Source: an optimization exercise on an open RTL-to-GDS flow (aim: small area and a short achievable clock period). Production flows keep margins and buffers that such runs may drop. The RTL was checked by simulation tests, not by an equivalence proof against the original design. The series may have gaps, and a smaller design here may also do less where the tests do not look.

[config.mk]
export PLATFORM = sky130hd
export DESIGN_NAME = mcdf
export DESIGN_NICKNAME = mcdf
export VERILOG_FILES = /design/flow/design.v
export SDC_FILE = /design/flow/constraint.sdc
export NUM_CORES = 8
export LEC_CHECK = 0
export CAP_MARGIN = 20
export CORE_MARGIN = 2
export CORE_UTILIZATION = 40
export SLEW_MARGIN = 20
[constraint.sdc]
create_clock -name core_clock -period 8.0 [get_ports {clk_i}]
set_input_delay 1.6000 -clock core_clock [delete_from_list [all_inputs] [get_ports {clk_i}]]
set_output_delay 1.6000 -clock core_clock [all_outputs]
set_load 0.01 [all_outputs]
[design.v]
   module ctrl_regs(	clk_i,
						rstn_i,
						cmd_i,
						cmd_addr_i,
						cmd_data_i,
						cmd_data_o,
			      slv0_pkglen_o,
						slv1_pkglen_o,
						slv2_pkglen_o,
			      slv0_prio_o,
						slv1_prio_o,
						slv2_prio_o,		
						slv0_margin_i,
						slv1_margin_i,
						slv2_margin_i,
					 	slv0_en_o,
						slv1_en_o,
						slv2_en_o);
input clk_i;
input rstn_i;
input [1:0] cmd_i;
input [8-1:0]  cmd_addr_i; 
input [32-1:0]  cmd_data_i;
input [8-1:0] slv0_margin_i;
input [8-1:0] slv1_margin_i;
input [8-1:0] slv2_margin_i;
reg [32-1:0] mem_slv0_rw;
reg [32-1:0] mem_slv1_rw;
reg [32-1:0] mem_slv2_rw;
reg [32-1:0] mem_slv0_r;
reg [32-1:0] mem_slv1_r;
reg [32-1:0] mem_slv2_r;
reg [32-1:0] cmd_data_reg;
output  [32-1:0] cmd_data_o;
output  [3-1:0]  slv0_pkglen_o;
output  [3-1:0]  slv1_pkglen_o;
output  [3-1:0]  slv2_pkglen_o;
output  [2-1:0]  slv0_prio_o;
output  [2-1:0]  slv1_prio_o;
output  [2-1:0]  slv2_prio_o;
output   slv0_en_o;
output   slv1_en_o;
output   slv2_en_o;
always @ (posedge clk_i or negedge rstn_i)  
begin 
  if (!rstn_i)
    begin
      mem_slv0_r <= 32'h00000020;    
      mem_slv1_r <= 32'h00000020;
      mem_slv2_r <= 32'h00000020;
    end
    else 
    begin
      mem_slv0_r <= {24'b0,slv0_margin_i};
      mem_slv1_r <= {24'b0,slv1_margin_i};
      mem_slv2_r <= {24'b0,slv2_margin_i};
    end
end
always @ (posedge clk_i or negedge rstn_i)  
begin
	if (!rstn_i)
  begin 
    mem_slv0_rw <= 32'h00000007;
    mem_slv1_rw <= 32'h00000007;
    mem_slv2_rw <= 32'h00000007;
  end
 else if (cmd_i== 2'b10) begin
				case(cmd_addr_i)
				8'h00: mem_slv0_rw<= {26'b0,cmd_data_i[5:0]};				
				8'h04: mem_slv1_rw<= {26'b0,cmd_data_i[5:0]};			
				8'h08: mem_slv2_rw<= {26'b0,cmd_data_i[5:0]};   
				endcase 
			end	
end 
always@ (posedge clk_i or negedge rstn_i)  
  if(!rstn_i)
  	  cmd_data_reg <= 32'b0;
		else if(cmd_i == 2'b01)
      begin       
				case(cmd_addr_i)
				8'h00:		cmd_data_reg  <= mem_slv0_rw;
				8'h04:		cmd_data_reg  <= mem_slv1_rw;
				8'h08:	  cmd_data_reg  <= mem_slv2_rw;					
				8'h10: 		cmd_data_reg  <= mem_slv0_r;
				8'h14: 		cmd_data_reg  <= mem_slv1_r;
				8'h18: 		cmd_data_reg  <= mem_slv2_r;
				endcase
     end
assign  cmd_data_o  = cmd_data_reg;
assign  slv0_pkglen_o  = mem_slv0_rw[5:3];
assign  slv1_pkglen_o  = mem_slv1_rw[5:3];
assign  slv2_pkglen_o  = mem_slv2_rw[5:3];
assign  slv0_prio_o  = mem_slv0_rw[2:1];
assign  slv1_prio_o  = mem_slv1_rw[2:1];
assign  slv2_prio_o  = mem_slv2_rw[2:1];
assign  slv0_en_o = mem_slv0_rw[0];
assign  slv1_en_o = mem_slv1_rw[0];
assign  slv2_en_o = mem_slv2_rw[0];
endmodule
module slave_fifo (
input                       clk_i,                   
input                       rstn_i,                  
input [31:0]                chx_data_i,              
input                       a2sx_ack_i,              
input                       slvx_en_i,               
input                       chx_valid_i,             
output reg [31:0]           slvx_data_o,             
output [5:0]                margin_o,                
output reg                  chx_ready_o,             
output reg                  slvx_val_o,              
output reg                  slvx_req_o 
);     
reg [5:0] wr_pointer_r;
reg [5:0] rd_pointer_r;
reg [31:0] mem [0:31];  
wire full_s, empty_s, rd_en_s ;
wire [5:0] data_cnt_s;
assign full_s = ({~wr_pointer_r[5],wr_pointer_r[4:0]}==rd_pointer_r);
assign empty_s = (wr_pointer_r == rd_pointer_r);
assign data_cnt_s = (6'd32 - (wr_pointer_r - rd_pointer_r));
assign margin_o = data_cnt_s;
assign rd_en_s = a2sx_ack_i;
always @ (*)  
begin
if (!full_s && slvx_en_i) chx_ready_o = 1'b1; 
else chx_ready_o = 1'b0;
end
always @ (*)  
begin 
  if (!rstn_i) slvx_req_o = 1'b0;
  else if (!empty_s) slvx_req_o = 1'b1;
  else slvx_req_o = 1'b0;
end 
always @ (posedge clk_i or negedge rstn_i)
begin : WRITE_POINTER
  if (!rstn_i) begin
    wr_pointer_r <= 6'b0000;
  end else 
  if (chx_valid_i && chx_ready_o) begin
    wr_pointer_r <= wr_pointer_r + 6'b0001;
  end
end
always @ (posedge clk_i or negedge rstn_i)
begin : READ_POINTER
  if (!rstn_i) begin
    rd_pointer_r <= 6'b0000;
  end else 
  if (rd_en_s && (!empty_s)) begin
    rd_pointer_r <= rd_pointer_r + 6'b0001;
  end
end
always @ (posedge clk_i or negedge rstn_i)
begin
  if (!rstn_i) slvx_val_o <= 1'b0;
  else if (rd_en_s && (!empty_s))
    slvx_val_o <= 1'b1;
    else slvx_val_o <= 1'b0;
end 
always  @ (posedge clk_i )
begin : READ_DATA 
  if (rstn_i && rd_en_s && (!empty_s)) begin
    slvx_data_o <= mem[rd_pointer_r[4:0]];
  end
end
always @ (posedge clk_i)
begin : MEM_WRITE
	if (rstn_i && chx_valid_i && chx_ready_o && slvx_en_i) begin
	  mem[wr_pointer_r[4:0]] <= chx_data_i;
	 end
end
endmodule 
module arbiter(
input                    clk_i,
input                    rstn_i,
input  [1:0]             slv0_prio_i,
input  [1:0]             slv1_prio_i,
input  [1:0]             slv2_prio_i,
input [2:0] 				 slv0_pkglen_i,
input [2:0]					 slv1_pkglen_i,
input [2:0]					 slv2_pkglen_i,
input  [31:0]            slv0_data_i,
input  [31:0]            slv1_data_i,
input  [31:0]            slv2_data_i,
input                    slv0_req_i,
input                    slv1_req_i,
input                    slv2_req_i,
input                    slv0_val_i,
input                    slv1_val_i,
input                    slv2_val_i,
output                   a2s0_ack_o,
output                   a2s1_ack_o,
output                   a2s2_ack_o,
input                    f2a_id_req_i,
input                    f2a_ack_i,
output                   a2f_val_o,
output [1:0]             a2f_id_o,
output [31:0]            a2f_data_o,
output [2:0] 				 a2f_pkglen_sel_o
);
reg                   a2f_val_r;
reg [1:0]             a2f_id_r;
reg [31:0]            a2f_data_r;
reg [1:0]             id_sel_r;
reg [2:0] 				 a2f_pkglen_sel_r;
always @ (posedge clk_i or negedge rstn_i)
begin : CHANEL_SELECT
  if (!rstn_i) begin
    id_sel_r  <= 2'b11;
    a2f_pkglen_sel_r <= 3'b111;    
  end
  else if (f2a_id_req_i)
         case ({slv2_req_i,slv1_req_i,slv0_req_i})  
				3'b001: 	begin 
							id_sel_r <= 2'b00;
							a2f_pkglen_sel_r <= slv0_pkglen_i;
							end 
				3'b010: 	begin
							id_sel_r <= 2'b01;
							a2f_pkglen_sel_r <= slv1_pkglen_i;
							end 
				3'b011: 	begin
							if(slv1_prio_i >= slv0_prio_i) 
								begin
									id_sel_r <= 2'b00;
									a2f_pkglen_sel_r <= slv0_pkglen_i;
								end 
							else 
								begin
									id_sel_r <= 2'b01;
									a2f_pkglen_sel_r <= slv1_pkglen_i;
								end 
							end 
				3'b100: 	begin
								id_sel_r <= 2'b10;
								a2f_pkglen_sel_r <= slv2_pkglen_i;
							end 
				3'b101: 	begin
							if(slv2_prio_i >= slv0_prio_i) 
								begin
									id_sel_r <= 2'b00;
									a2f_pkglen_sel_r <= slv0_pkglen_i;
								end 
							else 
								begin
									id_sel_r <= 2'b10;
									a2f_pkglen_sel_r <= slv2_pkglen_i;
								end 
							end
		     3'b110: 	begin
							if(slv2_prio_i >= slv1_prio_i) 
								begin
									id_sel_r <= 2'b01;
									a2f_pkglen_sel_r <= slv1_pkglen_i;
								end 
							else 
								begin
									id_sel_r <= 2'b10;
									a2f_pkglen_sel_r <= slv2_pkglen_i;
								end 
							end
		     3'b111: 	begin
							      if(slv2_prio_i >= slv0_prio_i && slv1_prio_i >= slv0_prio_i)  
										begin 
											id_sel_r <= 2'b00;
											a2f_pkglen_sel_r <= slv0_pkglen_i;
										end  																														 
							      if(slv2_prio_i >= slv0_prio_i && slv1_prio_i < slv0_prio_i)   
										begin
											id_sel_r <= 2'b01;              																				 
											a2f_pkglen_sel_r <= slv1_pkglen_i;
										end 
							      if(slv2_prio_i < slv0_prio_i && slv2_prio_i >= slv1_prio_i)   
										begin
											id_sel_r <= 2'b01; 																								 
											a2f_pkglen_sel_r <= slv1_pkglen_i;
										end 	
							      if(slv2_prio_i < slv0_prio_i && slv2_prio_i < slv1_prio_i)    
										begin 
											id_sel_r <= 2'b10; 																								 
											a2f_pkglen_sel_r <= slv2_pkglen_i;
										end 
							    end
		     default: 	begin 
								id_sel_r <= 2'b11;
								a2f_pkglen_sel_r <= 3'b111;
							end 
		     endcase 
       else 
			begin
				id_sel_r <= id_sel_r;
				a2f_pkglen_sel_r <= a2f_pkglen_sel_r;
			end 
end 
always@( id_sel_r or slv0_data_i or slv1_data_i or slv2_data_i or
        slv0_val_i or slv1_val_i or slv2_val_i) begin
  case ( id_sel_r)
    2'b00: begin
      a2f_id_r = 2'b00;
      a2f_data_r = slv0_data_i;
      a2f_val_r = slv0_val_i;
    end
    2'b01: begin
      a2f_id_r = 2'b01;
      a2f_data_r = slv1_data_i;
      a2f_val_r = slv1_val_i;
    end
    2'b10: begin
      a2f_id_r = 2'b10;
      a2f_data_r = slv2_data_i;
      a2f_val_r = slv2_val_i;
    end
    default :begin
      a2f_id_r = 2'b11;               
      a2f_data_r = 32'hffff_ffff; 
      a2f_val_r = 1'b0;
    end
  endcase
end
assign a2s0_ack_o = ( id_sel_r == 2'b00)?f2a_ack_i:1'b0;
assign a2s1_ack_o = ( id_sel_r == 2'b01)?f2a_ack_i:1'b0;
assign a2s2_ack_o = ( id_sel_r == 2'b10)?f2a_ack_i:1'b0;
assign  a2f_val_o = a2f_val_r;
assign  a2f_id_o = a2f_id_r;
assign  a2f_data_o = a2f_data_r;
assign  a2f_pkglen_sel_o = a2f_pkglen_sel_r;
endmodule
module formater(
                 input                      clk_i,
                 input                      rstn_i,
				         output                     f2a_ack_o,
                 output                     fmt_id_req_o,
                 input                      a2f_val_i,
                 input    [1:0]             a2f_id_i,
                 input    [31:0]            a2f_data_i,
					       input 	  [2:0] 				  pkglen_sel_i,
				        input                      fmt_grant_i,
                output   [1:0]             fmt_chid_o,                  
                output   [5:0]             fmt_length_o,                  
                output                     fmt_req_o,
                output   [31:0]            fmt_data_o,
                output                     fmt_start_o,
                output                     fmt_end_o
               );
reg [5:0]     length_r;
reg [31:0]    fmt_fifo [0:31];
reg [5:0]     cnt_rec_r;
reg [5:0]     cnt_sen_r;
reg [31:0]    slv0_buffer_r;
reg [31:0]    slv1_buffer_r;
reg [31:0]    slv2_buffer_r;
reg [31:0]    fmt_data_r;
reg [2:0]     c_state, n_state;
reg buffer0_val_r;
reg buffer1_val_r;
reg buffer2_val_r;
reg fmt_end_r;
reg fmt_start_r;
reg fmt_req_r;
reg fmt_ack_r;
reg fmt_send_r;
reg fmt_id_req_r;
always @ (*)   						
begin
  if (!rstn_i) length_r = 6'd32;
  else 
  case (pkglen_sel_i) 
    3'd0 : length_r = 6'd4;
    3'd1 : length_r = 6'd8;
    3'd2 : length_r = 6'd16;
    3'd3 : length_r = 6'd32;
    default : length_r = 6'd32;
  endcase
end 
always @ (posedge clk_i or negedge rstn_i)
begin
  if (!rstn_i) cnt_rec_r <= 1'b0;
  else if (fmt_id_req_r) cnt_rec_r <= 1'b0;
  else 
  case (a2f_id_i)
    2'b00 : if ((a2f_val_i | buffer0_val_r) && fmt_ack_r) cnt_rec_r <= cnt_rec_r + 1'b1;
    2'b01 : if ((a2f_val_i | buffer1_val_r) && fmt_ack_r) cnt_rec_r <= cnt_rec_r + 1'b1;
    2'b10 : if ((a2f_val_i | buffer2_val_r) && fmt_ack_r) cnt_rec_r <= cnt_rec_r + 1'b1;
    default : cnt_rec_r <= cnt_rec_r;
  endcase 
end 
always @ (posedge clk_i)
begin
  if (rstn_i && fmt_ack_r)
        case (a2f_id_i)
              2'b00 : if (buffer0_val_r) fmt_fifo[cnt_rec_r] <= slv0_buffer_r;
              else if (a2f_val_i) fmt_fifo[cnt_rec_r] <= a2f_data_i;
              2'b01 : if (buffer1_val_r) fmt_fifo[cnt_rec_r] <= slv1_buffer_r;
              else if (a2f_val_i) fmt_fifo[cnt_rec_r] <= a2f_data_i;
              2'b10 : if (buffer2_val_r) fmt_fifo[cnt_rec_r] <= slv2_buffer_r;
              else if (a2f_val_i) fmt_fifo[cnt_rec_r] <= a2f_data_i;
              default : ;
        endcase
end
always @ (posedge clk_i or negedge rstn_i)
begin
  if (!rstn_i) begin
                      slv0_buffer_r <= 32'hffff_ffff; 
					            buffer0_val_r <= 1'b0;
                      slv1_buffer_r <= 32'hffff_ffff;
					            buffer1_val_r <= 1'b0;
                      slv2_buffer_r <= 32'hffff_ffff;
					            buffer2_val_r <= 1'b0;
                end 
  else if (fmt_ack_r) 
        case (a2f_id_i)
              2'b00 : if (buffer0_val_r) buffer0_val_r <= 1'b0;
              2'b01 : if (buffer1_val_r) buffer1_val_r <= 1'b0;
              2'b10 : if (buffer2_val_r) buffer2_val_r <= 1'b0;
              default : ;
        endcase
    else 
      case (a2f_id_i)
            2'b00 : if (a2f_val_i) begin slv0_buffer_r <= a2f_data_i; buffer0_val_r <= 1'b1; end
            2'b01 : if (a2f_val_i) begin slv1_buffer_r <= a2f_data_i; buffer1_val_r <= 1'b1; end
            2'b10 : if (a2f_val_i) begin slv2_buffer_r <= a2f_data_i; buffer2_val_r <= 1'b1; end 
            default : ;
      endcase 
end 
always @ (posedge clk_i or negedge rstn_i)
begin 
  if (!rstn_i) cnt_sen_r <= 1'b0;
  else if (fmt_id_req_r) cnt_sen_r <= 1'b0;
  else if (fmt_send_r) cnt_sen_r <= cnt_sen_r + 1'b1;
end 
always @ (*)
begin
	if (!rstn_i) fmt_data_r <= 32'hffff_ffff;
	else if (fmt_send_r) fmt_data_r <= fmt_fifo[cnt_sen_r];
	else fmt_data_r <= 32'hffff_ffff;
end 
parameter FMT_REQ = 3'b000;
parameter FMT_WAIT_GRANT = 3'b001;
parameter FMT_START = 3'b011;
parameter FMT_SEND = 3'b010;
parameter FMT_END = 3'b110;
parameter FMT_IDLE = 3'b111;
always @ (posedge clk_i or negedge rstn_i)
if (!rstn_i) c_state <= FMT_IDLE;
else c_state <= n_state;
always @ (*)                       
begin
	if (!rstn_i) 
	n_state = FMT_IDLE;
	else case (c_state)
	FMT_IDLE : 	begin
						if (cnt_rec_r == length_r - 2'd1)  
							n_state = FMT_REQ;       
						else 
							n_state = FMT_IDLE;
					end 
	FMT_REQ : if(cnt_rec_r >= length_r)	n_state = FMT_WAIT_GRANT;
            else n_state = FMT_REQ;
	FMT_WAIT_GRANT : 	begin
								if(fmt_grant_i) n_state = FMT_START;
								else n_state = FMT_WAIT_GRANT;
							end 
	FMT_START :  n_state = FMT_SEND ;
	FMT_SEND  : 	begin
							if (cnt_sen_r == length_r - 2'd2) n_state = FMT_END;
							else n_state = FMT_SEND;
						end 
	FMT_END : n_state = FMT_IDLE;	
	default : n_state = FMT_IDLE;
	endcase 
end 
always @ (*)
begin
  if (!rstn_i)begin
                fmt_end_r = 1'b0;
                fmt_start_r = 1'b0;
                fmt_req_r = 1'b0;
                fmt_ack_r = 1'b0;
                fmt_send_r = 1'b0;
                fmt_id_req_r = 1'b1;
              end
  else case (c_state)
    FMT_IDLE : begin
      if (a2f_id_i != 2'b11) fmt_ack_r = 1'b1;
      else fmt_ack_r = 1'b0;
      if (a2f_id_i == 2'b11) fmt_id_req_r = 1'b1;
      else fmt_id_req_r = 1'b0;
      fmt_end_r = 1'b0;
      fmt_start_r = 1'b0;
      fmt_req_r = 1'b0;
      fmt_send_r = 1'b0;
    end 
    FMT_REQ : begin
      if (cnt_rec_r >= length_r)  fmt_ack_r = 1'b0;
      else fmt_ack_r = 1'b1;
      fmt_req_r = 1'b1;
      fmt_end_r = 1'b0;
      fmt_start_r = 1'b0;
      fmt_send_r = 1'b0;
      fmt_id_req_r = 1'b0;
    end
    FMT_WAIT_GRANT : begin
      fmt_req_r = 1'b1;
      fmt_ack_r = 1'b0;
      fmt_start_r = 1'b0;
      fmt_end_r = 1'b0;
      fmt_send_r = 1'b0;
      fmt_id_req_r = 1'b0;
    end
    FMT_START : begin
      fmt_req_r = 1'b0;
      fmt_ack_r = 1'b0;
      fmt_start_r = 1'b1;
      fmt_end_r = 1'b0;
      fmt_send_r = 1'b1;
      fmt_id_req_r = 1'b0;
    end
    FMT_SEND : begin
      fmt_req_r = 1'b0;
      fmt_ack_r = 1'b0;
      fmt_start_r = 1'b0;
      fmt_end_r = 1'b0;
      fmt_send_r = 1'b1;
      fmt_id_req_r = 1'b0;
    end
    FMT_END : begin 
      fmt_req_r = 1'b0;
      fmt_ack_r = 1'b0;
      fmt_start_r = 1'b0;
      fmt_end_r = 1'b1;
      fmt_send_r = 1'b1;
      fmt_id_req_r = 1'b1;
    end
    default : begin   
      fmt_req_r = 1'b0;
      fmt_ack_r = 1'b0;
      fmt_start_r = 1'b0;
      fmt_end_r = 1'b0;
      fmt_send_r = 1'b0;
      fmt_id_req_r = 1'b0;
    end
  endcase 
end  
assign fmt_id_req_o = fmt_id_req_r;
assign fmt_chid_o = a2f_id_i;
assign fmt_length_o = length_r;
assign fmt_req_o = fmt_req_r;
assign fmt_start_o = fmt_start_r;
assign fmt_end_o = fmt_end_r; 
assign f2a_ack_o = fmt_ack_r;
assign fmt_data_o = fmt_data_r;
endmodule 
module mcdf(
  input clk_i,
  input rstn_i,
  input [1:0]  cmd_i,
  input [8-1:0] cmd_addr_i,
  input [32-1:0] cmd_data_i,
  output[32-1:0] cmd_data_o,
  input [31:0] ch0_data_i,
  input  ch0_vld_i,
  input [31:0] ch1_data_i,
  input  ch1_vld_i,
  input [31:0] ch2_data_i,
  input  ch2_vld_i,
  output  ch0_ready_o,
  output  ch1_ready_o,
  output  ch2_ready_o,
  input  fmt_grant_i,
  output [1:0] fmt_chid_o,
  output fmt_req_o,
  output [5:0]  fmt_length_o,
  output [31:0] fmt_data_o,
  output fmt_start_o,
  output fmt_end_o );
wire  slv0_en_s;
wire  slv1_en_s;
wire  slv2_en_s;
wire [5:0] slv0_margin_s;
wire [5:0] slv1_margin_s;
wire [5:0] slv2_margin_s;
wire [2-1:0] slv0_prio_s;
wire [2-1:0] slv1_prio_s;
wire [2-1:0] slv2_prio_s;
wire  [3-1:0]  slv0_pkglen_s;
wire  [3-1:0]  slv1_pkglen_s;
wire  [3-1:0]  slv2_pkglen_s;
wire [31:0]  slv0_data_s;
wire [31:0]  slv1_data_s;
wire [31:0]  slv2_data_s;
wire slv0_req_s;
wire slv1_req_s;
wire slv2_req_s;
wire slv0_val_s;
wire slv1_val_s;
wire slv2_val_s;
wire a2s0_ack_s;
wire a2s1_ack_s;
wire a2s2_ack_s;
wire   			f2a_ack_s;
wire    			a2f_val_s;
wire    			f2a_id_req_s;
wire[31:0] 		a2f_data_s;
wire[1:0]   	a2f_id_s;
wire[2:0] 		pkglen_sel_s;
ctrl_regs ctrl_regs_inst(
	.clk_i(clk_i),   
	.rstn_i(rstn_i),
	.cmd_i(cmd_i),
	.cmd_addr_i(cmd_addr_i),
	.cmd_data_i(cmd_data_i),
	.cmd_data_o(cmd_data_o),
	.slv0_pkglen_o(slv0_pkglen_s),
	.slv1_pkglen_o(slv1_pkglen_s),
	.slv2_pkglen_o(slv2_pkglen_s),
	.slv0_prio_o(slv0_prio_s),
	.slv1_prio_o(slv1_prio_s),
	.slv2_prio_o(slv2_prio_s),		
	.slv0_margin_i({2'b0, slv0_margin_s}),
	.slv1_margin_i({2'b0, slv1_margin_s}),
	.slv2_margin_i({2'b0, slv2_margin_s}),
	.slv0_en_o(slv0_en_s),
	.slv1_en_o(slv1_en_s),
	.slv2_en_o(slv2_en_s));
 slave_fifo slv0_inst(
         .clk_i(clk_i),
         .rstn_i(rstn_i),
         .chx_data_i(ch0_data_i),
         .chx_valid_i(ch0_vld_i),
         .chx_ready_o(ch0_ready_o),
         .slvx_en_i(slv0_en_s),
         .margin_o(slv0_margin_s),
         .a2sx_ack_i(a2s0_ack_s),
         .slvx_req_o(slv0_req_s),
         .slvx_val_o(slv0_val_s),
         .slvx_data_o(slv0_data_s)
          );
 slave_fifo slv1_inst(
         .clk_i(clk_i),
         .rstn_i(rstn_i),
         .chx_data_i(ch1_data_i),
         .chx_valid_i(ch1_vld_i),
         .chx_ready_o(ch1_ready_o),
         .slvx_en_i(slv1_en_s),
         .margin_o(slv1_margin_s),
         .slvx_req_o(slv1_req_s),
         .a2sx_ack_i(a2s1_ack_s),
         .slvx_val_o(slv1_val_s),
         .slvx_data_o(slv1_data_s)
          );
 slave_fifo slv2_inst(
         .clk_i(clk_i),
         .rstn_i(rstn_i),
         .chx_data_i(ch2_data_i),
         .chx_valid_i(ch2_vld_i),
         .chx_ready_o(ch2_ready_o),
         .slvx_en_i(slv2_en_s),
         .margin_o(slv2_margin_s),
         .slvx_req_o(slv2_req_s),
         .a2sx_ack_i(a2s2_ack_s),
         .slvx_val_o(slv2_val_s),
         .slvx_data_o(slv2_data_s)
          );
arbiter arbiter_inst(
  .clk_i(clk_i),
  .rstn_i(rstn_i),
  .slv0_prio_i(slv0_prio_s),
  .slv1_prio_i(slv1_prio_s),
  .slv2_prio_i(slv2_prio_s),
  .slv0_data_i(slv0_data_s),
  .slv1_data_i(slv1_data_s),
  .slv2_data_i(slv2_data_s),
  .slv0_req_i(slv0_req_s),
  .slv1_req_i(slv1_req_s),
  .slv2_req_i(slv2_req_s),
  .slv0_val_i(slv0_val_s),
  .slv1_val_i(slv1_val_s),
  .slv2_val_i(slv2_val_s),
  .slv0_pkglen_i(slv0_pkglen_s),
  .slv1_pkglen_i(slv1_pkglen_s),
  .slv2_pkglen_i(slv2_pkglen_s),  
  .a2s0_ack_o(a2s0_ack_s),
  .a2s1_ack_o(a2s1_ack_s),
  .a2s2_ack_o(a2s2_ack_s),
  .a2f_pkglen_sel_o(pkglen_sel_s),
  .f2a_ack_i(f2a_ack_s),
  .f2a_id_req_i(f2a_id_req_s),
  .a2f_val_o(a2f_val_s),
  .a2f_id_o(a2f_id_s),
  .a2f_data_o(a2f_data_s)
);
formater formater_inst(
                 .clk_i(clk_i),
                 .rstn_i(rstn_i),
                 .a2f_val_i(a2f_val_s),
					       .pkglen_sel_i(pkglen_sel_s),
                 .a2f_id_i(a2f_id_s),
                 .a2f_data_i(a2f_data_s),                          
                 .f2a_ack_o(f2a_ack_s),
                 .fmt_id_req_o(f2a_id_req_s),
                 .fmt_chid_o(fmt_chid_o),                  
                 .fmt_length_o(fmt_length_o),                  
                 .fmt_req_o(fmt_req_o),
                 .fmt_grant_i(fmt_grant_i),
                 .fmt_data_o(fmt_data_o),
                 .fmt_start_o(fmt_start_o),
                 .fmt_end_o(fmt_end_o)
                  );
endmodule
[run.sh]
#!/bin/bash
# synth_recipe.tcl (not shown) runs the flow's synth.tcl, then flattens the netlist and writes it again
# the make line also repeats each setting of config.mk as NAME=value (left out here)
make -C /OpenROAD-flow-scripts/flow DESIGN_CONFIG=/design/flow/config.mk WORK_HOME=/design/flow/orfs CLKGATE_MAP_FILE= SYNTH_SCRIPT=/design/flow/synth_recipe.tcl finish
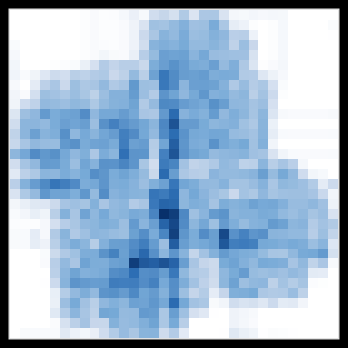
Fig. 1. Routed metal per tile (run 1).
Scale: 0.5 px per um. 33 x 33 tiles, from white (low) to dark blue (high), scaled to the fullest tile. Values are wire area over tile area, all layers added.
nearly empty tiles: 19%
fullest tile: 0.49
emptiest ninth of the die: top right
mean over tiles: 0.16
densest ninth of the die: middle
tiles over half the peak: 23%
routed length per instance: 30.3 um
routed vias: 78,200

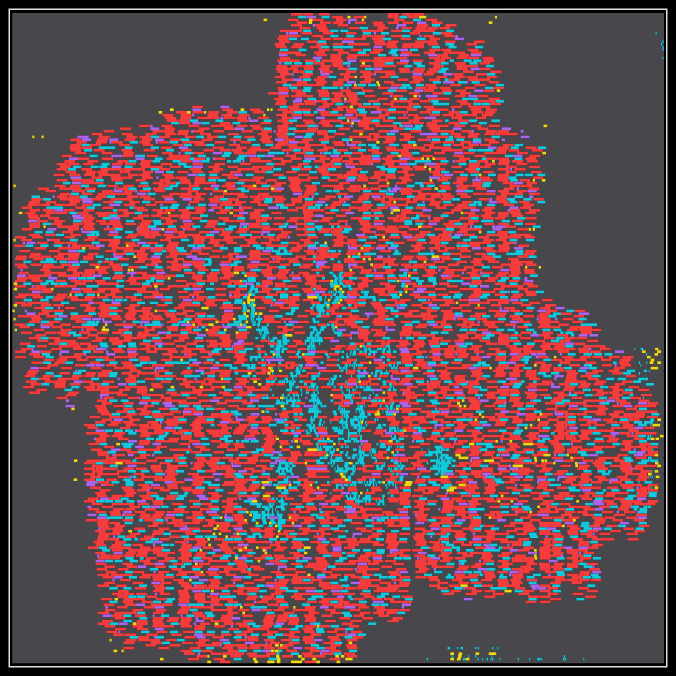
Fig. 2. Placed cells, one colour a class (run 1).
Scale: 1 px per um. Fill, decap, tap and diode cells in grey.
legend:
  cyan:
    class: combinational and other logic
    cells: 2,525
  purple:
    class: clock drivers and dummy loads
    cells: 818
  red:
    class: flops
    cells: 4,392
  yellow:
    class: other buffers and delay cells
    cells: 377
sequential share of cell area: 67.7%
Core Rows: 239

==> reports/qor.tcl, run 1 <==
set qor(postSynthRegisterBits) 4392
set qor(number_of_enable_flip_flop_cells_after_synthesis) 4192
set qor(ant_nets) 0
set qor(ratio_of_cells_with_drive_above_1_in_the_final_layout_pct) 31.7
set qor(gr-total-overflow) 0
set qor(cts_hold_buf) 0
set qor(finClkSkew_ns) 0.0484
set qor(multi_input_gates) 2465
set qor(layout.nonclk_buf_share_pct) 1.79
set qor(timing.final.crit_share_pct) 82.1
set qor(taps) 5663
set qor(drc_errors) 0
set qor(largest_cell_class) {sequential cells}
set qor(synth_seq_area_share_pct) 77.1
set qor(cp-start-kind) {flip-flop}
set qor(final_number_of_hold_violating_endpoints) 0
set qor(clk_transition_reported_paths_ns) 0.06
set qor(dominantRegCellSynth) {sky130_fd_sc_hd__edfxtp_1}
set qor(holdCritPathClass) {reg2reg}
set qor(dp_hpwl_mm) 234
set qor(synth.area.top_cells) {sky130_fd_sc_hd__edfxtp_1 74%, sky130_fd_sc_hd__mux4_2 17%, sky130_fd_sc_hd__dfstp_2 1.8%}
set qor(setup.worst_path.class) {reg2out}
set qor(die_w_um) 656
set qor(worstReg2RegStart) {arbiter_inst.id_sel_r[0]}
set qor(buffer_depth_of_the_longest_clock_path) 4
set qor(antenna_found_initial) 62
set qor(timing.critical_path.arrival_ns) 4.97
set qor(floorplan.io_pins) 222
set qor(area_of_the_multi_input_gates_mm2) 0.0379
set qor(worst_hold_slack_ns) 0.479
set qor(timing.hold.worst.start) {formater_inst.slv2_buffer_r[19]}
set qor(core_area_mm2) 0.423
set qor(vias_in_the_first_global_route) 80300
set qor(hold_end) {formater_inst.slv2_buffer_r[19]}
set qor(area_growth_synth_to_finish_pct) 13.9
set qor(gp_congestion) 0.846
set qor(netlist.top_cell.by_area) {sky130_fd_sc_hd__edfxtp_1}
set qor(synth-async-reset-ratio_pct) 4.55
set qor(reg2reg_setup_slack_ns) 2.27
set qor(die_h_um) 656
set qor(max_cap_viols) 0
set qor(placedInstanceArea_mm2) 0.180
set qor(post-route-min-period_ns) 6.57
set qor(tritoncts.num_buffers) 439
set qor(post_synth.cell_area_avg_um2) 23.3
set qor(cts_root_buffer) {sky130_fd_sc_hd__clkbuf_16}
set qor(vias_per_cell) 5.67
set qor(postCtsSetupRepairBufs) 0
set qor(clockBufferCount) 539
set qor(setup_ws_ns) 1.43
set qor(netlist-cell-type-count) 79
set qor(synth-warning-count) 4
set qor(setup_viol_count_final) 0
set qor(fmaxAchievable_mhz) 152
set qor(h-tree-depth) 5
set qor(tightest_slew_ns) 1.11
set qor(grt_pass1_wl_mm) 596
set qor(starting_utilization_of_the_core_area_pct) 40.1
set qor(layout.cells.most_common_list) {4,192 x sky130_fd_sc_hd__edfxtp_1, 1,280 x sky130_fd_sc_hd__mux4_2, 443 x sky130_fd_sc_hd__clkbuf_16}
set qor(num-fill-cells) 34800
set qor(maxSlewHeadroom_pct) 25.7
set qor(fin_setup_tns_ns) 0
set qor(final_max_slew_viol_count) 0
set qor(register_area_mm2) 0.131
set qor(timing.rr.end) {formater_inst.fmt_fifo[23][19]}
set qor(critPathCaptureType) {primary output}
set qor(final_nets) 7947
set qor(cts_resized) 0
set qor(flops_and_latches) 4392
set qor(hold-path-cell-count) 2
set qor(clock_buffer_and_inverter_area_fraction_after_layout_pct) 7.16
set qor(outcome) {finished clean}
set qor(port-buffer-count) 167
set qor(die_area_mm2) 0.430
set qor(num_antenna_cells) 17
set qor(post-route-util_pct) 45.7
set qor(synth.top_cell.area_share_pct) 74.1
set qor(r2r.worst_path.cells) 9
set qor(detail_route.first_pass.iterations) 25
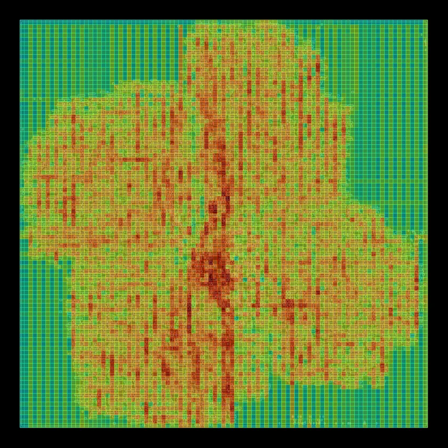
Fig. 3. Routing congestion (run 1).
global router's overall resource usage: 19.1%
routing usage on met1: 26.2%

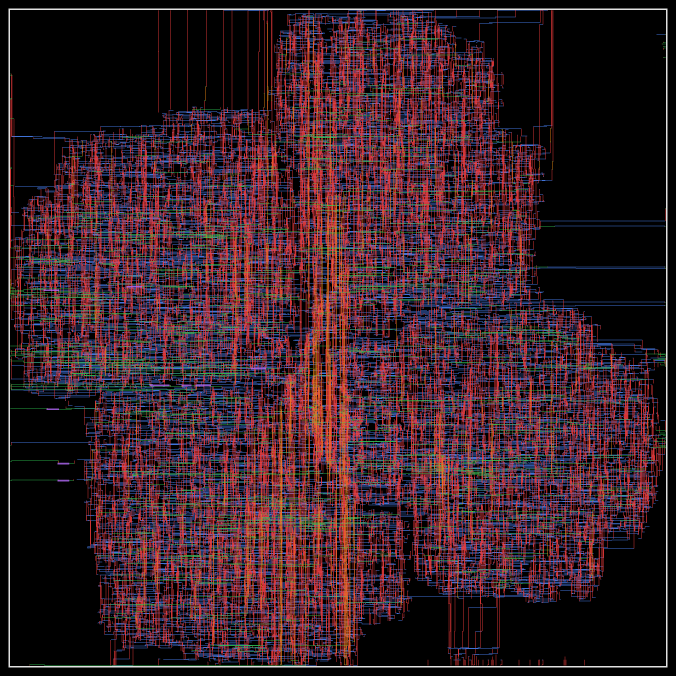
Fig. 4. Wiring by layer (run 1).
Scale: 1 px per um.
legend:
  green:
    layer: metal 3
    wire_length: 26.0 mm
  orange:
    layer: metal 4
    wire_length: 13,900 um
  red:
    layer: metal 2
    wire_length: 207 mm
  blue:
    layer: metal 1
    wire_length: 171 mm
  purple:
    layer: metal 5
    wire_length: 113 um
sum of routed wire length over all layers: 418 mm

run 1: per-layer routing:
metal  GRT usage, %  share of wire, %
met5              0             0.027
met3           2.91               6.2
met1           26.2                41
met4           6.11               3.3
met2           31.5                50
run 1: worst max-delay path by stage:
stage	startpoint	end	slack, ns	cells after the start
after floorplan	rstn_i	slv0_inst.slvx_data_o[0]	1.99	7
after global placement	rstn_i	formater_inst.fmt_fifo[10][21]	1.20	11
after detailed placement	rstn_i	formater_inst.fmt_fifo[23][19]	1.23	11
after CTS	formater_inst.cnt_sen_r[0]	fmt_data_o[0]	1.24	6
after global routing	formater_inst.cnt_sen_r[0]	fmt_data_o[23]	1.15	6
final	formater_inst.cnt_sen_r[0]	fmt_data_o[9]	1.43	6
run 1: critical path, stage by stage (launching register included):
cell                              delay (ns)
sky130_fd_sc_hd__dfrtp_4                1.00
sky130_fd_sc_hd__buf_12                 0.48
sky130_fd_sc_hd__mux4_2                 0.63
sky130_fd_sc_hd__mux4_2                 0.53
sky130_fd_sc_hd__mux2i_1                0.51
sky130_fd_sc_hd__nand2_1                0.14
sky130_fd_sc_hd__clkdlybuf4s50_1        0.51
run 1: Yosys cell counts, types with 59 or more instances:
cell                          n
sky130_fd_sc_hd__buf_4       94
sky130_fd_sc_hd__nor2_1     229
sky130_fd_sc_hd__a21oi_1     99
sky130_fd_sc_hd__o21ai_0     65
sky130_fd_sc_hd__nand2_1    151
sky130_fd_sc_hd__mux4_2    1280
sky130_fd_sc_hd__edfxtp_1  4192
sky130_fd_sc_hd__dfstp_2    116
sky130_fd_sc_hd__ha_1        65
sky130_fd_sc_hd__buf_2       59
sky130_fd_sc_hd__clkbuf_1   207
sky130_fd_sc_hd__dfrtp_1     84
sky130_fd_sc_hd__inv_1       59
sky130_fd_sc_hd__mux2_2     109
run 1: kinds of logic (layout without fill, tap and decap cells):
family	count (synthesis)	count (layout)	synth area share, %
multiplexers	1432	1432	17.9
AND/OR/NAND/NOR	523	523	1.37
adder cells (fa/ha/maj)	68	68	0.514
AO/OA/AOI/OAI	357	357	1.44
flip-flops	4392	4392	77.1
XOR/XNOR	57	57	0.294
other	1	45	0.00221
buffers and inverters	473	1255	1.36
Fig. 5: run 1, nets reached from selected ports
Scale: 1 px per um.
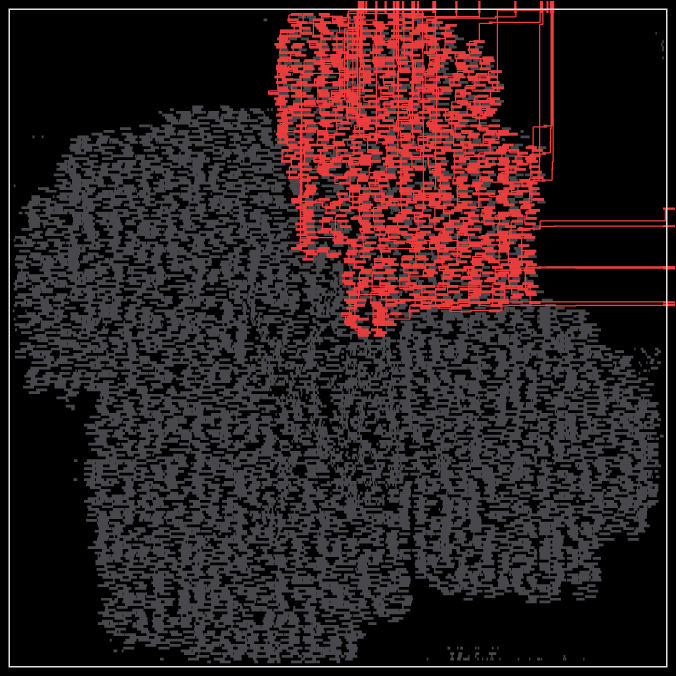

--- run 2 (changed files replaced; the others as in run 1) ---
==> design.v <==
module mcdf_chan (
  input             clk_i,
  input             rstn_i,
  input      [31:0] data_i,
  input             vld_i,
  input             en_next_i,    
  input             pop_req_i,    
  input             sel_next_i,   
  output reg        ready_o,
  output     [5:0]  free_o,       
  output            empty_o,
  output reg        val_o,        
  output reg [31:0] rdata_o       
);
reg [31:0] mem [0:31];
reg [3:0]  wlo_r;      
reg [7:0]  whi_r;
reg [3:0]  rlo_r;      
reg [7:0]  rhi_r;
reg [7:0]  rhs_r;      
reg [5:0]  lag_r;      
reg        push_r;     
reg        pop_r;
reg        full_r;
reg        empty_r;
wire push = vld_i & ready_o;
wire pop  = pop_req_i & ~empty_r;
wire [5:0] free = lag_r - {5'd0, push_r} + {5'd0, pop_r};
wire       f1 = (free == 6'd1);
wire       e1 = (free == 6'd31);
wire       full_nx  = ~pop & (full_r | (push & f1));
wire       empty_nx = ~push & (empty_r | (pop & e1));
wire [3:0] rlo_nx = pop ? {rlo_r[2:0], rlo_r[3]} : rlo_r;
wire [7:0] rhi_nx = (pop & rlo_r[3]) ? {rhi_r[6:0], rhi_r[7]} : rhi_r;
always @(posedge clk_i or negedge rstn_i) begin
  if (!rstn_i) begin
    wlo_r   <= 4'b0001;
    whi_r   <= 8'b0000_0001;
    rlo_r   <= 4'b0001;
    rhi_r   <= 8'b0000_0001;
    rhs_r   <= 8'b0000_0000;
    lag_r   <= 6'd32;
    push_r  <= 1'b0;
    pop_r   <= 1'b0;
    full_r  <= 1'b0;
    empty_r <= 1'b1;
    ready_o <= 1'b1;
    val_o   <= 1'b0;
  end else begin
    if (push) begin
      wlo_r <= {wlo_r[2:0], wlo_r[3]};
      if (wlo_r[3]) whi_r <= {whi_r[6:0], whi_r[7]};
    end
    rlo_r   <= rlo_nx;
    rhi_r   <= rhi_nx;
    rhs_r   <= rhi_nx & {8{sel_next_i}};
    lag_r   <= free;
    push_r  <= push;
    pop_r   <= pop;
    full_r  <= full_nx;
    empty_r <= empty_nx;
    ready_o <= en_next_i & ~full_nx;
    val_o   <= pop;
  end
end
integer k;
always @(posedge clk_i) begin
  for (k = 0; k < 32; k = k + 1)
    if (~full_r & wlo_r[k % 4] & whi_r[k / 4]) mem[k] <= data_i;
end
reg [31:0] rd;
always @(*) begin
  rd = 32'd0;
  for (k = 0; k < 32; k = k + 1)
    rd = rd | (mem[k] & {32{rlo_r[k % 4] & rhs_r[k / 4]}});
end
always @(posedge clk_i) rdata_o <= rd;
assign free_o  = free;
assign empty_o = empty_r;
endmodule
module mcdf(
  input clk_i,
  input rstn_i,
  input [1:0]  cmd_i,
  input [8-1:0] cmd_addr_i,
  input [32-1:0] cmd_data_i,
  output[32-1:0] cmd_data_o,
  input [31:0] ch0_data_i,
  input  ch0_vld_i,
  input [31:0] ch1_data_i,
  input  ch1_vld_i,
  input [31:0] ch2_data_i,
  input  ch2_vld_i,
  output  ch0_ready_o,
  output  ch1_ready_o,
  output  ch2_ready_o,
  input  fmt_grant_i,
  output [1:0] fmt_chid_o,
  output fmt_req_o,
  output [5:0]  fmt_length_o,
  output [31:0] fmt_data_o,
  output fmt_start_o,
  output fmt_end_o );
reg [5:0] cfg0_r, cfg1_r, cfg2_r;      
reg [5:0] mar0_r, mar1_r, mar2_r;      
reg [5:0] rdata_r;                     
wire wr_cmd = (cmd_i == 2'b10);
wire rd_cmd = (cmd_i == 2'b01);
wire wr0 = wr_cmd & (cmd_addr_i == 8'h00);
wire wr1 = wr_cmd & (cmd_addr_i == 8'h04);
wire wr2 = wr_cmd & (cmd_addr_i == 8'h08);
wire [5:0] cfg0_nx = wr0 ? cmd_data_i[5:0] : cfg0_r;
wire [5:0] cfg1_nx = wr1 ? cmd_data_i[5:0] : cfg1_r;
wire [5:0] cfg2_nx = wr2 ? cmd_data_i[5:0] : cfg2_r;
wire [5:0] free0, free1, free2;
always @(posedge clk_i or negedge rstn_i) begin
  if (!rstn_i) begin
    cfg0_r <= 6'h07; cfg1_r <= 6'h07; cfg2_r <= 6'h07;
    mar0_r <= 6'd32; mar1_r <= 6'd32; mar2_r <= 6'd32;
    rdata_r <= 6'd0;
  end else begin
    cfg0_r <= cfg0_nx; cfg1_r <= cfg1_nx; cfg2_r <= cfg2_nx;
    mar0_r <= free0; mar1_r <= free1; mar2_r <= free2;
    if (rd_cmd)
      case (cmd_addr_i)
        8'h00: rdata_r <= cfg0_r;
        8'h04: rdata_r <= cfg1_r;
        8'h08: rdata_r <= cfg2_r;
        8'h10:  rdata_r <= mar0_r;
        8'h14:  rdata_r <= mar1_r;
        8'h18:  rdata_r <= mar2_r;
        default: ;
      endcase
  end
end
assign cmd_data_o = {26'b0, rdata_r};
reg  [1:0] id_r;                  
reg  [2:0] sel_r;                 
reg  [3:0] len_r;                 
reg  s_idle, s_req, s_wait, s_start, s_send, s_end;
reg  send_r;                      
reg  req_r;                       
reg  [5:0] cnt_rec_r, cnt_sen_r;
reg  ge_len_r;                    
reg  eq_last_r;                   
reg  [2:0] bval_r;
reg  [31:0] buf0_r, buf1_r, buf2_r;
wire any_sel = |sel_r;
wire id_req  = (s_idle & ~any_sel) | s_end;
wire ack     = (s_idle & any_sel) | (s_req & ~ge_len_r);
wire [1:0] id_nx;
wire [2:0] sel_nx = id_req ? {id_nx == 2'b10, id_nx == 2'b01, id_nx == 2'b00} : sel_r;
wire empty0, empty1, empty2;
wire val0, val1, val2;
wire [31:0] rd0, rd1, rd2;
mcdf_chan chan0 (.clk_i(clk_i), .rstn_i(rstn_i), .data_i(ch0_data_i), .vld_i(ch0_vld_i),
  .en_next_i(cfg0_nx[0]), .pop_req_i(ack & sel_r[0]), .sel_next_i(sel_nx[0]), .ready_o(ch0_ready_o),
  .free_o(free0), .empty_o(empty0), .val_o(val0), .rdata_o(rd0));
mcdf_chan chan1 (.clk_i(clk_i), .rstn_i(rstn_i), .data_i(ch1_data_i), .vld_i(ch1_vld_i),
  .en_next_i(cfg1_nx[0]), .pop_req_i(ack & sel_r[1]), .sel_next_i(sel_nx[1]), .ready_o(ch1_ready_o),
  .free_o(free1), .empty_o(empty1), .val_o(val1), .rdata_o(rd1));
mcdf_chan chan2 (.clk_i(clk_i), .rstn_i(rstn_i), .data_i(ch2_data_i), .vld_i(ch2_vld_i),
  .en_next_i(cfg2_nx[0]), .pop_req_i(ack & sel_r[2]), .sel_next_i(sel_nx[2]), .ready_o(ch2_ready_o),
  .free_o(free2), .empty_o(empty2), .val_o(val2), .rdata_o(rd2));
wire [1:0] p0 = cfg0_r[2:1], p1 = cfg1_r[2:1], p2 = cfg2_r[2:1];
reg  [1:0] id_sel;
assign id_nx = id_sel;
always @(*) begin
  case ({~empty2, ~empty1, ~empty0})
    3'b001:  id_sel = 2'b00;
    3'b010:  id_sel = 2'b01;
    3'b011:  id_sel = (p1 >= p0) ? 2'b00 : 2'b01;
    3'b100:  id_sel = 2'b10;
    3'b101:  id_sel = (p2 >= p0) ? 2'b00 : 2'b10;
    3'b110:  id_sel = (p2 >= p1) ? 2'b01 : 2'b10;
    3'b111:  id_sel = (p2 >= p0 && p1 >= p0) ? 2'b00 :
                     (p2 >= p1 || p1 < p0 && p2 >= p0) ? 2'b01 : 2'b10;
    default: id_sel = 2'b11;
  endcase
end
function [3:0] len_dec(input [2:0] code);
  case (code)
    3'd0:    len_dec = 4'b0001;
    3'd1:    len_dec = 4'b0010;
    3'd2:    len_dec = 4'b0100;
    default: len_dec = 4'b1000;
  endcase
endfunction
reg [3:0] len_nx;
always @(*) begin
  case (id_nx)
    2'b00:   len_nx = len_dec(cfg0_r[5:3]);
    2'b01:   len_nx = len_dec(cfg1_r[5:3]);
    2'b10:   len_nx = len_dec(cfg2_r[5:3]);
    default: len_nx = 4'b1000;
  endcase
end
wire        a2f_val  = |(sel_r & {val2, val1, val0});
wire        bval_sel = |(sel_r & bval_r);
wire [31:0] a2f_data = rd0 | rd1 | rd2;    
wire [31:0] buf_sel  = (buf0_r & {32{sel_r[0]}}) | (buf1_r & {32{sel_r[1]}}) |
                       (buf2_r & {32{sel_r[2]}});
wire        take = ack & (a2f_val | bval_sel);    
wire [31:0] din  = bval_sel ? buf_sel : a2f_data;
wire eq_m2   = len_r[0] ? (cnt_rec_r == 6'd2)  :
               len_r[1] ? (cnt_rec_r == 6'd6)  :
               len_r[2] ? (cnt_rec_r == 6'd14) : (cnt_rec_r == 6'd30);
wire eq_send = len_r[0] ? (cnt_sen_r == 6'd2)  :
               len_r[1] ? (cnt_sen_r == 6'd6)  :
               len_r[2] ? (cnt_sen_r == 6'd14) : (cnt_sen_r == 6'd30);
always @(posedge clk_i or negedge rstn_i) begin
  if (!rstn_i) begin
    id_r <= 2'b11;
    sel_r <= 3'b000;
    len_r <= 4'b1000;
    s_idle <= 1'b1; s_req <= 1'b0; s_wait <= 1'b0;
    s_start <= 1'b0; s_send <= 1'b0; s_end <= 1'b0;
    send_r <= 1'b0;
    req_r <= 1'b0;
    cnt_rec_r <= 6'd0;
    cnt_sen_r <= 6'd0;
    ge_len_r <= 1'b0;
    eq_last_r <= 1'b0;
    bval_r <= 3'b000;
  end else begin
    sel_r <= sel_nx;
    if (id_req) begin
      id_r  <= id_nx;
      len_r <= len_nx;
    end
    s_idle  <= (s_idle & ~eq_last_r) | s_end;
    s_req   <= (s_idle & eq_last_r) | (s_req & ~ge_len_r);
    s_wait  <= (s_req & ge_len_r) | (s_wait & ~fmt_grant_i);
    s_start <= s_wait & fmt_grant_i;
    s_send  <= s_start | (s_send & ~eq_send);
    s_end   <= s_send & eq_send;
    send_r  <= (s_wait & fmt_grant_i) | s_start | s_send;
    req_r   <= (s_idle & eq_last_r) | s_req | (s_wait & ~fmt_grant_i);
    if (id_req) begin
      cnt_rec_r <= 6'd0;
      ge_len_r  <= 1'b0;
      eq_last_r <= 1'b0;
    end else if (take) begin
      cnt_rec_r <= cnt_rec_r + 6'd1;
      ge_len_r  <= ge_len_r | eq_last_r;
      eq_last_r <= eq_m2;
    end
    if (id_req)      cnt_sen_r <= 6'd0;
    else if (send_r) cnt_sen_r <= cnt_sen_r + 6'd1;
    if (ack) bval_r <= bval_r & ~sel_r;
    else     bval_r <= bval_r | (sel_r & {val2, val1, val0});
  end
end
always @(posedge clk_i) begin
  if (!ack && sel_r[0] && val0) buf0_r <= a2f_data;
  if (!ack && sel_r[1] && val1) buf1_r <= a2f_data;
  if (!ack && sel_r[2] && val2) buf2_r <= a2f_data;
end
reg [31:0] pk [0:31];
reg [31:0] pk_in_r;
reg        pk_we_r;
reg  [2:0] pk_ld_r;               
always @(posedge clk_i or negedge rstn_i) begin
  if (!rstn_i) begin
    pk_we_r <= 1'b0;
    pk_ld_r <= 3'b000;
  end else begin
    pk_we_r <= take;
    pk_ld_r <= {3{take}} & len_r[2:0];
  end
end
always @(posedge clk_i) pk_in_r <= din;
wire shift = pk_we_r | send_r;
integer i;
always @(posedge clk_i) begin
  if (shift) begin
    for (i = 0; i < 31; i = i + 1)
      pk[i] <= pk[i+1];
    pk[31] <= pk_in_r;
    if (pk_ld_r[0]) pk[3]  <= pk_in_r;
    if (pk_ld_r[1]) pk[7]  <= pk_in_r;
    if (pk_ld_r[2]) pk[15] <= pk_in_r;
  end
end
wire send_nx = (s_wait & fmt_grant_i) | s_start | s_send;
reg [31:0] dout_r;
always @(posedge clk_i or negedge rstn_i) begin
  if (!rstn_i) dout_r <= 32'hffff_ffff;
  else         dout_r <= send_nx ? (send_r ? pk[1] : pk[0]) : 32'hffff_ffff;
end
assign fmt_data_o   = dout_r;
assign fmt_chid_o   = id_r;
assign fmt_length_o = {len_r, 2'b00};
assign fmt_req_o    = req_r;
assign fmt_start_o  = s_start;
assign fmt_end_o    = s_end;
endmodule
==> config.mk <==
export PLATFORM = sky130hd
export DESIGN_NAME = mcdf
export DESIGN_NICKNAME = mcdf
export VERILOG_FILES = /design/flow/design.v
export SDC_FILE = /design/flow/constraint.sdc
export NUM_CORES = 8
export LEC_CHECK = 0
export CAP_MARGIN = 20
export CORE_MARGIN = 2
export CORE_UTILIZATION = 40
export CTS_CLUSTER_DIAMETER = 100
export CTS_CLUSTER_SIZE = 20
export SETUP_SLACK_MARGIN = 4.8
export SLEW_MARGIN = 20
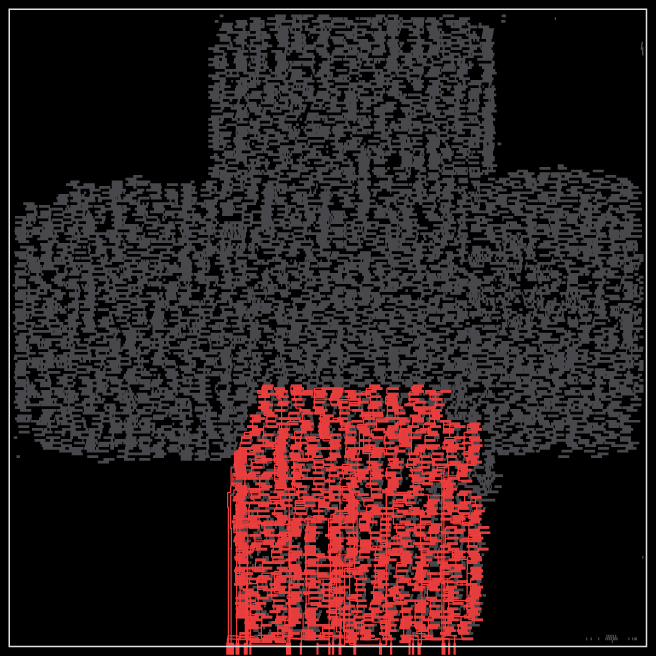
Fig. 6. Nets reached from selected ports (run 2).
Scale: 1 px per um.
legend:
  red:
    port: ch1_data_i
    direction: input
    edge: bottom
    end_cells: 1,024
    buffers: 32
    wire: 11,800 um
number of I/O port buffers: 167
number of top-level pins: 222

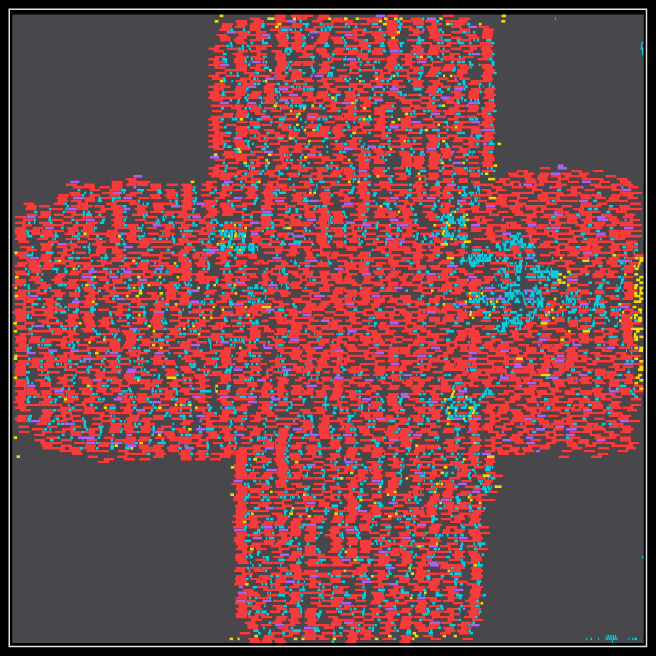
Fig. 7. Placed cells, one colour a class (run 2).
Scale: 1 px per um. Fill, decap, tap and diode cells in grey.
legend:
  cyan:
    class: combinational and other logic
    cells: 3,280
  red:
    class: flops
    cells: 4,543
  purple:
    class: clock drivers and dummy loads
    cells: 430
  yellow:
    class: other buffers and delay cells
    cells: 358
post-route cell area: 0.176 mm^2
final core occ: 44.3%
core area: 0.397 mm^2
Core Rows: 231
sequential share of cell area: 76.4%

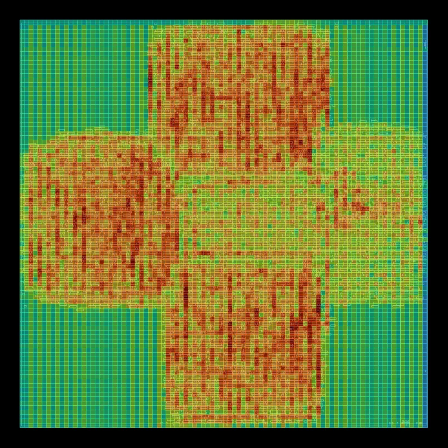
Fig. 8. Routing congestion (run 2).
routing usage on met1: 30.4%
global router's overall resource usage: 21.5%
routed length per instance: 32.6 um
global routing usage on met2: 33.6%
global routing's busiest layer: met2

==> run 2 against run 1 <==
Clock skew increased by 0.018 ns; synthesized area decreased by 6.1%; maximum frequency increased by 91%; sequential cell count increased by 151; critical path type unchanged; critical endpoint is now ch2_ready_o.
==> reports/qor.tcl, run 2 <==
set qor(post_synth.cell_area_avg_um2) 19.3
set qor(fmaxAchievable_mhz) 290
set qor(holdCritPathClass) {reg2reg}
set qor(postSynthRegisterBits) 4543
set qor(setup_ws_ns) 4.55
set qor(post_layout_nonfiller_instances) 13900
set qor(critPathRequiredTime_ns) 6.40
set qor(timing.final.crit_share_pct) 43.1
set qor(worst_hold_slack_ns) 0.377
set qor(netlist-cell-type-count) 86
set qor(outcome) {finished clean}
set qor(fin_setup_tns_ns) 0
set qor(die_area_mm2) 0.404
set qor(cts_hold_buf) 0
set qor(syn_inst) 8289
set qor(cp-start-kind) {flip-flop}
set qor(number_of_enable_flip_flop_cells_after_synthesis) 4192
set qor(buffer_depth_of_the_longest_clock_path) 4
set qor(worstPathBufferInverterCount) 1
set qor(critical_path.max_stage_delay_ns) 0.76
set qor(tritoncts.num_buffers) 267
set qor(die_h_um) 636
set qor(h-tree-depth) 5
set qor(cts_tree) {done}
set qor(detailedPlace.worstSlack_ns) 3.64
set qor(synth_seq_area_share_pct) 84.0
set qor(yosys.area_share.adder_pct) 0.257
set qor(layout.cells.most_common_list) {4,192 x sky130_fd_sc_hd__edfxtp_1, 678 x sky130_fd_sc_hd__a22oi_1, 338 x sky130_fd_sc_hd__a222oi_1}
set qor(clk_transition_reported_paths_ns) 0.08
set qor(vias_per_cell) 6.16
set qor(detail_route.first_pass.iterations) 7
set qor(rsz_0062_raised_after_global_routing) {yes}
set qor(netlist.top_cell.by_area) {sky130_fd_sc_hd__edfxtp_1}
set qor(timing.critical_path.max_delay_family) {flip-flops}
set qor(timing.critical_path.slowest_stage_cell) {sky130_fd_sc_hd__dfstp_4}
set qor(area_growth_synth_to_finish_pct) 10.1
set qor(starting_utilization_of_the_core_area_pct) 40.2
set qor(critPathCaptureType) {primary output}
set qor(vias_in_the_first_global_route) 81300
set qor(yosys-top-cells-count) {4,192 x sky130_fd_sc_hd__edfxtp_1, 678 x sky130_fd_sc_hd__a22oi_1, 338 x sky130_fd_sc_hd__a222oi_1}
set qor(clkSinkCount) 4543
set qor(placed_cells_incl_taps) 13400
set qor(setup.worst_path.class) {reg2out}
set qor(antenna_found_initial) 78
set qor(cts_root_buffer) {sky130_fd_sc_hd__clkbuf_16}
set qor(dominantRegCellSynth) {sky130_fd_sc_hd__edfxtp_1}
set qor(final_nets) 8625
set qor(final_max_slew_viol_count) 0
set qor(routed-via-count) 85500
set qor(drc_errors) 0
set qor(synth.area.top_cells) {sky130_fd_sc_hd__edfxtp_1 79%, sky130_fd_sc_hd__a22oi_1 3.2%, sky130_fd_sc_hd__dfrtp_1 2.5%}
set qor(grt_pass1_wl_mm) 624
set qor(tightest_slew_ns) 1.17
set qor(worst-path-max-fanout) 2
set qor(synthMuxAreaShare_pct) 1.28
set qor(worst_skew_pair.late_latency_ns) 0.93
set qor(post_synth_instance_area_mm2) 0.160
set qor(ratio_of_cells_with_drive_above_1_in_the_final_layout_pct) 10.8
set qor(maxSlewHeadroom_pct) 21.6
set qor(max_cap_viols) 0
set qor(synth_top_family_by_area) {compound AO/OA/AOI/OAI gates}
set qor(cell_by_cell_trace_of_the_critical_path) {buf_6}
set qor(dp_hpwl_mm) 233
set qor(die_w_um) 636
set qor(ant_nets) 0
set qor(routed_wirelength_mm) 453
set qor(synth-warning-count) 4
set qor(timing.critical_path.arrival_ns) 1.85
set qor(final_number_of_hold_violating_endpoints) 0
set qor(synth_compound_area_share_pct) 9.76
set qor(layout.cells.most_common) {sky130_fd_sc_hd__edfxtp_1}
set qor(grt_start_max_net_pins) 206
set qor(drt_first_iter_violations) 14800
set qor(hold-path-cell-count) 0
set qor(gr-total-overflow) 0
set qor(setup_viol_count_final) 0
set qor(finClkSkew_ns) 0.0661
set qor(post-route-min-period_ns) 3.45
set qor(synth_most_common_cell) {sky130_fd_sc_hd__edfxtp_1}
set qor(synth-async-reset-ratio_pct) 4.91
set qor(worstSetupPathDepth) 1
set qor(gp_congestion) 0.805
set qor(synth_simple_gate_area_share_pct) 3.08
set qor(r2r.worst_path.cells) 6
set qor(synth-xor-area-share_pct) 0.148
set qor(synth.top_cell.area_share_pct) 78.9
==> run 2: changes by cell type in the layout (fill, tap and decap cells not counted), sizes merged, moves of 135 or more <==
cell,before,now
clkbuf,540,403
clkinv,216,17
mux4,1280,0
a21oi,99,234
a22o,31,258
and2,4,175
a222oi,2,338
a22oi,7,678
==> run 2: path summary, 6_finish.rpt <==
| path | slack [ns] | to | startpoint |
|---|---|---|---|
| setup / recovery | 4.55 | ch2_ready_o | chan2.ready_o |
| hold / removal | 0.38 | pk[1][10] | pk[2][10] |
| setup reg to reg | 4.76 | chan0.rdata_o[15] | chan0.rhs_r[5] |
| hold reg to reg | 0.38 | pk[1][10] | pk[2][10] |
| max in group asynchronous | 5.73 | chan2.rhs_r[1] | rstn_i |
| min in group asynchronous | 0.65 | send_r | rstn_i |
==> run 2: timing repair <==
item	in CTS	in global routing
pin swaps	0	1
resized for setup	264	8
setup endpoints to repair	258	35
setup buffers	8	4
==> run 2: layer usage <==
metal	global-route usage, %	up-vias	wire [um]
met5	0	-	245
met4	8.02	38	18300
met3	3.71	903	50500
met2	33.6	5563	207000
met1	30.4	44500	177000
li1	-	34500	-
==> run 2: area by class of cell <==
class	count	area, um^2
antenna	35	87.6
timing repair buffer	358	3310
inverter	81	312
clock buffer	403	7300
multi-input combinational	3199	23600
clock inverter	27	452
tap	5242	6560
fill	33500	221000
sequential	4543	134000
==> run 2: per-stage QoR <==
stage	area [um^2]
6_report	176000
5_1_grt	176000
4_1_cts	176000
3_5_place_dp	168000
3_3_place_gp	168000
2_1_floorplan	160000
==> run 2: cell families (layout without fill, tap and decap cells) <==
group	after synthesis	count (layout)
compound gates	1986	1986
xor+xnor	27	27
fa+ha+maj	31	31
buf+inv	574	869
flops	4543	4543
mux	185	185
other cells	1	63
simple gates	942	942
Fig. 9: run 2, wiring by layer
Scale: 1 px per um.
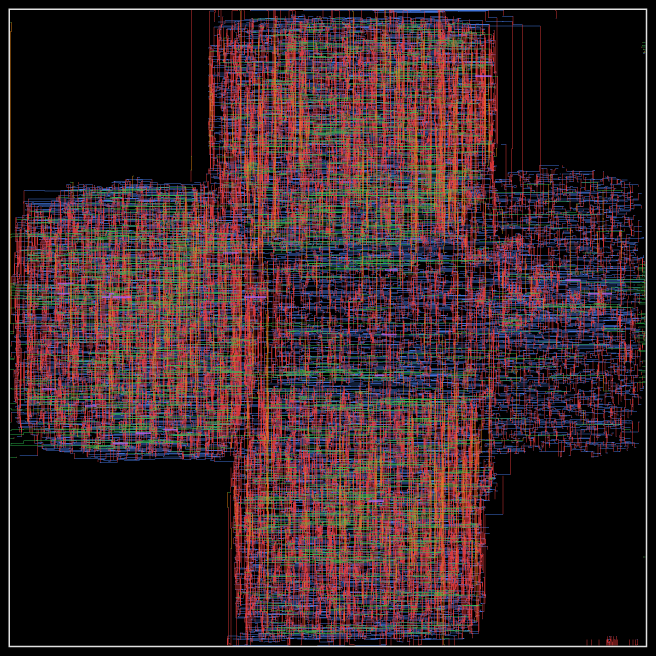

==> run 2 -> run 3 <==
--- a/design.v
+++ b/design.v
@@ -6,7 +6,7 @@
   input             en_next_i,    
   input             pop_req_i,    
   input             sel_next_i,   
-  output reg        ready_o,
+  output            ready_o,
   output     [5:0]  free_o,       
   output            empty_o,
   output reg        val_o,        
@@ -23,7 +23,9 @@
 reg        pop_r;
 reg        full_r;
 reg        empty_r;
-wire push = vld_i & ready_o;
+reg  nrdy_r;           
+assign ready_o = ~nrdy_r;
+wire push = vld_i & ~nrdy_r;
 wire pop  = pop_req_i & ~empty_r;
 wire [5:0] free = lag_r - {5'd0, push_r} + {5'd0, pop_r};
 wire       f1 = (free == 6'd1);
@@ -44,7 +46,7 @@
     pop_r   <= 1'b0;
     full_r  <= 1'b0;
     empty_r <= 1'b1;
-    ready_o <= 1'b1;
+    nrdy_r  <= 1'b0;
     val_o   <= 1'b0;
   end else begin
     if (push) begin
@@ -59,7 +61,7 @@
     pop_r   <= pop;
     full_r  <= full_nx;
     empty_r <= empty_nx;
-    ready_o <= en_next_i & ~full_nx;
+    nrdy_r  <= ~en_next_i | full_nx;
     val_o   <= pop;
   end
 end
@@ -134,9 +136,10 @@
   end
 end
 assign cmd_data_o = {26'b0, rdata_r};
-reg  [1:0] id_r;                  
+reg  [1:0] nid_r;                 
 reg  [2:0] sel_r;                 
-reg  [3:0] len_r;                 
+reg  [2:0] len_r;                 
+reg        nlen32_r;              
 reg  s_idle, s_req, s_wait, s_start, s_send, s_end;
 reg  send_r;                      
 reg  req_r;                       
@@ -210,9 +213,10 @@
                len_r[2] ? (cnt_sen_r == 6'd14) : (cnt_sen_r == 6'd30);
 always @(posedge clk_i or negedge rstn_i) begin
   if (!rstn_i) begin
-    id_r <= 2'b11;
+    nid_r <= 2'b00;
     sel_r <= 3'b000;
-    len_r <= 4'b1000;
+    len_r <= 3'b000;
+    nlen32_r <= 1'b0;
     s_idle <= 1'b1; s_req <= 1'b0; s_wait <= 1'b0;
     s_start <= 1'b0; s_send <= 1'b0; s_end <= 1'b0;
     send_r <= 1'b0;
@@ -225,8 +229,9 @@
   end else begin
     sel_r <= sel_nx;
     if (id_req) begin
-      id_r  <= id_nx;
-      len_r <= len_nx;
+      nid_r <= ~id_nx;
+      len_r <= len_nx[2:0];
+      nlen32_r <= ~len_nx[3];
     end
     s_idle  <= (s_idle & ~eq_last_r) | s_end;
     s_req   <= (s_idle & eq_last_r) | (s_req & ~ge_len_r);
@@ -257,40 +262,27 @@
   if (!ack && sel_r[2] && val2) buf2_r <= a2f_data;
 end
 reg [31:0] pk [0:31];
-reg [31:0] pk_in_r;
-reg        pk_we_r;
-reg  [2:0] pk_ld_r;               
-always @(posedge clk_i or negedge rstn_i) begin
-  if (!rstn_i) begin
-    pk_we_r <= 1'b0;
-    pk_ld_r <= 3'b000;
-  end else begin
-    pk_we_r <= take;
-    pk_ld_r <= {3{take}} & len_r[2:0];
-  end
-end
-always @(posedge clk_i) pk_in_r <= din;
-wire shift = pk_we_r | send_r;
+wire shift = take | send_r;
 integer i;
 always @(posedge clk_i) begin
   if (shift) begin
     for (i = 0; i < 31; i = i + 1)
       pk[i] <= pk[i+1];
-    pk[31] <= pk_in_r;
-    if (pk_ld_r[0]) pk[3]  <= pk_in_r;
-    if (pk_ld_r[1]) pk[7]  <= pk_in_r;
-    if (pk_ld_r[2]) pk[15] <= pk_in_r;
+    pk[31] <= din;
+    if (len_r[0]) pk[3]  <= din;
+    if (len_r[1]) pk[7]  <= din;
+    if (len_r[2]) pk[15] <= din;
   end
 end
 wire send_nx = (s_wait & fmt_grant_i) | s_start | s_send;
-reg [31:0] dout_r;
-always @(posedge clk_i or negedge rstn_i) begin
-  if (!rstn_i) dout_r <= 32'hffff_ffff;
-  else         dout_r <= send_nx ? (send_r ? pk[1] : pk[0]) : 32'hffff_ffff;
-end
-assign fmt_data_o   = dout_r;
-assign fmt_chid_o   = id_r;
-assign fmt_length_o = {len_r, 2'b00};
+reg [31:0] ndout_r;               
+always @(posedge clk_i or negedge rstn_i) begin
+  if (!rstn_i) ndout_r <= 32'd0;
+  else         ndout_r <= send_nx ? ~(send_r ? pk[1] : pk[0]) : 32'd0;
+end
+assign fmt_data_o   = ~ndout_r;
+assign fmt_chid_o   = ~nid_r;
+assign fmt_length_o = {~nlen32_r, len_r, 2'b00};
 assign fmt_req_o    = req_r;
 assign fmt_start_o  = s_start;
 assign fmt_end_o    = s_end;
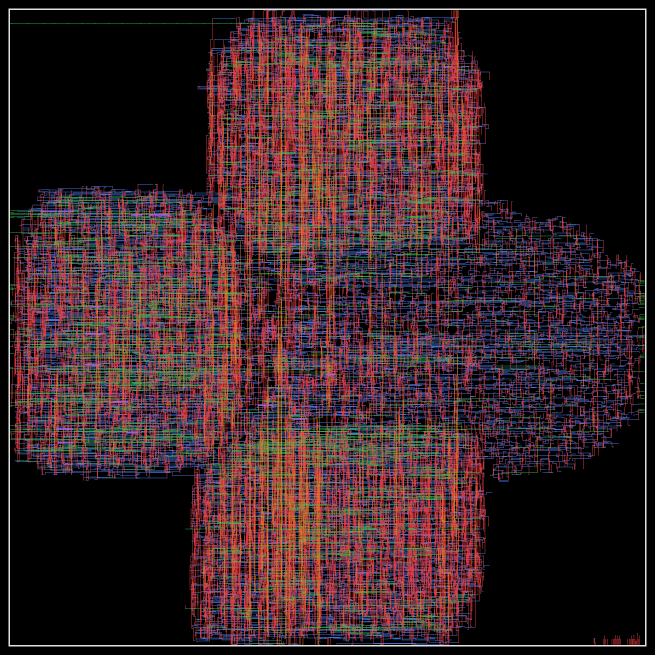
Fig. 10. Wiring by layer (run 3).
Scale: 1 px per um.
legend:
  green:
    layer: metal 3
    wire_length: 45.7 mm
  orange:
    layer: metal 4
    wire_length: 20.4 mm
  blue:
    layer: metal 1
    wire_length: 173 mm
  red:
    layer: metal 2
    wire_length: 205 mm
  purple:
    layer: metal 5
    wire_length: 191 um
routed length per instance: 32.0 um
global router's overall resource usage: 21.2%
sum of routed wire length over all layers: 444 mm
routed vias: 84,700

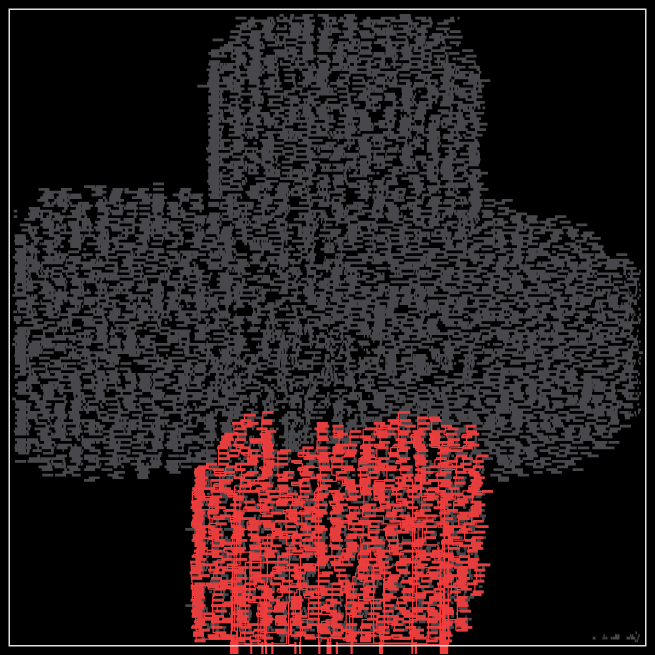
Fig. 11. Nets reached from selected ports (run 3).
Scale: 1 px per um.
legend:
  red:
    port: ch1_data_i
    direction: input
    edge: bottom
    end_cells: 1,024
    buffers: 32
    wire: 11,900 um

==> run 3 against run 2 <==
Worst hold slack gained 0.016 ns; global-route usage down 0.34 points; design area down 0.33%; critical path depth up 1; first-iteration DRC count is 4.5% lower; clock-buffer cell count fell by 25; sequential cell count shrank 36; critical endpoint is now fmt_chid_o[1].
==> reports/qor.tcl, run 3 <==
set qor(grt_pass1_wl_mm) 616
set qor(cell_by_cell_trace_of_the_critical_path) {clkinvlp_4, buf_6}
set qor(fmaxAchievable_mhz) 295
set qor(finClkSkew_ns) 0.0530
set qor(h-tree-depth) 5
set qor(syn_inst) 8327
set qor(placedInstanceArea_mm2) 0.167
set qor(clk_transition_reported_paths_ns) 0.09
set qor(area_of_the_multi_input_gates_mm2) 0.0238
set qor(die_area_mm2) 0.403
set qor(worstPathBufferInverterCount) 2
set qor(tightest_slew_ns) 1.20
set qor(core_area_mm2) 0.396
set qor(grt_start_max_net_pins) 148
set qor(cts_root_buffer) {sky130_fd_sc_hd__clkbuf_16}
set qor(gp_congestion) 0.826
set qor(layout.cell_area.non_filler_mm2) 0.175
set qor(dp_hpwl_mm) 229
set qor(std_cell_rows) 231
set qor(outcome) {finished clean}
set qor(maxSlewHeadroom_pct) 19.7
set qor(number_of_enable_flip_flop_cells_after_synthesis) 4192
set qor(port-buffer-count) 167
set qor(layout.cells.most_common_list) {4,192 x sky130_fd_sc_hd__edfxtp_1, 704 x sky130_fd_sc_hd__a22oi_1, 345 x sky130_fd_sc_hd__a222oi_1}
set qor(max_cap_viols) 0
set qor(synth-warning-count) 4
set qor(worst-path-max-fanout) 2
set qor(post_synth_instance_area_mm2) 0.159
set qor(reg2reg_setup_slack_ns) 4.73
set qor(netlist.top_cell.by_area) {sky130_fd_sc_hd__edfxtp_1}
set qor(postSynthRegisterBits) 4507
set qor(critPathCaptureType) {primary output}
set qor(timing.rr.end) {chan0.rdata_o[4]}
set qor(fin_setup_tns_ns) 0
set qor(synth_seq_area_share_pct) 83.7
set qor(timing.critical_path.arrival_ns) 1.78
set qor(worstSetupPathDepth) 2
set qor(area_growth_synth_to_finish_pct) 10.0
set qor(die_w_um) 635
set qor(critical_path.max_stage_delay_ns) 0.38
set qor(post_synth.cell_area_avg_um2) 19.1
set qor(ant_nets) 0
set qor(worst_skew_pair.late_latency_ns) 0.94
set qor(synth.area.top_cells) {sky130_fd_sc_hd__edfxtp_1 79%, sky130_fd_sc_hd__a22oi_1 3.3%, sky130_fd_sc_hd__dfrtp_1 3.0%}
set qor(antenna_found_initial) 84
set qor(synth-async-reset-ratio_pct) 4.86
set qor(setup.worst_path.class) {reg2out}
set qor(worstReg2RegStart) {chan0.rlo_r[3]}
set qor(synth.top_cell.area_share_pct) 79.0
set qor(final_number_of_hold_violating_endpoints) 0
set qor(timing.final.crit_share_pct) 42.3
set qor(setup_viol_count_final) 0
set qor(netlist-cell-type-count) 82
set qor(layout.cells.most_common) {sky130_fd_sc_hd__edfxtp_1}
set qor(clkSinkCount) 4507
set qor(timing.critical_path.slowest_stage_cell) {sky130_fd_sc_hd__dfrtp_1}
set qor(gr-total-overflow) 0
set qor(vias_per_cell) 6.10
set qor(ratio_of_cells_with_drive_above_1_in_the_final_layout_pct) 10.7
set qor(r2r.worst_path.cells) 7
set qor(hold_end) {pk[8][26]}
set qor(dominantRegCellSynth) {sky130_fd_sc_hd__edfxtp_1}
set qor(buffer_depth_of_the_longest_clock_path) 4
set qor(critPathRequiredTime_ns) 6.40
set qor(post-route-min-period_ns) 3.38
set qor(drt_first_iter_violations) 14200
set qor(vias_in_the_first_global_route) 82100
set qor(timing.hold.worst.start) {pk[9][26]}
set qor(yosys-top-cells-count) {4,192 x sky130_fd_sc_hd__edfxtp_1, 704 x sky130_fd_sc_hd__a22oi_1, 345 x sky130_fd_sc_hd__a222oi_1}
set qor(tritoncts.num_buffers) 264
set qor(timing.critical_path.max_delay_family) {buffers and inverters}
set qor(final_max_slew_viol_count) 0
set qor(detail_route.first_pass.iterations) 10
set qor(rsz_0062_raised_after_global_routing) {yes}
set qor(floorplan.io_pins) 222
set qor(hold-path-cell-count) 0
set qor(synth_most_common_cell) {sky130_fd_sc_hd__edfxtp_1}
set qor(cp-start-kind) {flip-flop}
set qor(cts_tree) {done}
set qor(register_area_mm2) 0.133
set qor(drc_errors) 0
set qor(holdCritPathClass) {reg2reg}
set qor(cts_hold_buf) 0
set qor(die_h_um) 635
set qor(final_nets) 8618
set qor(num-fill-cells) 33500
set qor(starting_utilization_of_the_core_area_pct) 40.2
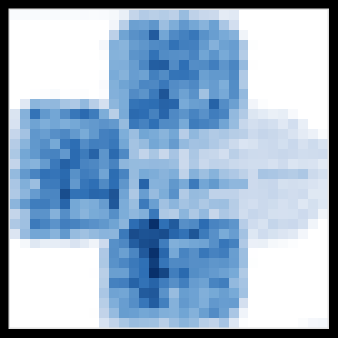
Fig. 12. Routed metal per tile (run 3).
Scale: 0.5 px per um. 32 x 32 tiles, from white (low) to dark blue (high), scaled to the fullest tile. Values are wire area over tile area, all layers added.
mean over tiles: 0.19
nearly empty tiles: 30%
emptiest ninth of the die: top left
fullest tile: 0.57
tiles over half the peak: 34%

run 3: worst max path at each step:
stage                  startpoint         endpoint  slack [ns]
floorplan                sel_r[1]         pk[0][0]       -0.91
global placement    cmd_addr_i[4]     chan2.nrdy_r        3.71
detailed placement  cmd_addr_i[4]     chan1.nrdy_r        3.70
CTS                      nlen32_r  fmt_length_o[5]        4.54
global route             nlen32_r  fmt_length_o[5]        4.61
finish                   nid_r[1]    fmt_chid_o[1]        4.62
run 3: cells by family (layout without fill, tap and decap cells):
group / Yosys count / in the layout / synth area share [%]
multiplexers: 177 / 177 / 1.24
other: 1 / 92 / 0.00235
flip-flops: 4507 / 4507 / 83.7
buffers and inverters: 648 / 877 / 1.64
AND/OR/NAND/NOR: 891 / 892 / 2.96
AO/OA/AOI/OAI: 2046 / 2046 / 10.1
XOR/XNOR: 26 / 26 / 0.143
adder cells (fa/ha/maj): 31 / 31 / 0.258
run 3: what timing repair did:
item                       in CTS  in global routing
gates cloned                    3                  0
setup buffers                   7                  3
setup endpoints to repair    1159                461
gates resized for setup       265                 25
pin swaps                       2                  1
run 3: area by class of cell:
type	instances	area share, %
sequential	4507	76.2
multi-input combinational	3200	13.6
clock buffer	378	4.04
tap	5242	3.74
timing repair buffer	340	1.77
clock inverter	29	0.328
inverter	130	0.289
antenna	64	0.0914
run 3: routing by layer:
metal  track usage, %  share of wire [%]
met5                0              0.043
met4             9.32                4.6
met3             3.85                 10
met2             33.2                 46
met1             29.0                 39
run 3: metrics by stage:
step	hold slack (ns)	setup slack [ns]	utilization [%]	cells
6_report	0.392	4.62	44.2	13900
5_1_grt	0.390	4.61	44.2	13900
4_1_cts	0.382	4.54	44.1	13800
3_5_place_dp	0.405	3.70	42.2	13400
3_3_place_gp	0.400	3.71	42.2	13400
2_1_floorplan	0.400	-0.913	-	8354
Fig. 13: run 3, placed cells, one colour a class
Scale: 1 px per um. Fill, decap, tap and diode cells in grey.
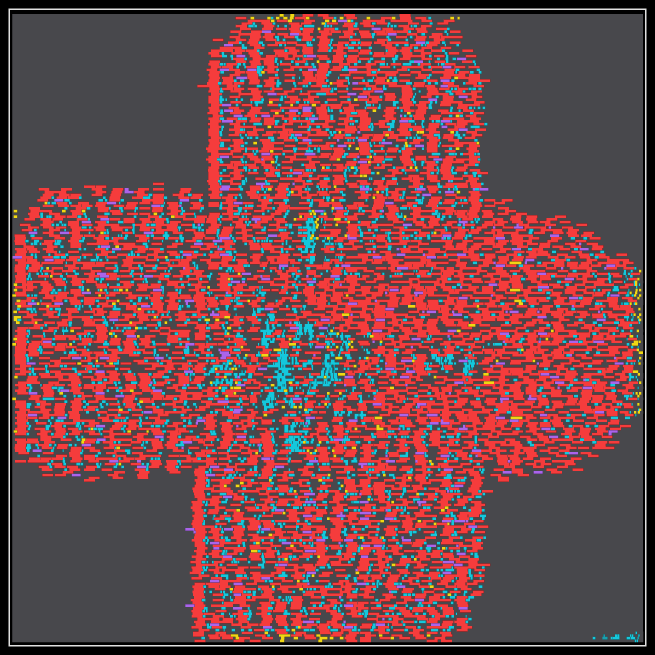

==> run 3 -> run 4 <==
--- a/config.mk
+++ b/config.mk
@@ -7,7 +7,7 @@
 export LEC_CHECK = 0
 export CAP_MARGIN = 20
 export CORE_MARGIN = 2
-export CORE_UTILIZATION = 40
+export CORE_UTILIZATION = 50
 export CTS_CLUSTER_DIAMETER = 100
 export CTS_CLUSTER_SIZE = 20
 export SETUP_SLACK_MARGIN = 4.8
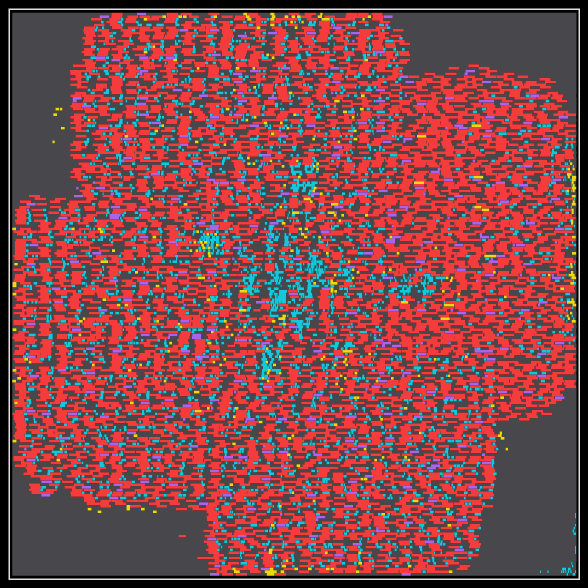
Fig. 14. Placed cells, one colour a class (run 4).
Scale: 1 px per um. Fill, decap, tap and diode cells in grey.
legend:
  purple:
    class: clock drivers and dummy loads
    cells: 421
  cyan:
    class: combinational and other logic
    cells: 3,332
  red:
    class: flops
    cells: 4,507
  yellow:
    class: other buffers and delay cells
    cells: 343
Core Rows: 207
post-route cell area: 0.174 mm^2
core area: 0.318 mm^2
final core occ: 54.8%

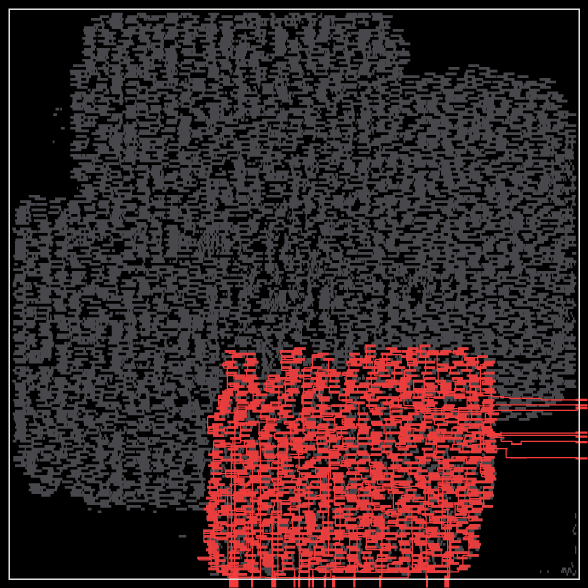
Fig. 15. Nets reached from selected ports (run 4).
Scale: 1 px per um.
legend:
  red:
    port: ch1_data_i
    direction: input
    edge: 25 bottom, 7 right
    end_cells: 1,024
    buffers: 32
    wire: 12,200 um

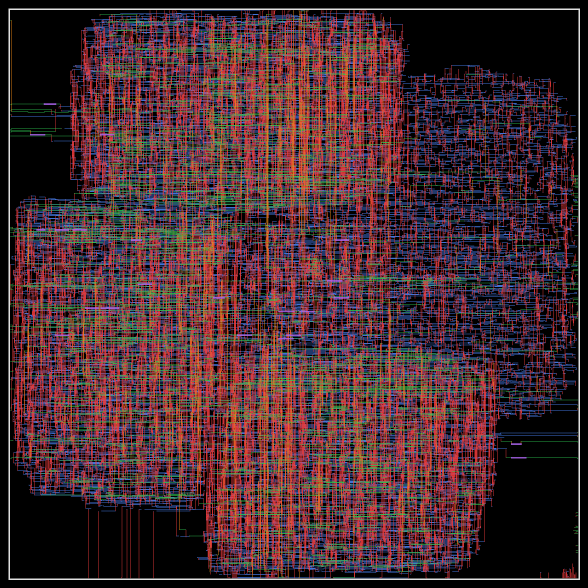
Fig. 16. Wiring by layer (run 4).
Scale: 1 px per um.
legend:
  green:
    layer: metal 3
    wire_length: 45.2 mm
  red:
    layer: metal 2
    wire_length: 205 mm
  purple:
    layer: metal 5
    wire_length: 277 um
  blue:
    layer: metal 1
    wire_length: 173 mm
  orange:
    layer: metal 4
    wire_length: 17,200 um
global router's overall resource usage: 26.6%
routed length per instance: 34.4 um
routed vias: 84,200
sum of routed wire length over all layers: 441 mm

==> run 4 against run 3 <==
Still clean; design area down 0.76%; cell count fell by 7.6%; sequential cell count did not move; utilization grew 11 points; register-to-register slack gained 0.03 ns.
==> reports/qor.tcl, run 4 <==
set qor(outcome) {finished clean}
set qor(critPathRequiredTime_ns) 6.40
set qor(detail_route.first_pass.iterations) 10
set qor(final_number_of_hold_violating_endpoints) 0
set qor(port-buffer-count) 167
set qor(timing.critical_path.arrival_ns) 1.74
set qor(timing.critical_path.slowest_stage_cell) {sky130_fd_sc_hd__dfrtp_1}
set qor(die_w_um) 568
set qor(max_cap_viols) 0
set qor(timing.critical_path.max_delay_family) {buffers and inverters}
set qor(final_max_slew_viol_count) 0
set qor(register_area_mm2) 0.133
set qor(synth_most_common_cell) {sky130_fd_sc_hd__edfxtp_1}
set qor(final_nets) 8624
set qor(placed_cells_incl_taps) 12300
set qor(cts_root_buffer) {sky130_fd_sc_hd__clkbuf_16}
set qor(netlist-cell-type-count) 82
set qor(ant_nets) 0
set qor(post_synth.cell_area_avg_um2) 19.1
set qor(die_area_mm2) 0.323
set qor(cts_hold_buf) 0
set qor(critical_path.max_stage_delay_ns) 0.38
set qor(cell_by_cell_trace_of_the_critical_path) {clkinvlp_4, buf_6}
set qor(finClkSkew_ns) 0.0533
set qor(clk_transition_reported_paths_ns) 0.09
set qor(netlist.top_cell.by_area) {sky130_fd_sc_hd__edfxtp_1}
set qor(post_synth_instance_area_mm2) 0.159
set qor(buffer_depth_of_the_longest_clock_path) 4
set qor(drc_errors) 0
set qor(die_h_um) 568
set qor(vias_in_the_first_global_route) 80700
set qor(rsz_0062_raised_after_global_routing) {yes}
set qor(yosys-top-cells-count) {4,192 x sky130_fd_sc_hd__edfxtp_1, 704 x sky130_fd_sc_hd__a22oi_1, 345 x sky130_fd_sc_hd__a222oi_1}
set qor(worstPathBufferInverterCount) 2
set qor(gr-total-overflow) 0
set qor(synth_seq_area_share_pct) 83.7
set qor(maxSlewHeadroom_pct) 21.7
set qor(syn_inst) 8327
set qor(num-fill-cells) 24300
set qor(gp_congestion) 0.806
set qor(post-route-min-period_ns) 3.34
set qor(area_growth_synth_to_finish_pct) 9.16
set qor(drt_first_iter_violations) 13500
set qor(crit_start) {nlen32_r}
set qor(post_layout_nonfiller_instances) 12800
set qor(timing.hold.worst.start) {pk[24][22]}
set qor(floorplan.io_pins) 222
set qor(tritoncts.num_buffers) 265
set qor(timing.final.crit_share_pct) 41.7
set qor(number_of_enable_flip_flop_cells_after_synthesis) 4192
set qor(clkSinkCount) 4507
set qor(tightest_slew_ns) 1.17
set qor(layout.cells.most_common) {sky130_fd_sc_hd__edfxtp_1}
set qor(area_of_the_multi_input_gates_mm2) 0.0237
set qor(synth-async-reset-ratio_pct) 4.86
set qor(postSynthRegisterBits) 4507
set qor(setup.worst_path.class) {reg2out}
set qor(dp_hpwl_mm) 224
set qor(grt_start_max_net_pins) 210
set qor(h-tree-depth) 5
set qor(layout.cells.most_common_list) {4,192 x sky130_fd_sc_hd__edfxtp_1, 704 x sky130_fd_sc_hd__a22oi_1, 345 x sky130_fd_sc_hd__a222oi_1}
run 4: cell counts after synthesis:
No cell type changed its count.
run 4: worst paths after layout:
path                                    endpoint  depth (start not counted)
worst max-delay path             fmt_length_o[5]                          2
worst min-delay path                  pk[23][22]                          0
worst max register to register  chan0.rdata_o[5]                          5
worst min register to register        pk[23][22]                          0
max in group asynchronous         chan2.rhs_r[0]                          2
min in group asynchronous             ndout_r[4]                          1
run 4: timing repair:
item / in CTS / in global routing
cloned: 4 / 3
endpoints found under the setup margin: 1031 / 542
resized for setup: 230 / 22
setup buffers: 6 / 5
pin swaps: 2 / 4
run 4: cell families (layout without fill, tap and decap cells):
kind of cell    Yosys count  in the layout  synth area share, %
flops                  4507           4507                 83.7
compound gates         2046           2046                 10.1
simple gates            891            894                 2.96
buf+inv                 648            894                 1.64
mux                     177            177                 1.24
fa+ha+maj                31             31                0.258
xor+xnor                 26             26                0.143
other cells               1             75              0.00235
run 4: per-layer routing:
metal	routed length [um]	GRT usage, %
met3	45200	4.98
met4	17200	9.80
met5	276	0
met2	205000	41.6
met1	173000	37.5
run 4: cell type report:
| class | count | area share, % |
|---|---|---|
| inverter | 130 | 0.287 |
| timing repair buffer | 343 | 1.85 |
| multi-input combinational | 3202 | 13.7 |
| sequential | 4507 | 76.7 |
| clock buffer | 398 | 4.20 |
| tap | 4180 | 3.01 |
| clock inverter | 23 | 0.181 |
| antenna | 47 | 0.0676 |
run 4: per-stage QoR:
stage / area [um^2] / setup WS [ns] / hold WS, ns / setup TNS (ns)
after floorplan: 159000 / -0.913 / 0.400 / -934.81
after global placement: 166000 / 3.91 / 0.400 / 0
after detailed placement: 166000 / 3.83 / 0.405 / 0
after CTS: 174000 / 4.60 / 0.399 / 0
after global routing: 174000 / 4.62 / 0.412 / 0
final: 174000 / 4.66 / 0.403 / 0
Fig. 17: run 4, routing congestion
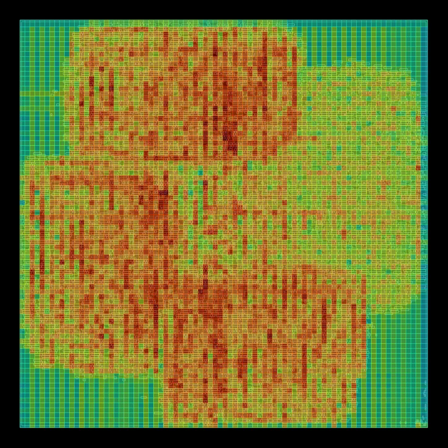

==> run 4 -> run 5 <==
--- a/config.mk
+++ b/config.mk
@@ -7,8 +7,8 @@
 export LEC_CHECK = 0
 export CAP_MARGIN = 20
 export CORE_MARGIN = 2
-export CORE_UTILIZATION = 50
+export CORE_UTILIZATION = 40
 export CTS_CLUSTER_DIAMETER = 100
 export CTS_CLUSTER_SIZE = 20
-export SETUP_SLACK_MARGIN = 4.8
+export SETUP_SLACK_MARGIN = 5.0
 export SLEW_MARGIN = 20
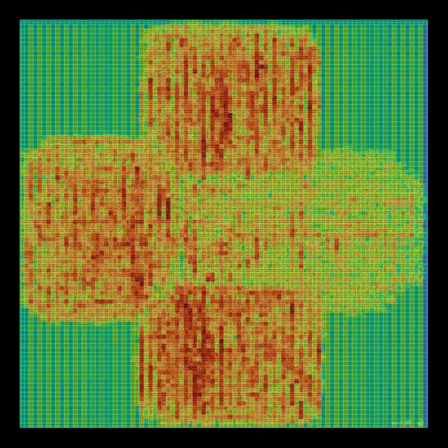
Fig. 18. Routing congestion (run 5).
global routing usage on met2: 33.7%
global router's overall resource usage: 21.2%
routing usage on met1: 28.7%
routed length per instance: 32.1 um
final core occ: 44.3%

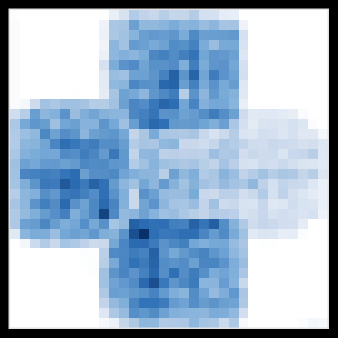
Fig. 19. Routed metal per tile (run 5).
Scale: 0.5 px per um. 32 x 32 tiles, from white (low) to dark blue (high), scaled to the fullest tile. Values are wire area over tile area, all layers added.
fullest tile: 0.61
nearly empty tiles: 30%
tiles over half the peak: 30%
sum of routed wire length over all layers: 447 mm
routed vias: 84,900

==> run 5 against run 4 <==
Still clean; synthesized area unchanged; critical path depth unchanged; sequential cell count unchanged; setup slack worse by 0.069 ns; design area up 0.99%; clock-buffer cell count down 22; via count up 0.83%; global-route usage down 5.4 points; wire length up 1.3%; utilization down 10 points; critical endpoint is now fmt_chid_o[0].
==> reports/qor.tcl, run 5 <==
set qor(routed-wl-met3_mm) 47.0
set qor(final_number_of_hold_violating_endpoints) 0
set qor(grt.met3_usage_pct) 3.67
set qor(register_area_mm2) 0.133
set qor(area_of_the_multi_input_gates_mm2) 0.0239
set qor(drc_errors) 0
set qor(cp-start-kind) {flip-flop}
set qor(cts_tree) {done}
set qor(timing.critical_path.arrival_ns) 1.81
set qor(worstSetupPathDepth) 2
set qor(synth_compound_area_share_pct) 10.1
set qor(setup.worst_path.class) {reg2out}
set qor(critical_path.max_stage_delay_ns) 0.41
set qor(timing.hold.worst.start) {pk[9][24]}
set qor(max_cap_viols) 0
set qor(floorplan.io_pins) 222
set qor(cts_hold_buf) 0
set qor(layout.cells.most_common) {sky130_fd_sc_hd__edfxtp_1}
set qor(cts_root_buffer) {sky130_fd_sc_hd__clkbuf_16}
set qor(timing.final.crit_share_pct) 42.6
set qor(vias_in_the_first_global_route) 81400
set qor(synth_most_common_cell) {sky130_fd_sc_hd__edfxtp_1}
set qor(port-buffer-count) 167
set qor(gr-total-overflow) 0
set qor(grt_pass1_wl_mm) 617
set qor(rsz_0062_raised_after_global_routing) {yes}
set qor(layout.cell_area.non_filler_mm2) 0.176
set qor(area_growth_synth_to_finish_pct) 10.2
set qor(clkSinkCount) 4507
set qor(grt.busiest_layer) {met2}
set qor(number_of_enable_flip_flop_cells_after_synthesis) 4192
set qor(reg2reg_setup_slack_ns) 4.91
set qor(detail_route.first_pass.iterations) 12
set qor(timing.rr.end) {chan1.rdata_o[19]}
set qor(worstReg2RegStart) {chan1.rlo_r[2]}
set qor(cell_by_cell_trace_of_the_critical_path) {clkinvlp_4, buf_6}
set qor(outcome) {finished clean}
set qor(worstPathBufferInverterCount) 2
set qor(vias_per_cell) 6.10
set qor(core_area_mm2) 0.396
set qor(starting_utilization_of_the_core_area_pct) 40.2
set qor(netlist.top_cell.by_area) {sky130_fd_sc_hd__edfxtp_1}
set qor(timing.critical_path.max_delay_family) {buffers and inverters}
set qor(yosys.area_share.adder_pct) 0.258
set qor(gp_congestion) 0.818
set qor(layout.cells.most_common_list) {4,192 x sky130_fd_sc_hd__edfxtp_1, 704 x sky130_fd_sc_hd__a22oi_1, 345 x sky130_fd_sc_hd__a222oi_1}
set qor(syn_inst) 8327
set qor(synth-warning-count) 4
set qor(dominantRegCellSynth) {sky130_fd_sc_hd__edfxtp_1}
set qor(post-route-min-period_ns) 3.41
set qor(synthMuxAreaShare_pct) 1.24
set qor(post_synth_instance_area_mm2) 0.159
set qor(post_synth.cell_area_avg_um2) 19.1
set qor(num-fill-cells) 33500
set qor(holdCritPathClass) {reg2reg}
set qor(hold_end) {pk[8][24]}
set qor(tritoncts.num_buffers) 265
set qor(clk_transition_reported_paths_ns) 0.08
set qor(std_cell_rows) 231
set qor(tightest_slew_ns) 1.18
set qor(netlist-cell-type-count) 82
set qor(die_h_um) 635
set qor(setup_viol_count_final) 0
set qor(buffer_depth_of_the_longest_clock_path) 4
set qor(synth_seq_area_share_pct) 83.7
set qor(hold-path-cell-count) 0
set qor(grt_start_max_net_pins) 216
set qor(final_max_slew_viol_count) 0
set qor(die_w_um) 635
set qor(top_layer) {met5}
set qor(r2r.worst_path.cells) 7
set qor(dp_hpwl_mm) 227
set qor(antenna_found_initial) 89
set qor(postSynthRegisterBits) 4507
set qor(h-tree-depth) 5
set qor(die_area_mm2) 0.403
set qor(critPathCaptureType) {primary output}
set qor(drt-met1-wl_mm) 171
set qor(drt_first_iter_violations) 13700
set qor(critPathRequiredTime_ns) 6.40
set qor(ant_nets) 0
set qor(worst_skew_pair.late_latency_ns) 0.93
set qor(fmaxAchievable_mhz) 293
set qor(placedInstanceArea_mm2) 0.167
set qor(ratio_of_cells_with_drive_above_1_in_the_final_layout_pct) 11.3
set qor(met2_wirelength_mm) 208
set qor(synth_simple_gate_area_share_pct) 2.96
set qor(worst-path-max-fanout) 2
set qor(final_nets) 8625
set qor(synth.area.top_cells) {sky130_fd_sc_hd__edfxtp_1 79%, sky130_fd_sc_hd__a22oi_1 3.3%, sky130_fd_sc_hd__dfrtp_1 3.0%}
set qor(synth_top_family_by_area) {compound AO/OA/AOI/OAI gates}
set qor(worst_hold_slack_ns) 0.400
set qor(synth-xor-area-share_pct) 0.143
set qor(finClkSkew_ns) 0.0608
set qor(timing.critical_path.slowest_stage_cell) {sky130_fd_sc_hd__dfrtp_1}
set qor(maxSlewHeadroom_pct) 21.3
set qor(synth-async-reset-ratio_pct) 4.86
set qor(synth.top_cell.area_share_pct) 79.0
set qor(yosys-top-cells-count) {4,192 x sky130_fd_sc_hd__edfxtp_1, 704 x sky130_fd_sc_hd__a22oi_1, 345 x sky130_fd_sc_hd__a222oi_1}
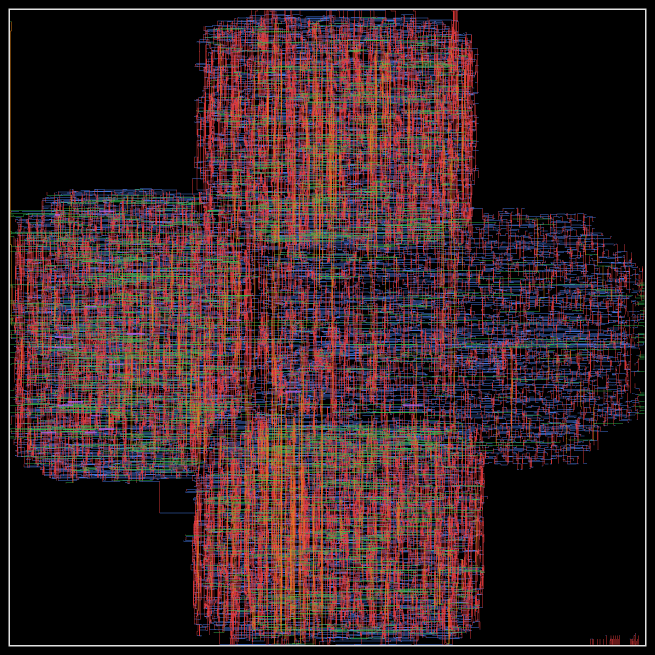
Fig. 20. Wiring by layer (run 5).
Scale: 1 px per um.
legend:
  green:
    layer: metal 3
    wire_length: 47.0 mm
  red:
    layer: metal 2
    wire_length: 208 mm
  orange:
    layer: metal 4
    wire_length: 20.0 mm
  blue:
    layer: metal 1
    wire_length: 171 mm
  purple:
    layer: metal 5
    wire_length: 209 um

==> run 5: how the worst max path moves through the flow <==
stage / endpoint / start
floorplan: pk[0][0] / sel_r[1]
global placement: chan2.nrdy_r / cmd_addr_i[4]
detailed placement: chan2.nrdy_r / cmd_addr_i[4]
CTS: fmt_length_o[5] / nlen32_r
global route: fmt_length_o[5] / nlen32_r
finish: fmt_chid_o[0] / nid_r[0]
==> run 5: layout make-up <==
cell class | count | share of cell area [%]
flip-flops and latches | 4507 | 76.0
multi-input cells | 3199 | 13.6
clock buffers | 376 | 4.01
well taps | 5242 | 3.74
repair buffers | 347 | 1.85
clock inverters | 32 | 0.362
inverters | 130 | 0.294
diodes | 83 | 0.118
==> run 5: metrics by stage <==
step | TNS [ns] | setup WS (ns) | utilization, % | cells
CTS | 0 | 4.53 | 44.2 | 13800
global placement | 0 | 3.65 | 42.2 | 13400
global route | 0 | 4.59 | 44.3 | 13900
floorplan | -934.81 | -0.913 | - | 8354
detailed placement | 0 | 3.61 | 42.2 | 13400
finish | 0 | 4.59 | 44.3 | 13900
==> run 5: logic make-up (layout without fill, tap and decap cells) <==
kind of cell    after synthesis  after routing
mux                         177            177
buf+inv                     648            885
other cells                   1            111
simple gates                891            891
xor+xnor                     26             26
compound gates             2046           2046
flops                      4507           4507
fa+ha+maj                    31             31
==> run 5: what timing repair did <==
item | CTS | global route
gates cloned | 0 | 2
resized for setup | 322 | 44
pin swaps | 8 | 5
hold endpoints to repair | 0 | 0
buffers inserted | 9 | 13
endpoints found under the setup margin | 930 | 774
==> run 5: worst register-to-register path: stages, from the launching register on <==
cell and delay, ns:
sky130_fd_sc_hd__dfrtp_2 0.55, sky130_fd_sc_hd__buf_4 0.35, sky130_fd_sc_hd__buf_4 0.36, sky130_fd_sc_hd__and2_2 0.37, sky130_fd_sc_hd__a222oi_1 0.39, sky130_fd_sc_hd__nand3_1 0.13, sky130_fd_sc_hd__nor3_1 0.20, sky130_fd_sc_hd__nand4_1 0.43
Fig. 21: run 5, placed cells, one colour a class
Scale: 1 px per um. Fill, decap, tap and diode cells in grey.
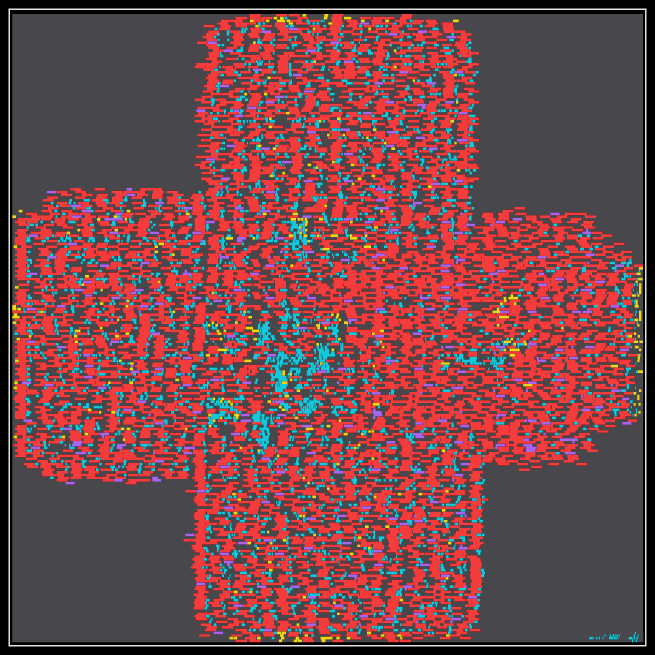

==> run 5 -> run 6 <==
--- a/config.mk
+++ b/config.mk
@@ -8,7 +8,8 @@
 export CAP_MARGIN = 20
 export CORE_MARGIN = 2
 export CORE_UTILIZATION = 40
+export CTS_BUF_LIST = sky130_fd_sc_hd__clkbuf_8
 export CTS_CLUSTER_DIAMETER = 100
-export CTS_CLUSTER_SIZE = 20
-export SETUP_SLACK_MARGIN = 5.0
+export CTS_CLUSTER_SIZE = 16
+export SETUP_SLACK_MARGIN = 4.8
 export SLEW_MARGIN = 20
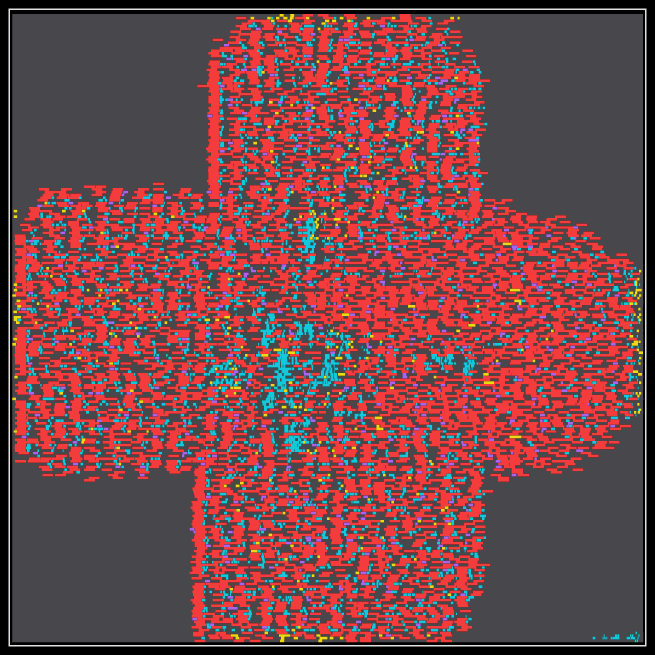
Fig. 22. Placed cells, one colour a class (run 6).
Scale: 1 px per um. Fill, decap, tap and diode cells in grey.
legend:
  cyan:
    class: combinational and other logic
    cells: 3,330
  purple:
    class: clock drivers and dummy loads
    cells: 502
  red:
    class: flops
    cells: 4,507
  yellow:
    class: other buffers and delay cells
    cells: 340
Core Rows: 231
final core occ: 43.7%
sequential share of cell area: 77.1%
core area: 0.396 mm^2

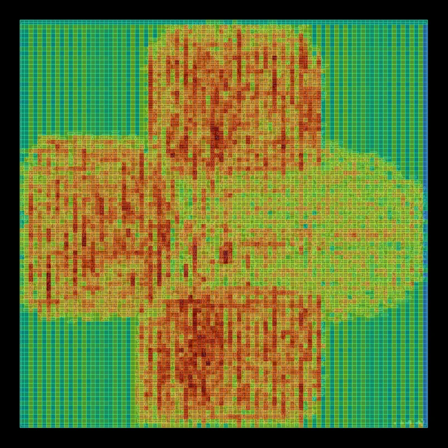
Fig. 23. Routing congestion (run 6).
global router's overall resource usage: 21.2%
met3 usage: 3.82%
routing usage on met1: 29.0%
routed length per instance: 31.8 um
global routing usage on met2: 33.3%

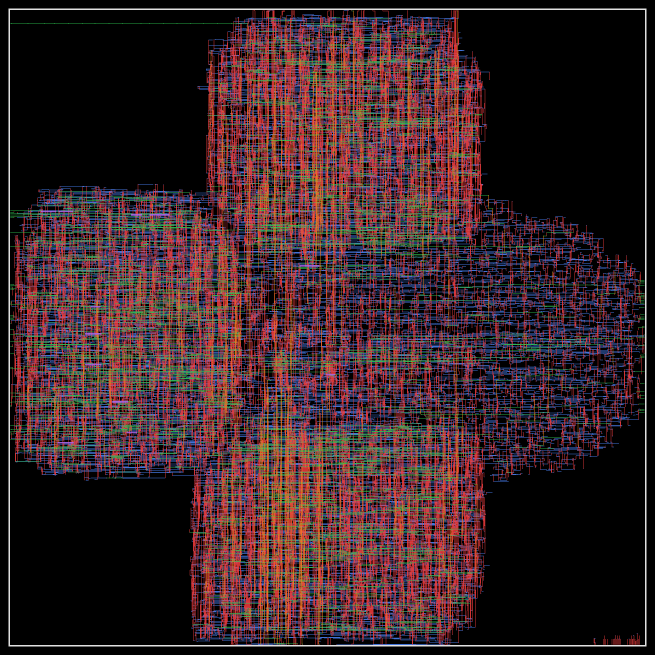
Fig. 24. Wiring by layer (run 6).
Scale: 1 px per um.
legend:
  blue:
    layer: metal 1
    wire_length: 173 mm
  purple:
    layer: metal 5
    wire_length: 156 um
  green:
    layer: metal 3
    wire_length: 46.0 mm
  red:
    layer: metal 2
    wire_length: 206 mm
  orange:
    layer: metal 4
    wire_length: 20.0 mm
routed vias: 84,800
sum of routed wire length over all layers: 445 mm

==> run 6 against run 5 <==
Global-route usage hardly changed; still clean; setup slack worse by 0.16 ns; clock skew is 0.036 ns higher; sequential cell count stayed put; design area is 1.5% lower.
==> reports/qor.tcl, run 6 <==
set qor(grt_start_max_net_pins) 170
set qor(drt_first_iter_violations) 14100
set qor(drc_errors) 0
set qor(dp_hpwl_mm) 229
set qor(fin_setup_tns_ns) 0
set qor(fmaxAchievable_mhz) 280
set qor(reg2reg_setup_slack_ns) 4.70
set qor(r2r.worst_path.cells) 6
set qor(holdCritPathClass) {reg2reg}
set qor(timing.final.crit_share_pct) 44.6
set qor(timing.hold.worst.start) {pk[11][29]}
set qor(synth_seq_area_share_pct) 83.7
set qor(area_of_the_multi_input_gates_mm2) 0.0238
set qor(cp-start-kind) {flip-flop}
set qor(antenna_found_initial) 81
set qor(register_area_mm2) 0.133
set qor(final_max_slew_viol_count) 0
set qor(hold_end) {pk[10][29]}
set qor(h-tree-depth) 5
set qor(synth_compound_area_share_pct) 10.1
set qor(clk_transition_reported_paths_ns) 0.11
set qor(synth-xor-area-share_pct) 0.143
set qor(layout.cells.most_common_list) {4,192 x sky130_fd_sc_hd__edfxtp_1, 704 x sky130_fd_sc_hd__a22oi_1, 345 x sky130_fd_sc_hd__a222oi_1}
set qor(port-buffer-count) 167
set qor(post_synth_instance_area_mm2) 0.159
set qor(crit_start) {nid_r[1]}
set qor(rsz_0062_raised_after_global_routing) {yes}
set qor(clkSinkCount) 4507
set qor(outcome) {finished clean}
set qor(timing.critical_path.arrival_ns) 1.97
set qor(starting_utilization_of_the_core_area_pct) 40.2
set qor(synth_most_common_cell) {sky130_fd_sc_hd__edfxtp_1}
set qor(critPathRequiredTime_ns) 6.40
set qor(layout.cells.most_common) {sky130_fd_sc_hd__edfxtp_1}
set qor(floorplan.io_pins) 222
set qor(synth.top_cell.area_share_pct) 79.0
set qor(yosys-top-cells-count) {4,192 x sky130_fd_sc_hd__edfxtp_1, 704 x sky130_fd_sc_hd__a22oi_1, 345 x sky130_fd_sc_hd__a222oi_1}
set qor(setup.worst_path.class) {reg2out}
set qor(max_cap_viols) 0
set qor(postSynthRegisterBits) 4507
set qor(ratio_of_cells_with_drive_above_1_in_the_final_layout_pct) 11.2
set qor(ant_nets) 0
set qor(post_synth.cell_area_avg_um2) 19.1
set qor(dominantRegCellSynth) {sky130_fd_sc_hd__edfxtp_1}
set qor(die_w_um) 635
set qor(die_area_mm2) 0.403
set qor(synth_top_family_by_area) {compound AO/OA/AOI/OAI gates}
set qor(area_growth_synth_to_finish_pct) 8.65
set qor(worst_hold_slack_ns) 0.388
set qor(synth-async-reset-ratio_pct) 4.86
set qor(worst-path-max-fanout) 2
set qor(final_nets) 8675
set qor(die_h_um) 635
set qor(post-route-min-period_ns) 3.57
set qor(grt_pass1_wl_mm) 617
set qor(tightest_slew_ns) 1.19
set qor(gr-total-overflow) 0
set qor(yosys.area_share.adder_pct) 0.258
set qor(num-fill-cells) 33800
set qor(buffer_depth_of_the_longest_clock_path) 4
set qor(detail_route.first_pass.iterations) 9
set qor(worst_skew_pair.late_latency_ns) 1.16
set qor(synth_simple_gate_area_share_pct) 2.96
set qor(synth.area.top_cells) {sky130_fd_sc_hd__edfxtp_1 79%, sky130_fd_sc_hd__a22oi_1 3.3%, sky130_fd_sc_hd__dfrtp_1 3.0%}
set qor(timing.rr.end) {chan2.rdata_o[3]}
set qor(netlist-cell-type-count) 82
set qor(hold-path-cell-count) 0
set qor(syn_inst) 8327
set qor(synth-warning-count) 4
set qor(netlist.top_cell.by_area) {sky130_fd_sc_hd__edfxtp_1}
set qor(vias_in_the_first_global_route) 82600
set qor(vias_per_cell) 6.06
set qor(cts_root_buffer) {sky130_fd_sc_hd__clkbuf_8}
set qor(synthMuxAreaShare_pct) 1.24
set qor(finClkSkew_ns) 0.0970
## run 6: changes by cell type in the layout (fill, tap and decap cells not counted), moves of 16 or more
cell | previous run | this run
sky130_fd_sc_hd__a21oi_1 | 199 | 215
sky130_fd_sc_hd__clkbuf_1 | 111 | 0
sky130_fd_sc_hd__clkbuf_8 | 0 | 322
sky130_fd_sc_hd__a21oi_2 | 24 | 8
sky130_fd_sc_hd__inv_1 | 111 | 263
sky130_fd_sc_hd__clkbuf_16 | 267 | 1
sky130_fd_sc_hd__diode_2 | 83 | 67
## run 6: through the flow
step,instance area [um^2],setup slack (ns),instances
2_1_floorplan,159000,-0.913,8354
3_3_place_gp,167000,3.71,13400
3_5_place_dp,167000,3.70,13400
4_1_cts,173000,4.31,13900
5_1_grt,173000,4.38,14000
6_report,173000,4.43,14000
## run 6: critical path, cell delays in order, from the launching register on
cell and delay, ns:
sky130_fd_sc_hd__dfrtp_1 0.39, sky130_fd_sc_hd__clkinvlp_4 0.22, sky130_fd_sc_hd__buf_6 0.19
## run 6: kinds of logic after synthesis
| kind of cell | Yosys count |
|---|---|
| fa+ha+maj | 31 |
| other cells | 1 |
| buf+inv | 648 |
| mux | 177 |
| xor+xnor | 26 |
| simple gates | 891 |
| flops | 4507 |
| compound gates | 2046 |
## run 6: layout make-up
cell class / count / share of cell area (%)
sequential: 4507 / 77.1
multi-input combinational: 3200 / 13.7
tap: 5242 / 3.79
clock buffer: 322 / 2.56
timing repair buffer: 340 / 1.81
clock inverter: 180 / 0.600
inverter: 130 / 0.292
antenna: 67 / 0.0969
## run 6: timing repair
action,CTS,global route
gates cloned,2,1
setup endpoints to repair,1152,576
hold buffers,0,0
pin swaps,2,2
buffers inserted,8,2
resized for setup,263,31
## run 6: per-layer routing
layer | wire length, um | global-route usage [%]
met1 | 173000 | 29.0
met2 | 206000 | 33.3
met5 | 155 | 0
met3 | 46000 | 3.82
met4 | 20000 | 9.38
Fig. 25: run 6, nets reached from selected ports
Scale: 1 px per um.
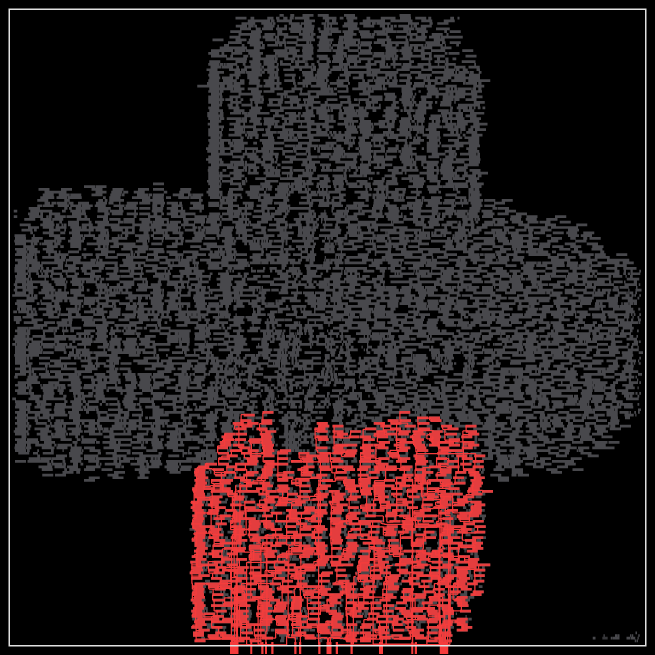

==> run 6 -> run 7 <==
--- a/design.v
+++ b/design.v
@@ -17,7 +17,7 @@
 reg [7:0]  whi_r;
 reg [3:0]  rlo_r;      
 reg [7:0]  rhi_r;
-reg [7:0]  rhs_r;      
+reg [31:0] rs_r;       
 reg [5:0]  lag_r;      
 reg        push_r;     
 reg        pop_r;
@@ -26,6 +26,7 @@
 reg  nrdy_r;           
 assign ready_o = ~nrdy_r;
 wire push = vld_i & ~nrdy_r;
+integer k;
 wire pop  = pop_req_i & ~empty_r;
 wire [5:0] free = lag_r - {5'd0, push_r} + {5'd0, pop_r};
 wire       f1 = (free == 6'd1);
@@ -40,7 +41,7 @@
     whi_r   <= 8'b0000_0001;
     rlo_r   <= 4'b0001;
     rhi_r   <= 8'b0000_0001;
-    rhs_r   <= 8'b0000_0000;
+    rs_r    <= 32'd0;
     lag_r   <= 6'd32;
     push_r  <= 1'b0;
     pop_r   <= 1'b0;
@@ -55,7 +56,8 @@
     end
     rlo_r   <= rlo_nx;
     rhi_r   <= rhi_nx;
-    rhs_r   <= rhi_nx & {8{sel_next_i}};
+    for (k = 0; k < 32; k = k + 1)
+      rs_r[k] <= sel_next_i & rlo_nx[k % 4] & rhi_nx[k / 4];
     lag_r   <= free;
     push_r  <= push;
     pop_r   <= pop;
@@ -65,7 +67,6 @@
     val_o   <= pop;
   end
 end
-integer k;
 always @(posedge clk_i) begin
   for (k = 0; k < 32; k = k + 1)
     if (~full_r & wlo_r[k % 4] & whi_r[k / 4]) mem[k] <= data_i;
@@ -74,7 +75,7 @@
 always @(*) begin
   rd = 32'd0;
   for (k = 0; k < 32; k = k + 1)
-    rd = rd | (mem[k] & {32{rlo_r[k % 4] & rhs_r[k / 4]}});
+    rd = rd | (mem[k] & {32{rs_r[k]}});
 end
 always @(posedge clk_i) rdata_o <= rd;
 assign free_o  = free;
--- a/config.mk
+++ b/config.mk
@@ -7,9 +7,8 @@
 export LEC_CHECK = 0
 export CAP_MARGIN = 20
 export CORE_MARGIN = 2
-export CORE_UTILIZATION = 40
-export CTS_BUF_LIST = sky130_fd_sc_hd__clkbuf_8
+export CORE_UTILIZATION = 50
 export CTS_CLUSTER_DIAMETER = 100
-export CTS_CLUSTER_SIZE = 16
+export CTS_CLUSTER_SIZE = 20
 export SETUP_SLACK_MARGIN = 4.8
 export SLEW_MARGIN = 20
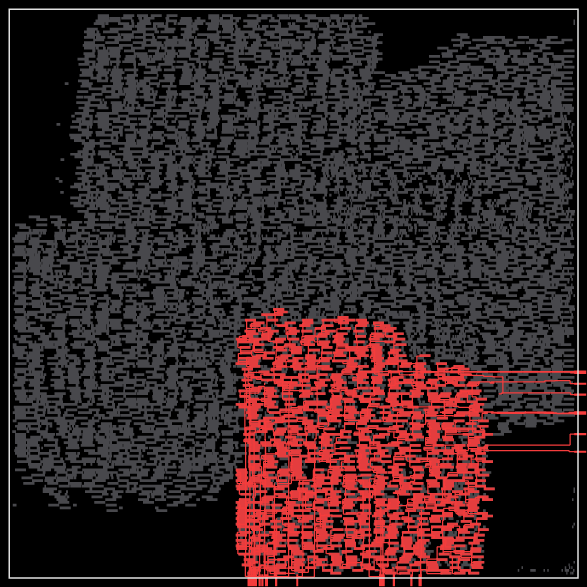
Fig. 26. Nets reached from selected ports (run 7).
Scale: 1 px per um.
legend:
  red:
    port: ch1_data_i
    direction: input
    edge: 24 bottom, 8 right
    end_cells: 1,024
    buffers: 32
    wire: 11,800 um

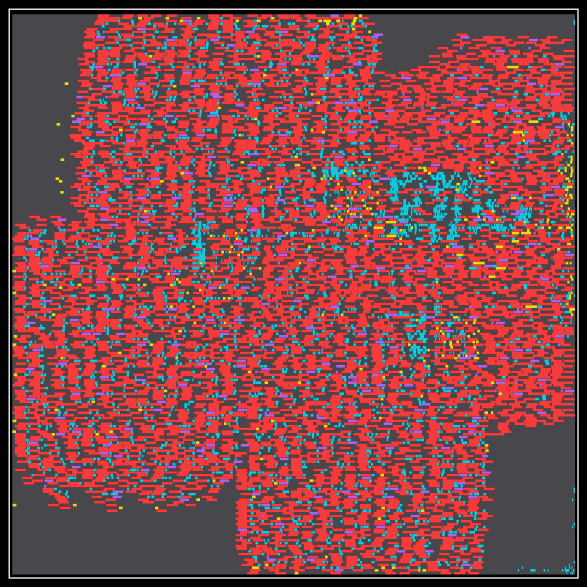
Fig. 27. Placed cells, one colour a class (run 7).
Scale: 1 px per um. Fill, decap, tap and diode cells in grey.
legend:
  yellow:
    class: other buffers and delay cells
    cells: 324
  purple:
    class: clock drivers and dummy loads
    cells: 417
  cyan:
    class: combinational and other logic
    cells: 3,103
  red:
    class: flops
    cells: 4,579
Core Rows: 206
post-route cell area: 0.174 mm^2
sequential share of cell area: 77.9%

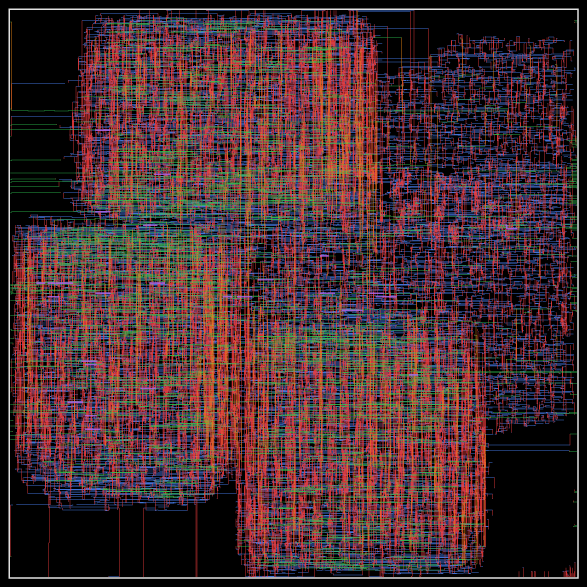
Fig. 28. Wiring by layer (run 7).
Scale: 1 px per um.
legend:
  orange:
    layer: metal 4
    wire_length: 19,900 um
  purple:
    layer: metal 5
    wire_length: 329 um
  blue:
    layer: metal 1
    wire_length: 179 mm
  green:
    layer: metal 3
    wire_length: 53.6 mm
  red:
    layer: metal 2
    wire_length: 208 mm
routed vias: 83,900
global router's overall resource usage: 28.0%
sum of routed wire length over all layers: 461 mm
routed length per instance: 36.5 um

==> run 7 against run 6 <==
Maximum frequency rose by 10%; synthesized cell count decreased by 3.7%; wire length up 3.6%; critical endpoint is now ch2_ready_o; global-route usage up 6.8 points; die area fell by 20%; critical path depth unchanged; synthesized area is 0.42% lower; worst hold slack gained 0.018 ns; sequential cell count up 72; via count down 1.1%.
==> reports/qor.tcl, run 7 <==
set qor(crit_start) {chan2.nrdy_r}
set qor(post_layout_nonfiller_instances) 12600
set qor(final_nets) 8452
set qor(holdCritPathClass) {reg2reg}
set qor(die_h_um) 567
set qor(placedInstanceArea_mm2) 0.166
set qor(worst-path-max-fanout) 2
set qor(rsz_0062_raised_after_global_routing) {yes}
set qor(worstPathBufferInverterCount) 2
set qor(setup.worst_path.class) {reg2out}
set qor(worst_skew_pair.late_latency_ns) 0.95
set qor(critical_path.max_stage_delay_ns) 0.53
set qor(grt_start_max_net_pins) 159
set qor(die_w_um) 567
set qor(synth_top_family_by_area) {compound AO/OA/AOI/OAI gates}
set qor(ratio_of_cells_with_drive_above_1_in_the_final_layout_pct) 11.2
set qor(number_of_enable_flip_flop_cells_after_synthesis) 4192
set qor(synthMuxAreaShare_pct) 1.29
set qor(vias_in_the_first_global_route) 78600
set qor(critPathRequiredTime_ns) 6.40
set qor(dp_hpwl_mm) 217
set qor(tightest_slew_ns) 1.12
set qor(vias_per_cell) 6.65
set qor(grt_pass1_wl_mm) 627
set qor(reg2reg_setup_slack_ns) 4.90
set qor(fin_setup_tns_ns) 0
set qor(r2r.worst_path.cells) 7
set qor(timing.critical_path.max_delay_family) {flip-flops}
set qor(worstSetupPathDepth) 2
set qor(fmaxAchievable_mhz) 309
set qor(post-route-util_pct) 55.1
set qor(timing.critical_path.arrival_ns) 1.63
set qor(tritoncts.num_buffers) 269
set qor(synth.area.top_cells) {sky130_fd_sc_hd__edfxtp_1 79%, sky130_fd_sc_hd__a22oi_1 5.5%, sky130_fd_sc_hd__dfrtp_1 4.1%}
set qor(starting_utilization_of_the_core_area_pct) 50.3
set qor(synth-async-reset-ratio_pct) 6.36
set qor(cp-start-kind) {flip-flop}
set qor(final_number_of_hold_violating_endpoints) 0
set qor(synth_simple_gate_area_share_pct) 3.36
set qor(drc_errors) 0
set qor(placed_cells_incl_taps) 12100
set qor(synth.top_cell.area_share_pct) 79.4
set qor(port-buffer-count) 167
set qor(netlist.top_cell.by_area) {sky130_fd_sc_hd__edfxtp_1}
set qor(area_growth_synth_to_finish_pct) 9.52
set qor(detailedPlace.worstSlack_ns) 3.79
set qor(grt.met3_usage_pct) 5.89
set qor(gr-total-overflow) 0
set qor(detail_route.first_pass.iterations) 6
set qor(cts_hold_buf) 0
set qor(setup.worst_path.end) {ch2_ready_o}
set qor(postSynthRegisterBits) 4579
set qor(cts_root_buffer) {sky130_fd_sc_hd__clkbuf_16}
set qor(dominantRegCellSynth) {sky130_fd_sc_hd__edfxtp_1}
set qor(layout.cells.most_common) {sky130_fd_sc_hd__edfxtp_1}
set qor(worst_hold_slack_ns) 0.406
set qor(layout.cells.most_common_list) {4,192 x sky130_fd_sc_hd__edfxtp_1, 1,157 x sky130_fd_sc_hd__a22oi_1, 279 x sky130_fd_sc_hd__clkbuf_16}
set qor(outcome) {finished clean}
set qor(post_synth_instance_area_mm2) 0.159
set qor(timing.critical_path.slowest_stage_cell) {sky130_fd_sc_hd__dfrtp_2}
set qor(synth_most_common_cell) {sky130_fd_sc_hd__edfxtp_1}
set qor(drt_first_iter_violations) 13800
set qor(yosys.area_share.adder_pct) 0.259
set qor(grt.busiest_layer) {met2}
set qor(final_max_slew_viol_count) 0
set qor(cts_tree) {done}
set qor(ant_nets) 0
set qor(syn_inst) 8022
set qor(timing.rr.end) {pk[7][23]}
==> run 7: cell count changes after synthesis, moves of 97 or more <==
cell,before,now
sky130_fd_sc_hd__nand2_1,173,50
sky130_fd_sc_hd__nand4_1,58,200
sky130_fd_sc_hd__a221oi_1,77,195
sky130_fd_sc_hd__a222oi_1,345,33
sky130_fd_sc_hd__buf_1,142,45
sky130_fd_sc_hd__a21oi_1,223,67
sky130_fd_sc_hd__a22oi_1,704,1157
==> run 7: final cells by class <==
class	count	area (um^2)
timing repair buffer	324	2930
clock buffer	395	7400
inverter	120	450
clock inverter	22	293
multi-input combinational	2983	22100
antenna	34	85.1
fill	23800	142000
sequential	4579	135000
tap	4160	5200
==> run 7: cells by family (layout without fill, tap and decap cells) <==
| kind of cell | Yosys count | count (layout) |
|---|---|---|
| other | 1 | 62 |
| xor gates and xnor gates | 26 | 26 |
| muxes | 185 | 185 |
| buffers and inverters | 490 | 861 |
| DFF | 4579 | 4579 |
| adders and majority gates | 31 | 31 |
| and+or+nand+nor | 956 | 959 |
| AOI/OAI and AO/OA | 1754 | 1754 |
==> run 7: timing repair <==
action | CTS | global route
cloned | 6 | 1
resized for setup | 225 | 16
endpoints found under the setup margin | 1118 | 549
pin swaps | 0 | 1
buffers inserted | 9 | 4
==> run 7: worst min-delay path by stage <==
| stage | start | end | slack, ns |
|---|---|---|---|
| floorplan | pk[11][0] | pk[10][0] | 0.40 |
| CTS | pk[31][19] | pk[30][19] | 0.41 |
| global route | pk[31][16] | pk[30][16] | 0.41 |
| detailed placement | pk[11][30] | pk[10][30] | 0.40 |
| finish | pk[18][25] | pk[17][25] | 0.41 |
| global placement | pk[22][13] | pk[21][13] | 0.40 |
==> run 7: layer usage <==
metal	part of all wire [%]	routed length, um	vias up
met5	0.071	329	-
met4	4.3	19900	50
met3	12	53600	957
met2	45	208000	5385
met1	39	179000	44100
li1	-	-	33400

re-timing with driven ports:
Ports are ideal in the flow. The routed layouts listed here were re-timed in OpenROAD.
Step 1 sets driving cells, clkbuf_16 on the clock port and buf_2 on the other inputs (assumed; they add their load-dependent delay and slew).
Step 2 times the ports against the registers' clock, not the clock port: input delays grow and output delays shrink by t, the midpoint of the rising clock arrivals with the driver on.
Three values: no drivers, after step 1, after step 2; two values: the first two.
run | t (ns) | setup slack, ns | hold WS [ns] | cell pins on the clock port's net
run 1 | 1.078 | 1.432 / 1.321 / 0.921 | 0.479 / 0.479 / 0.479 | 1
run 2 | 1.016 | 4.554 / 4.445 / 3.882 | 0.377 / 0.377 / 0.377 | 1
run 3 | 1.048 | 4.616 / 4.493 / 3.818 | 0.392 / 0.392 / 0.392 | 1
run 4 | 1.019 | 4.662 / 4.549 / 3.840 | 0.403 / 0.403 / 0.403 | 1
run 5 | 1.006 | 4.592 / 4.483 / 4.023 | 0.400 / 0.400 / 0.400 | 1
run 6 | 1.231 | 4.432 / 4.319 / 3.808 | 0.388 / 0.384 / 0.388 | 1
run 7 | 1.032 | 4.767 / 4.655 / 3.782 | 0.406 / 0.406 / 0.406 | 1
After both steps setup and hold are still met in every run listed. For run 7, which loses most, drivers alone change the setup slack by -0.112 ns; drivers and shift together by -0.985 ns.
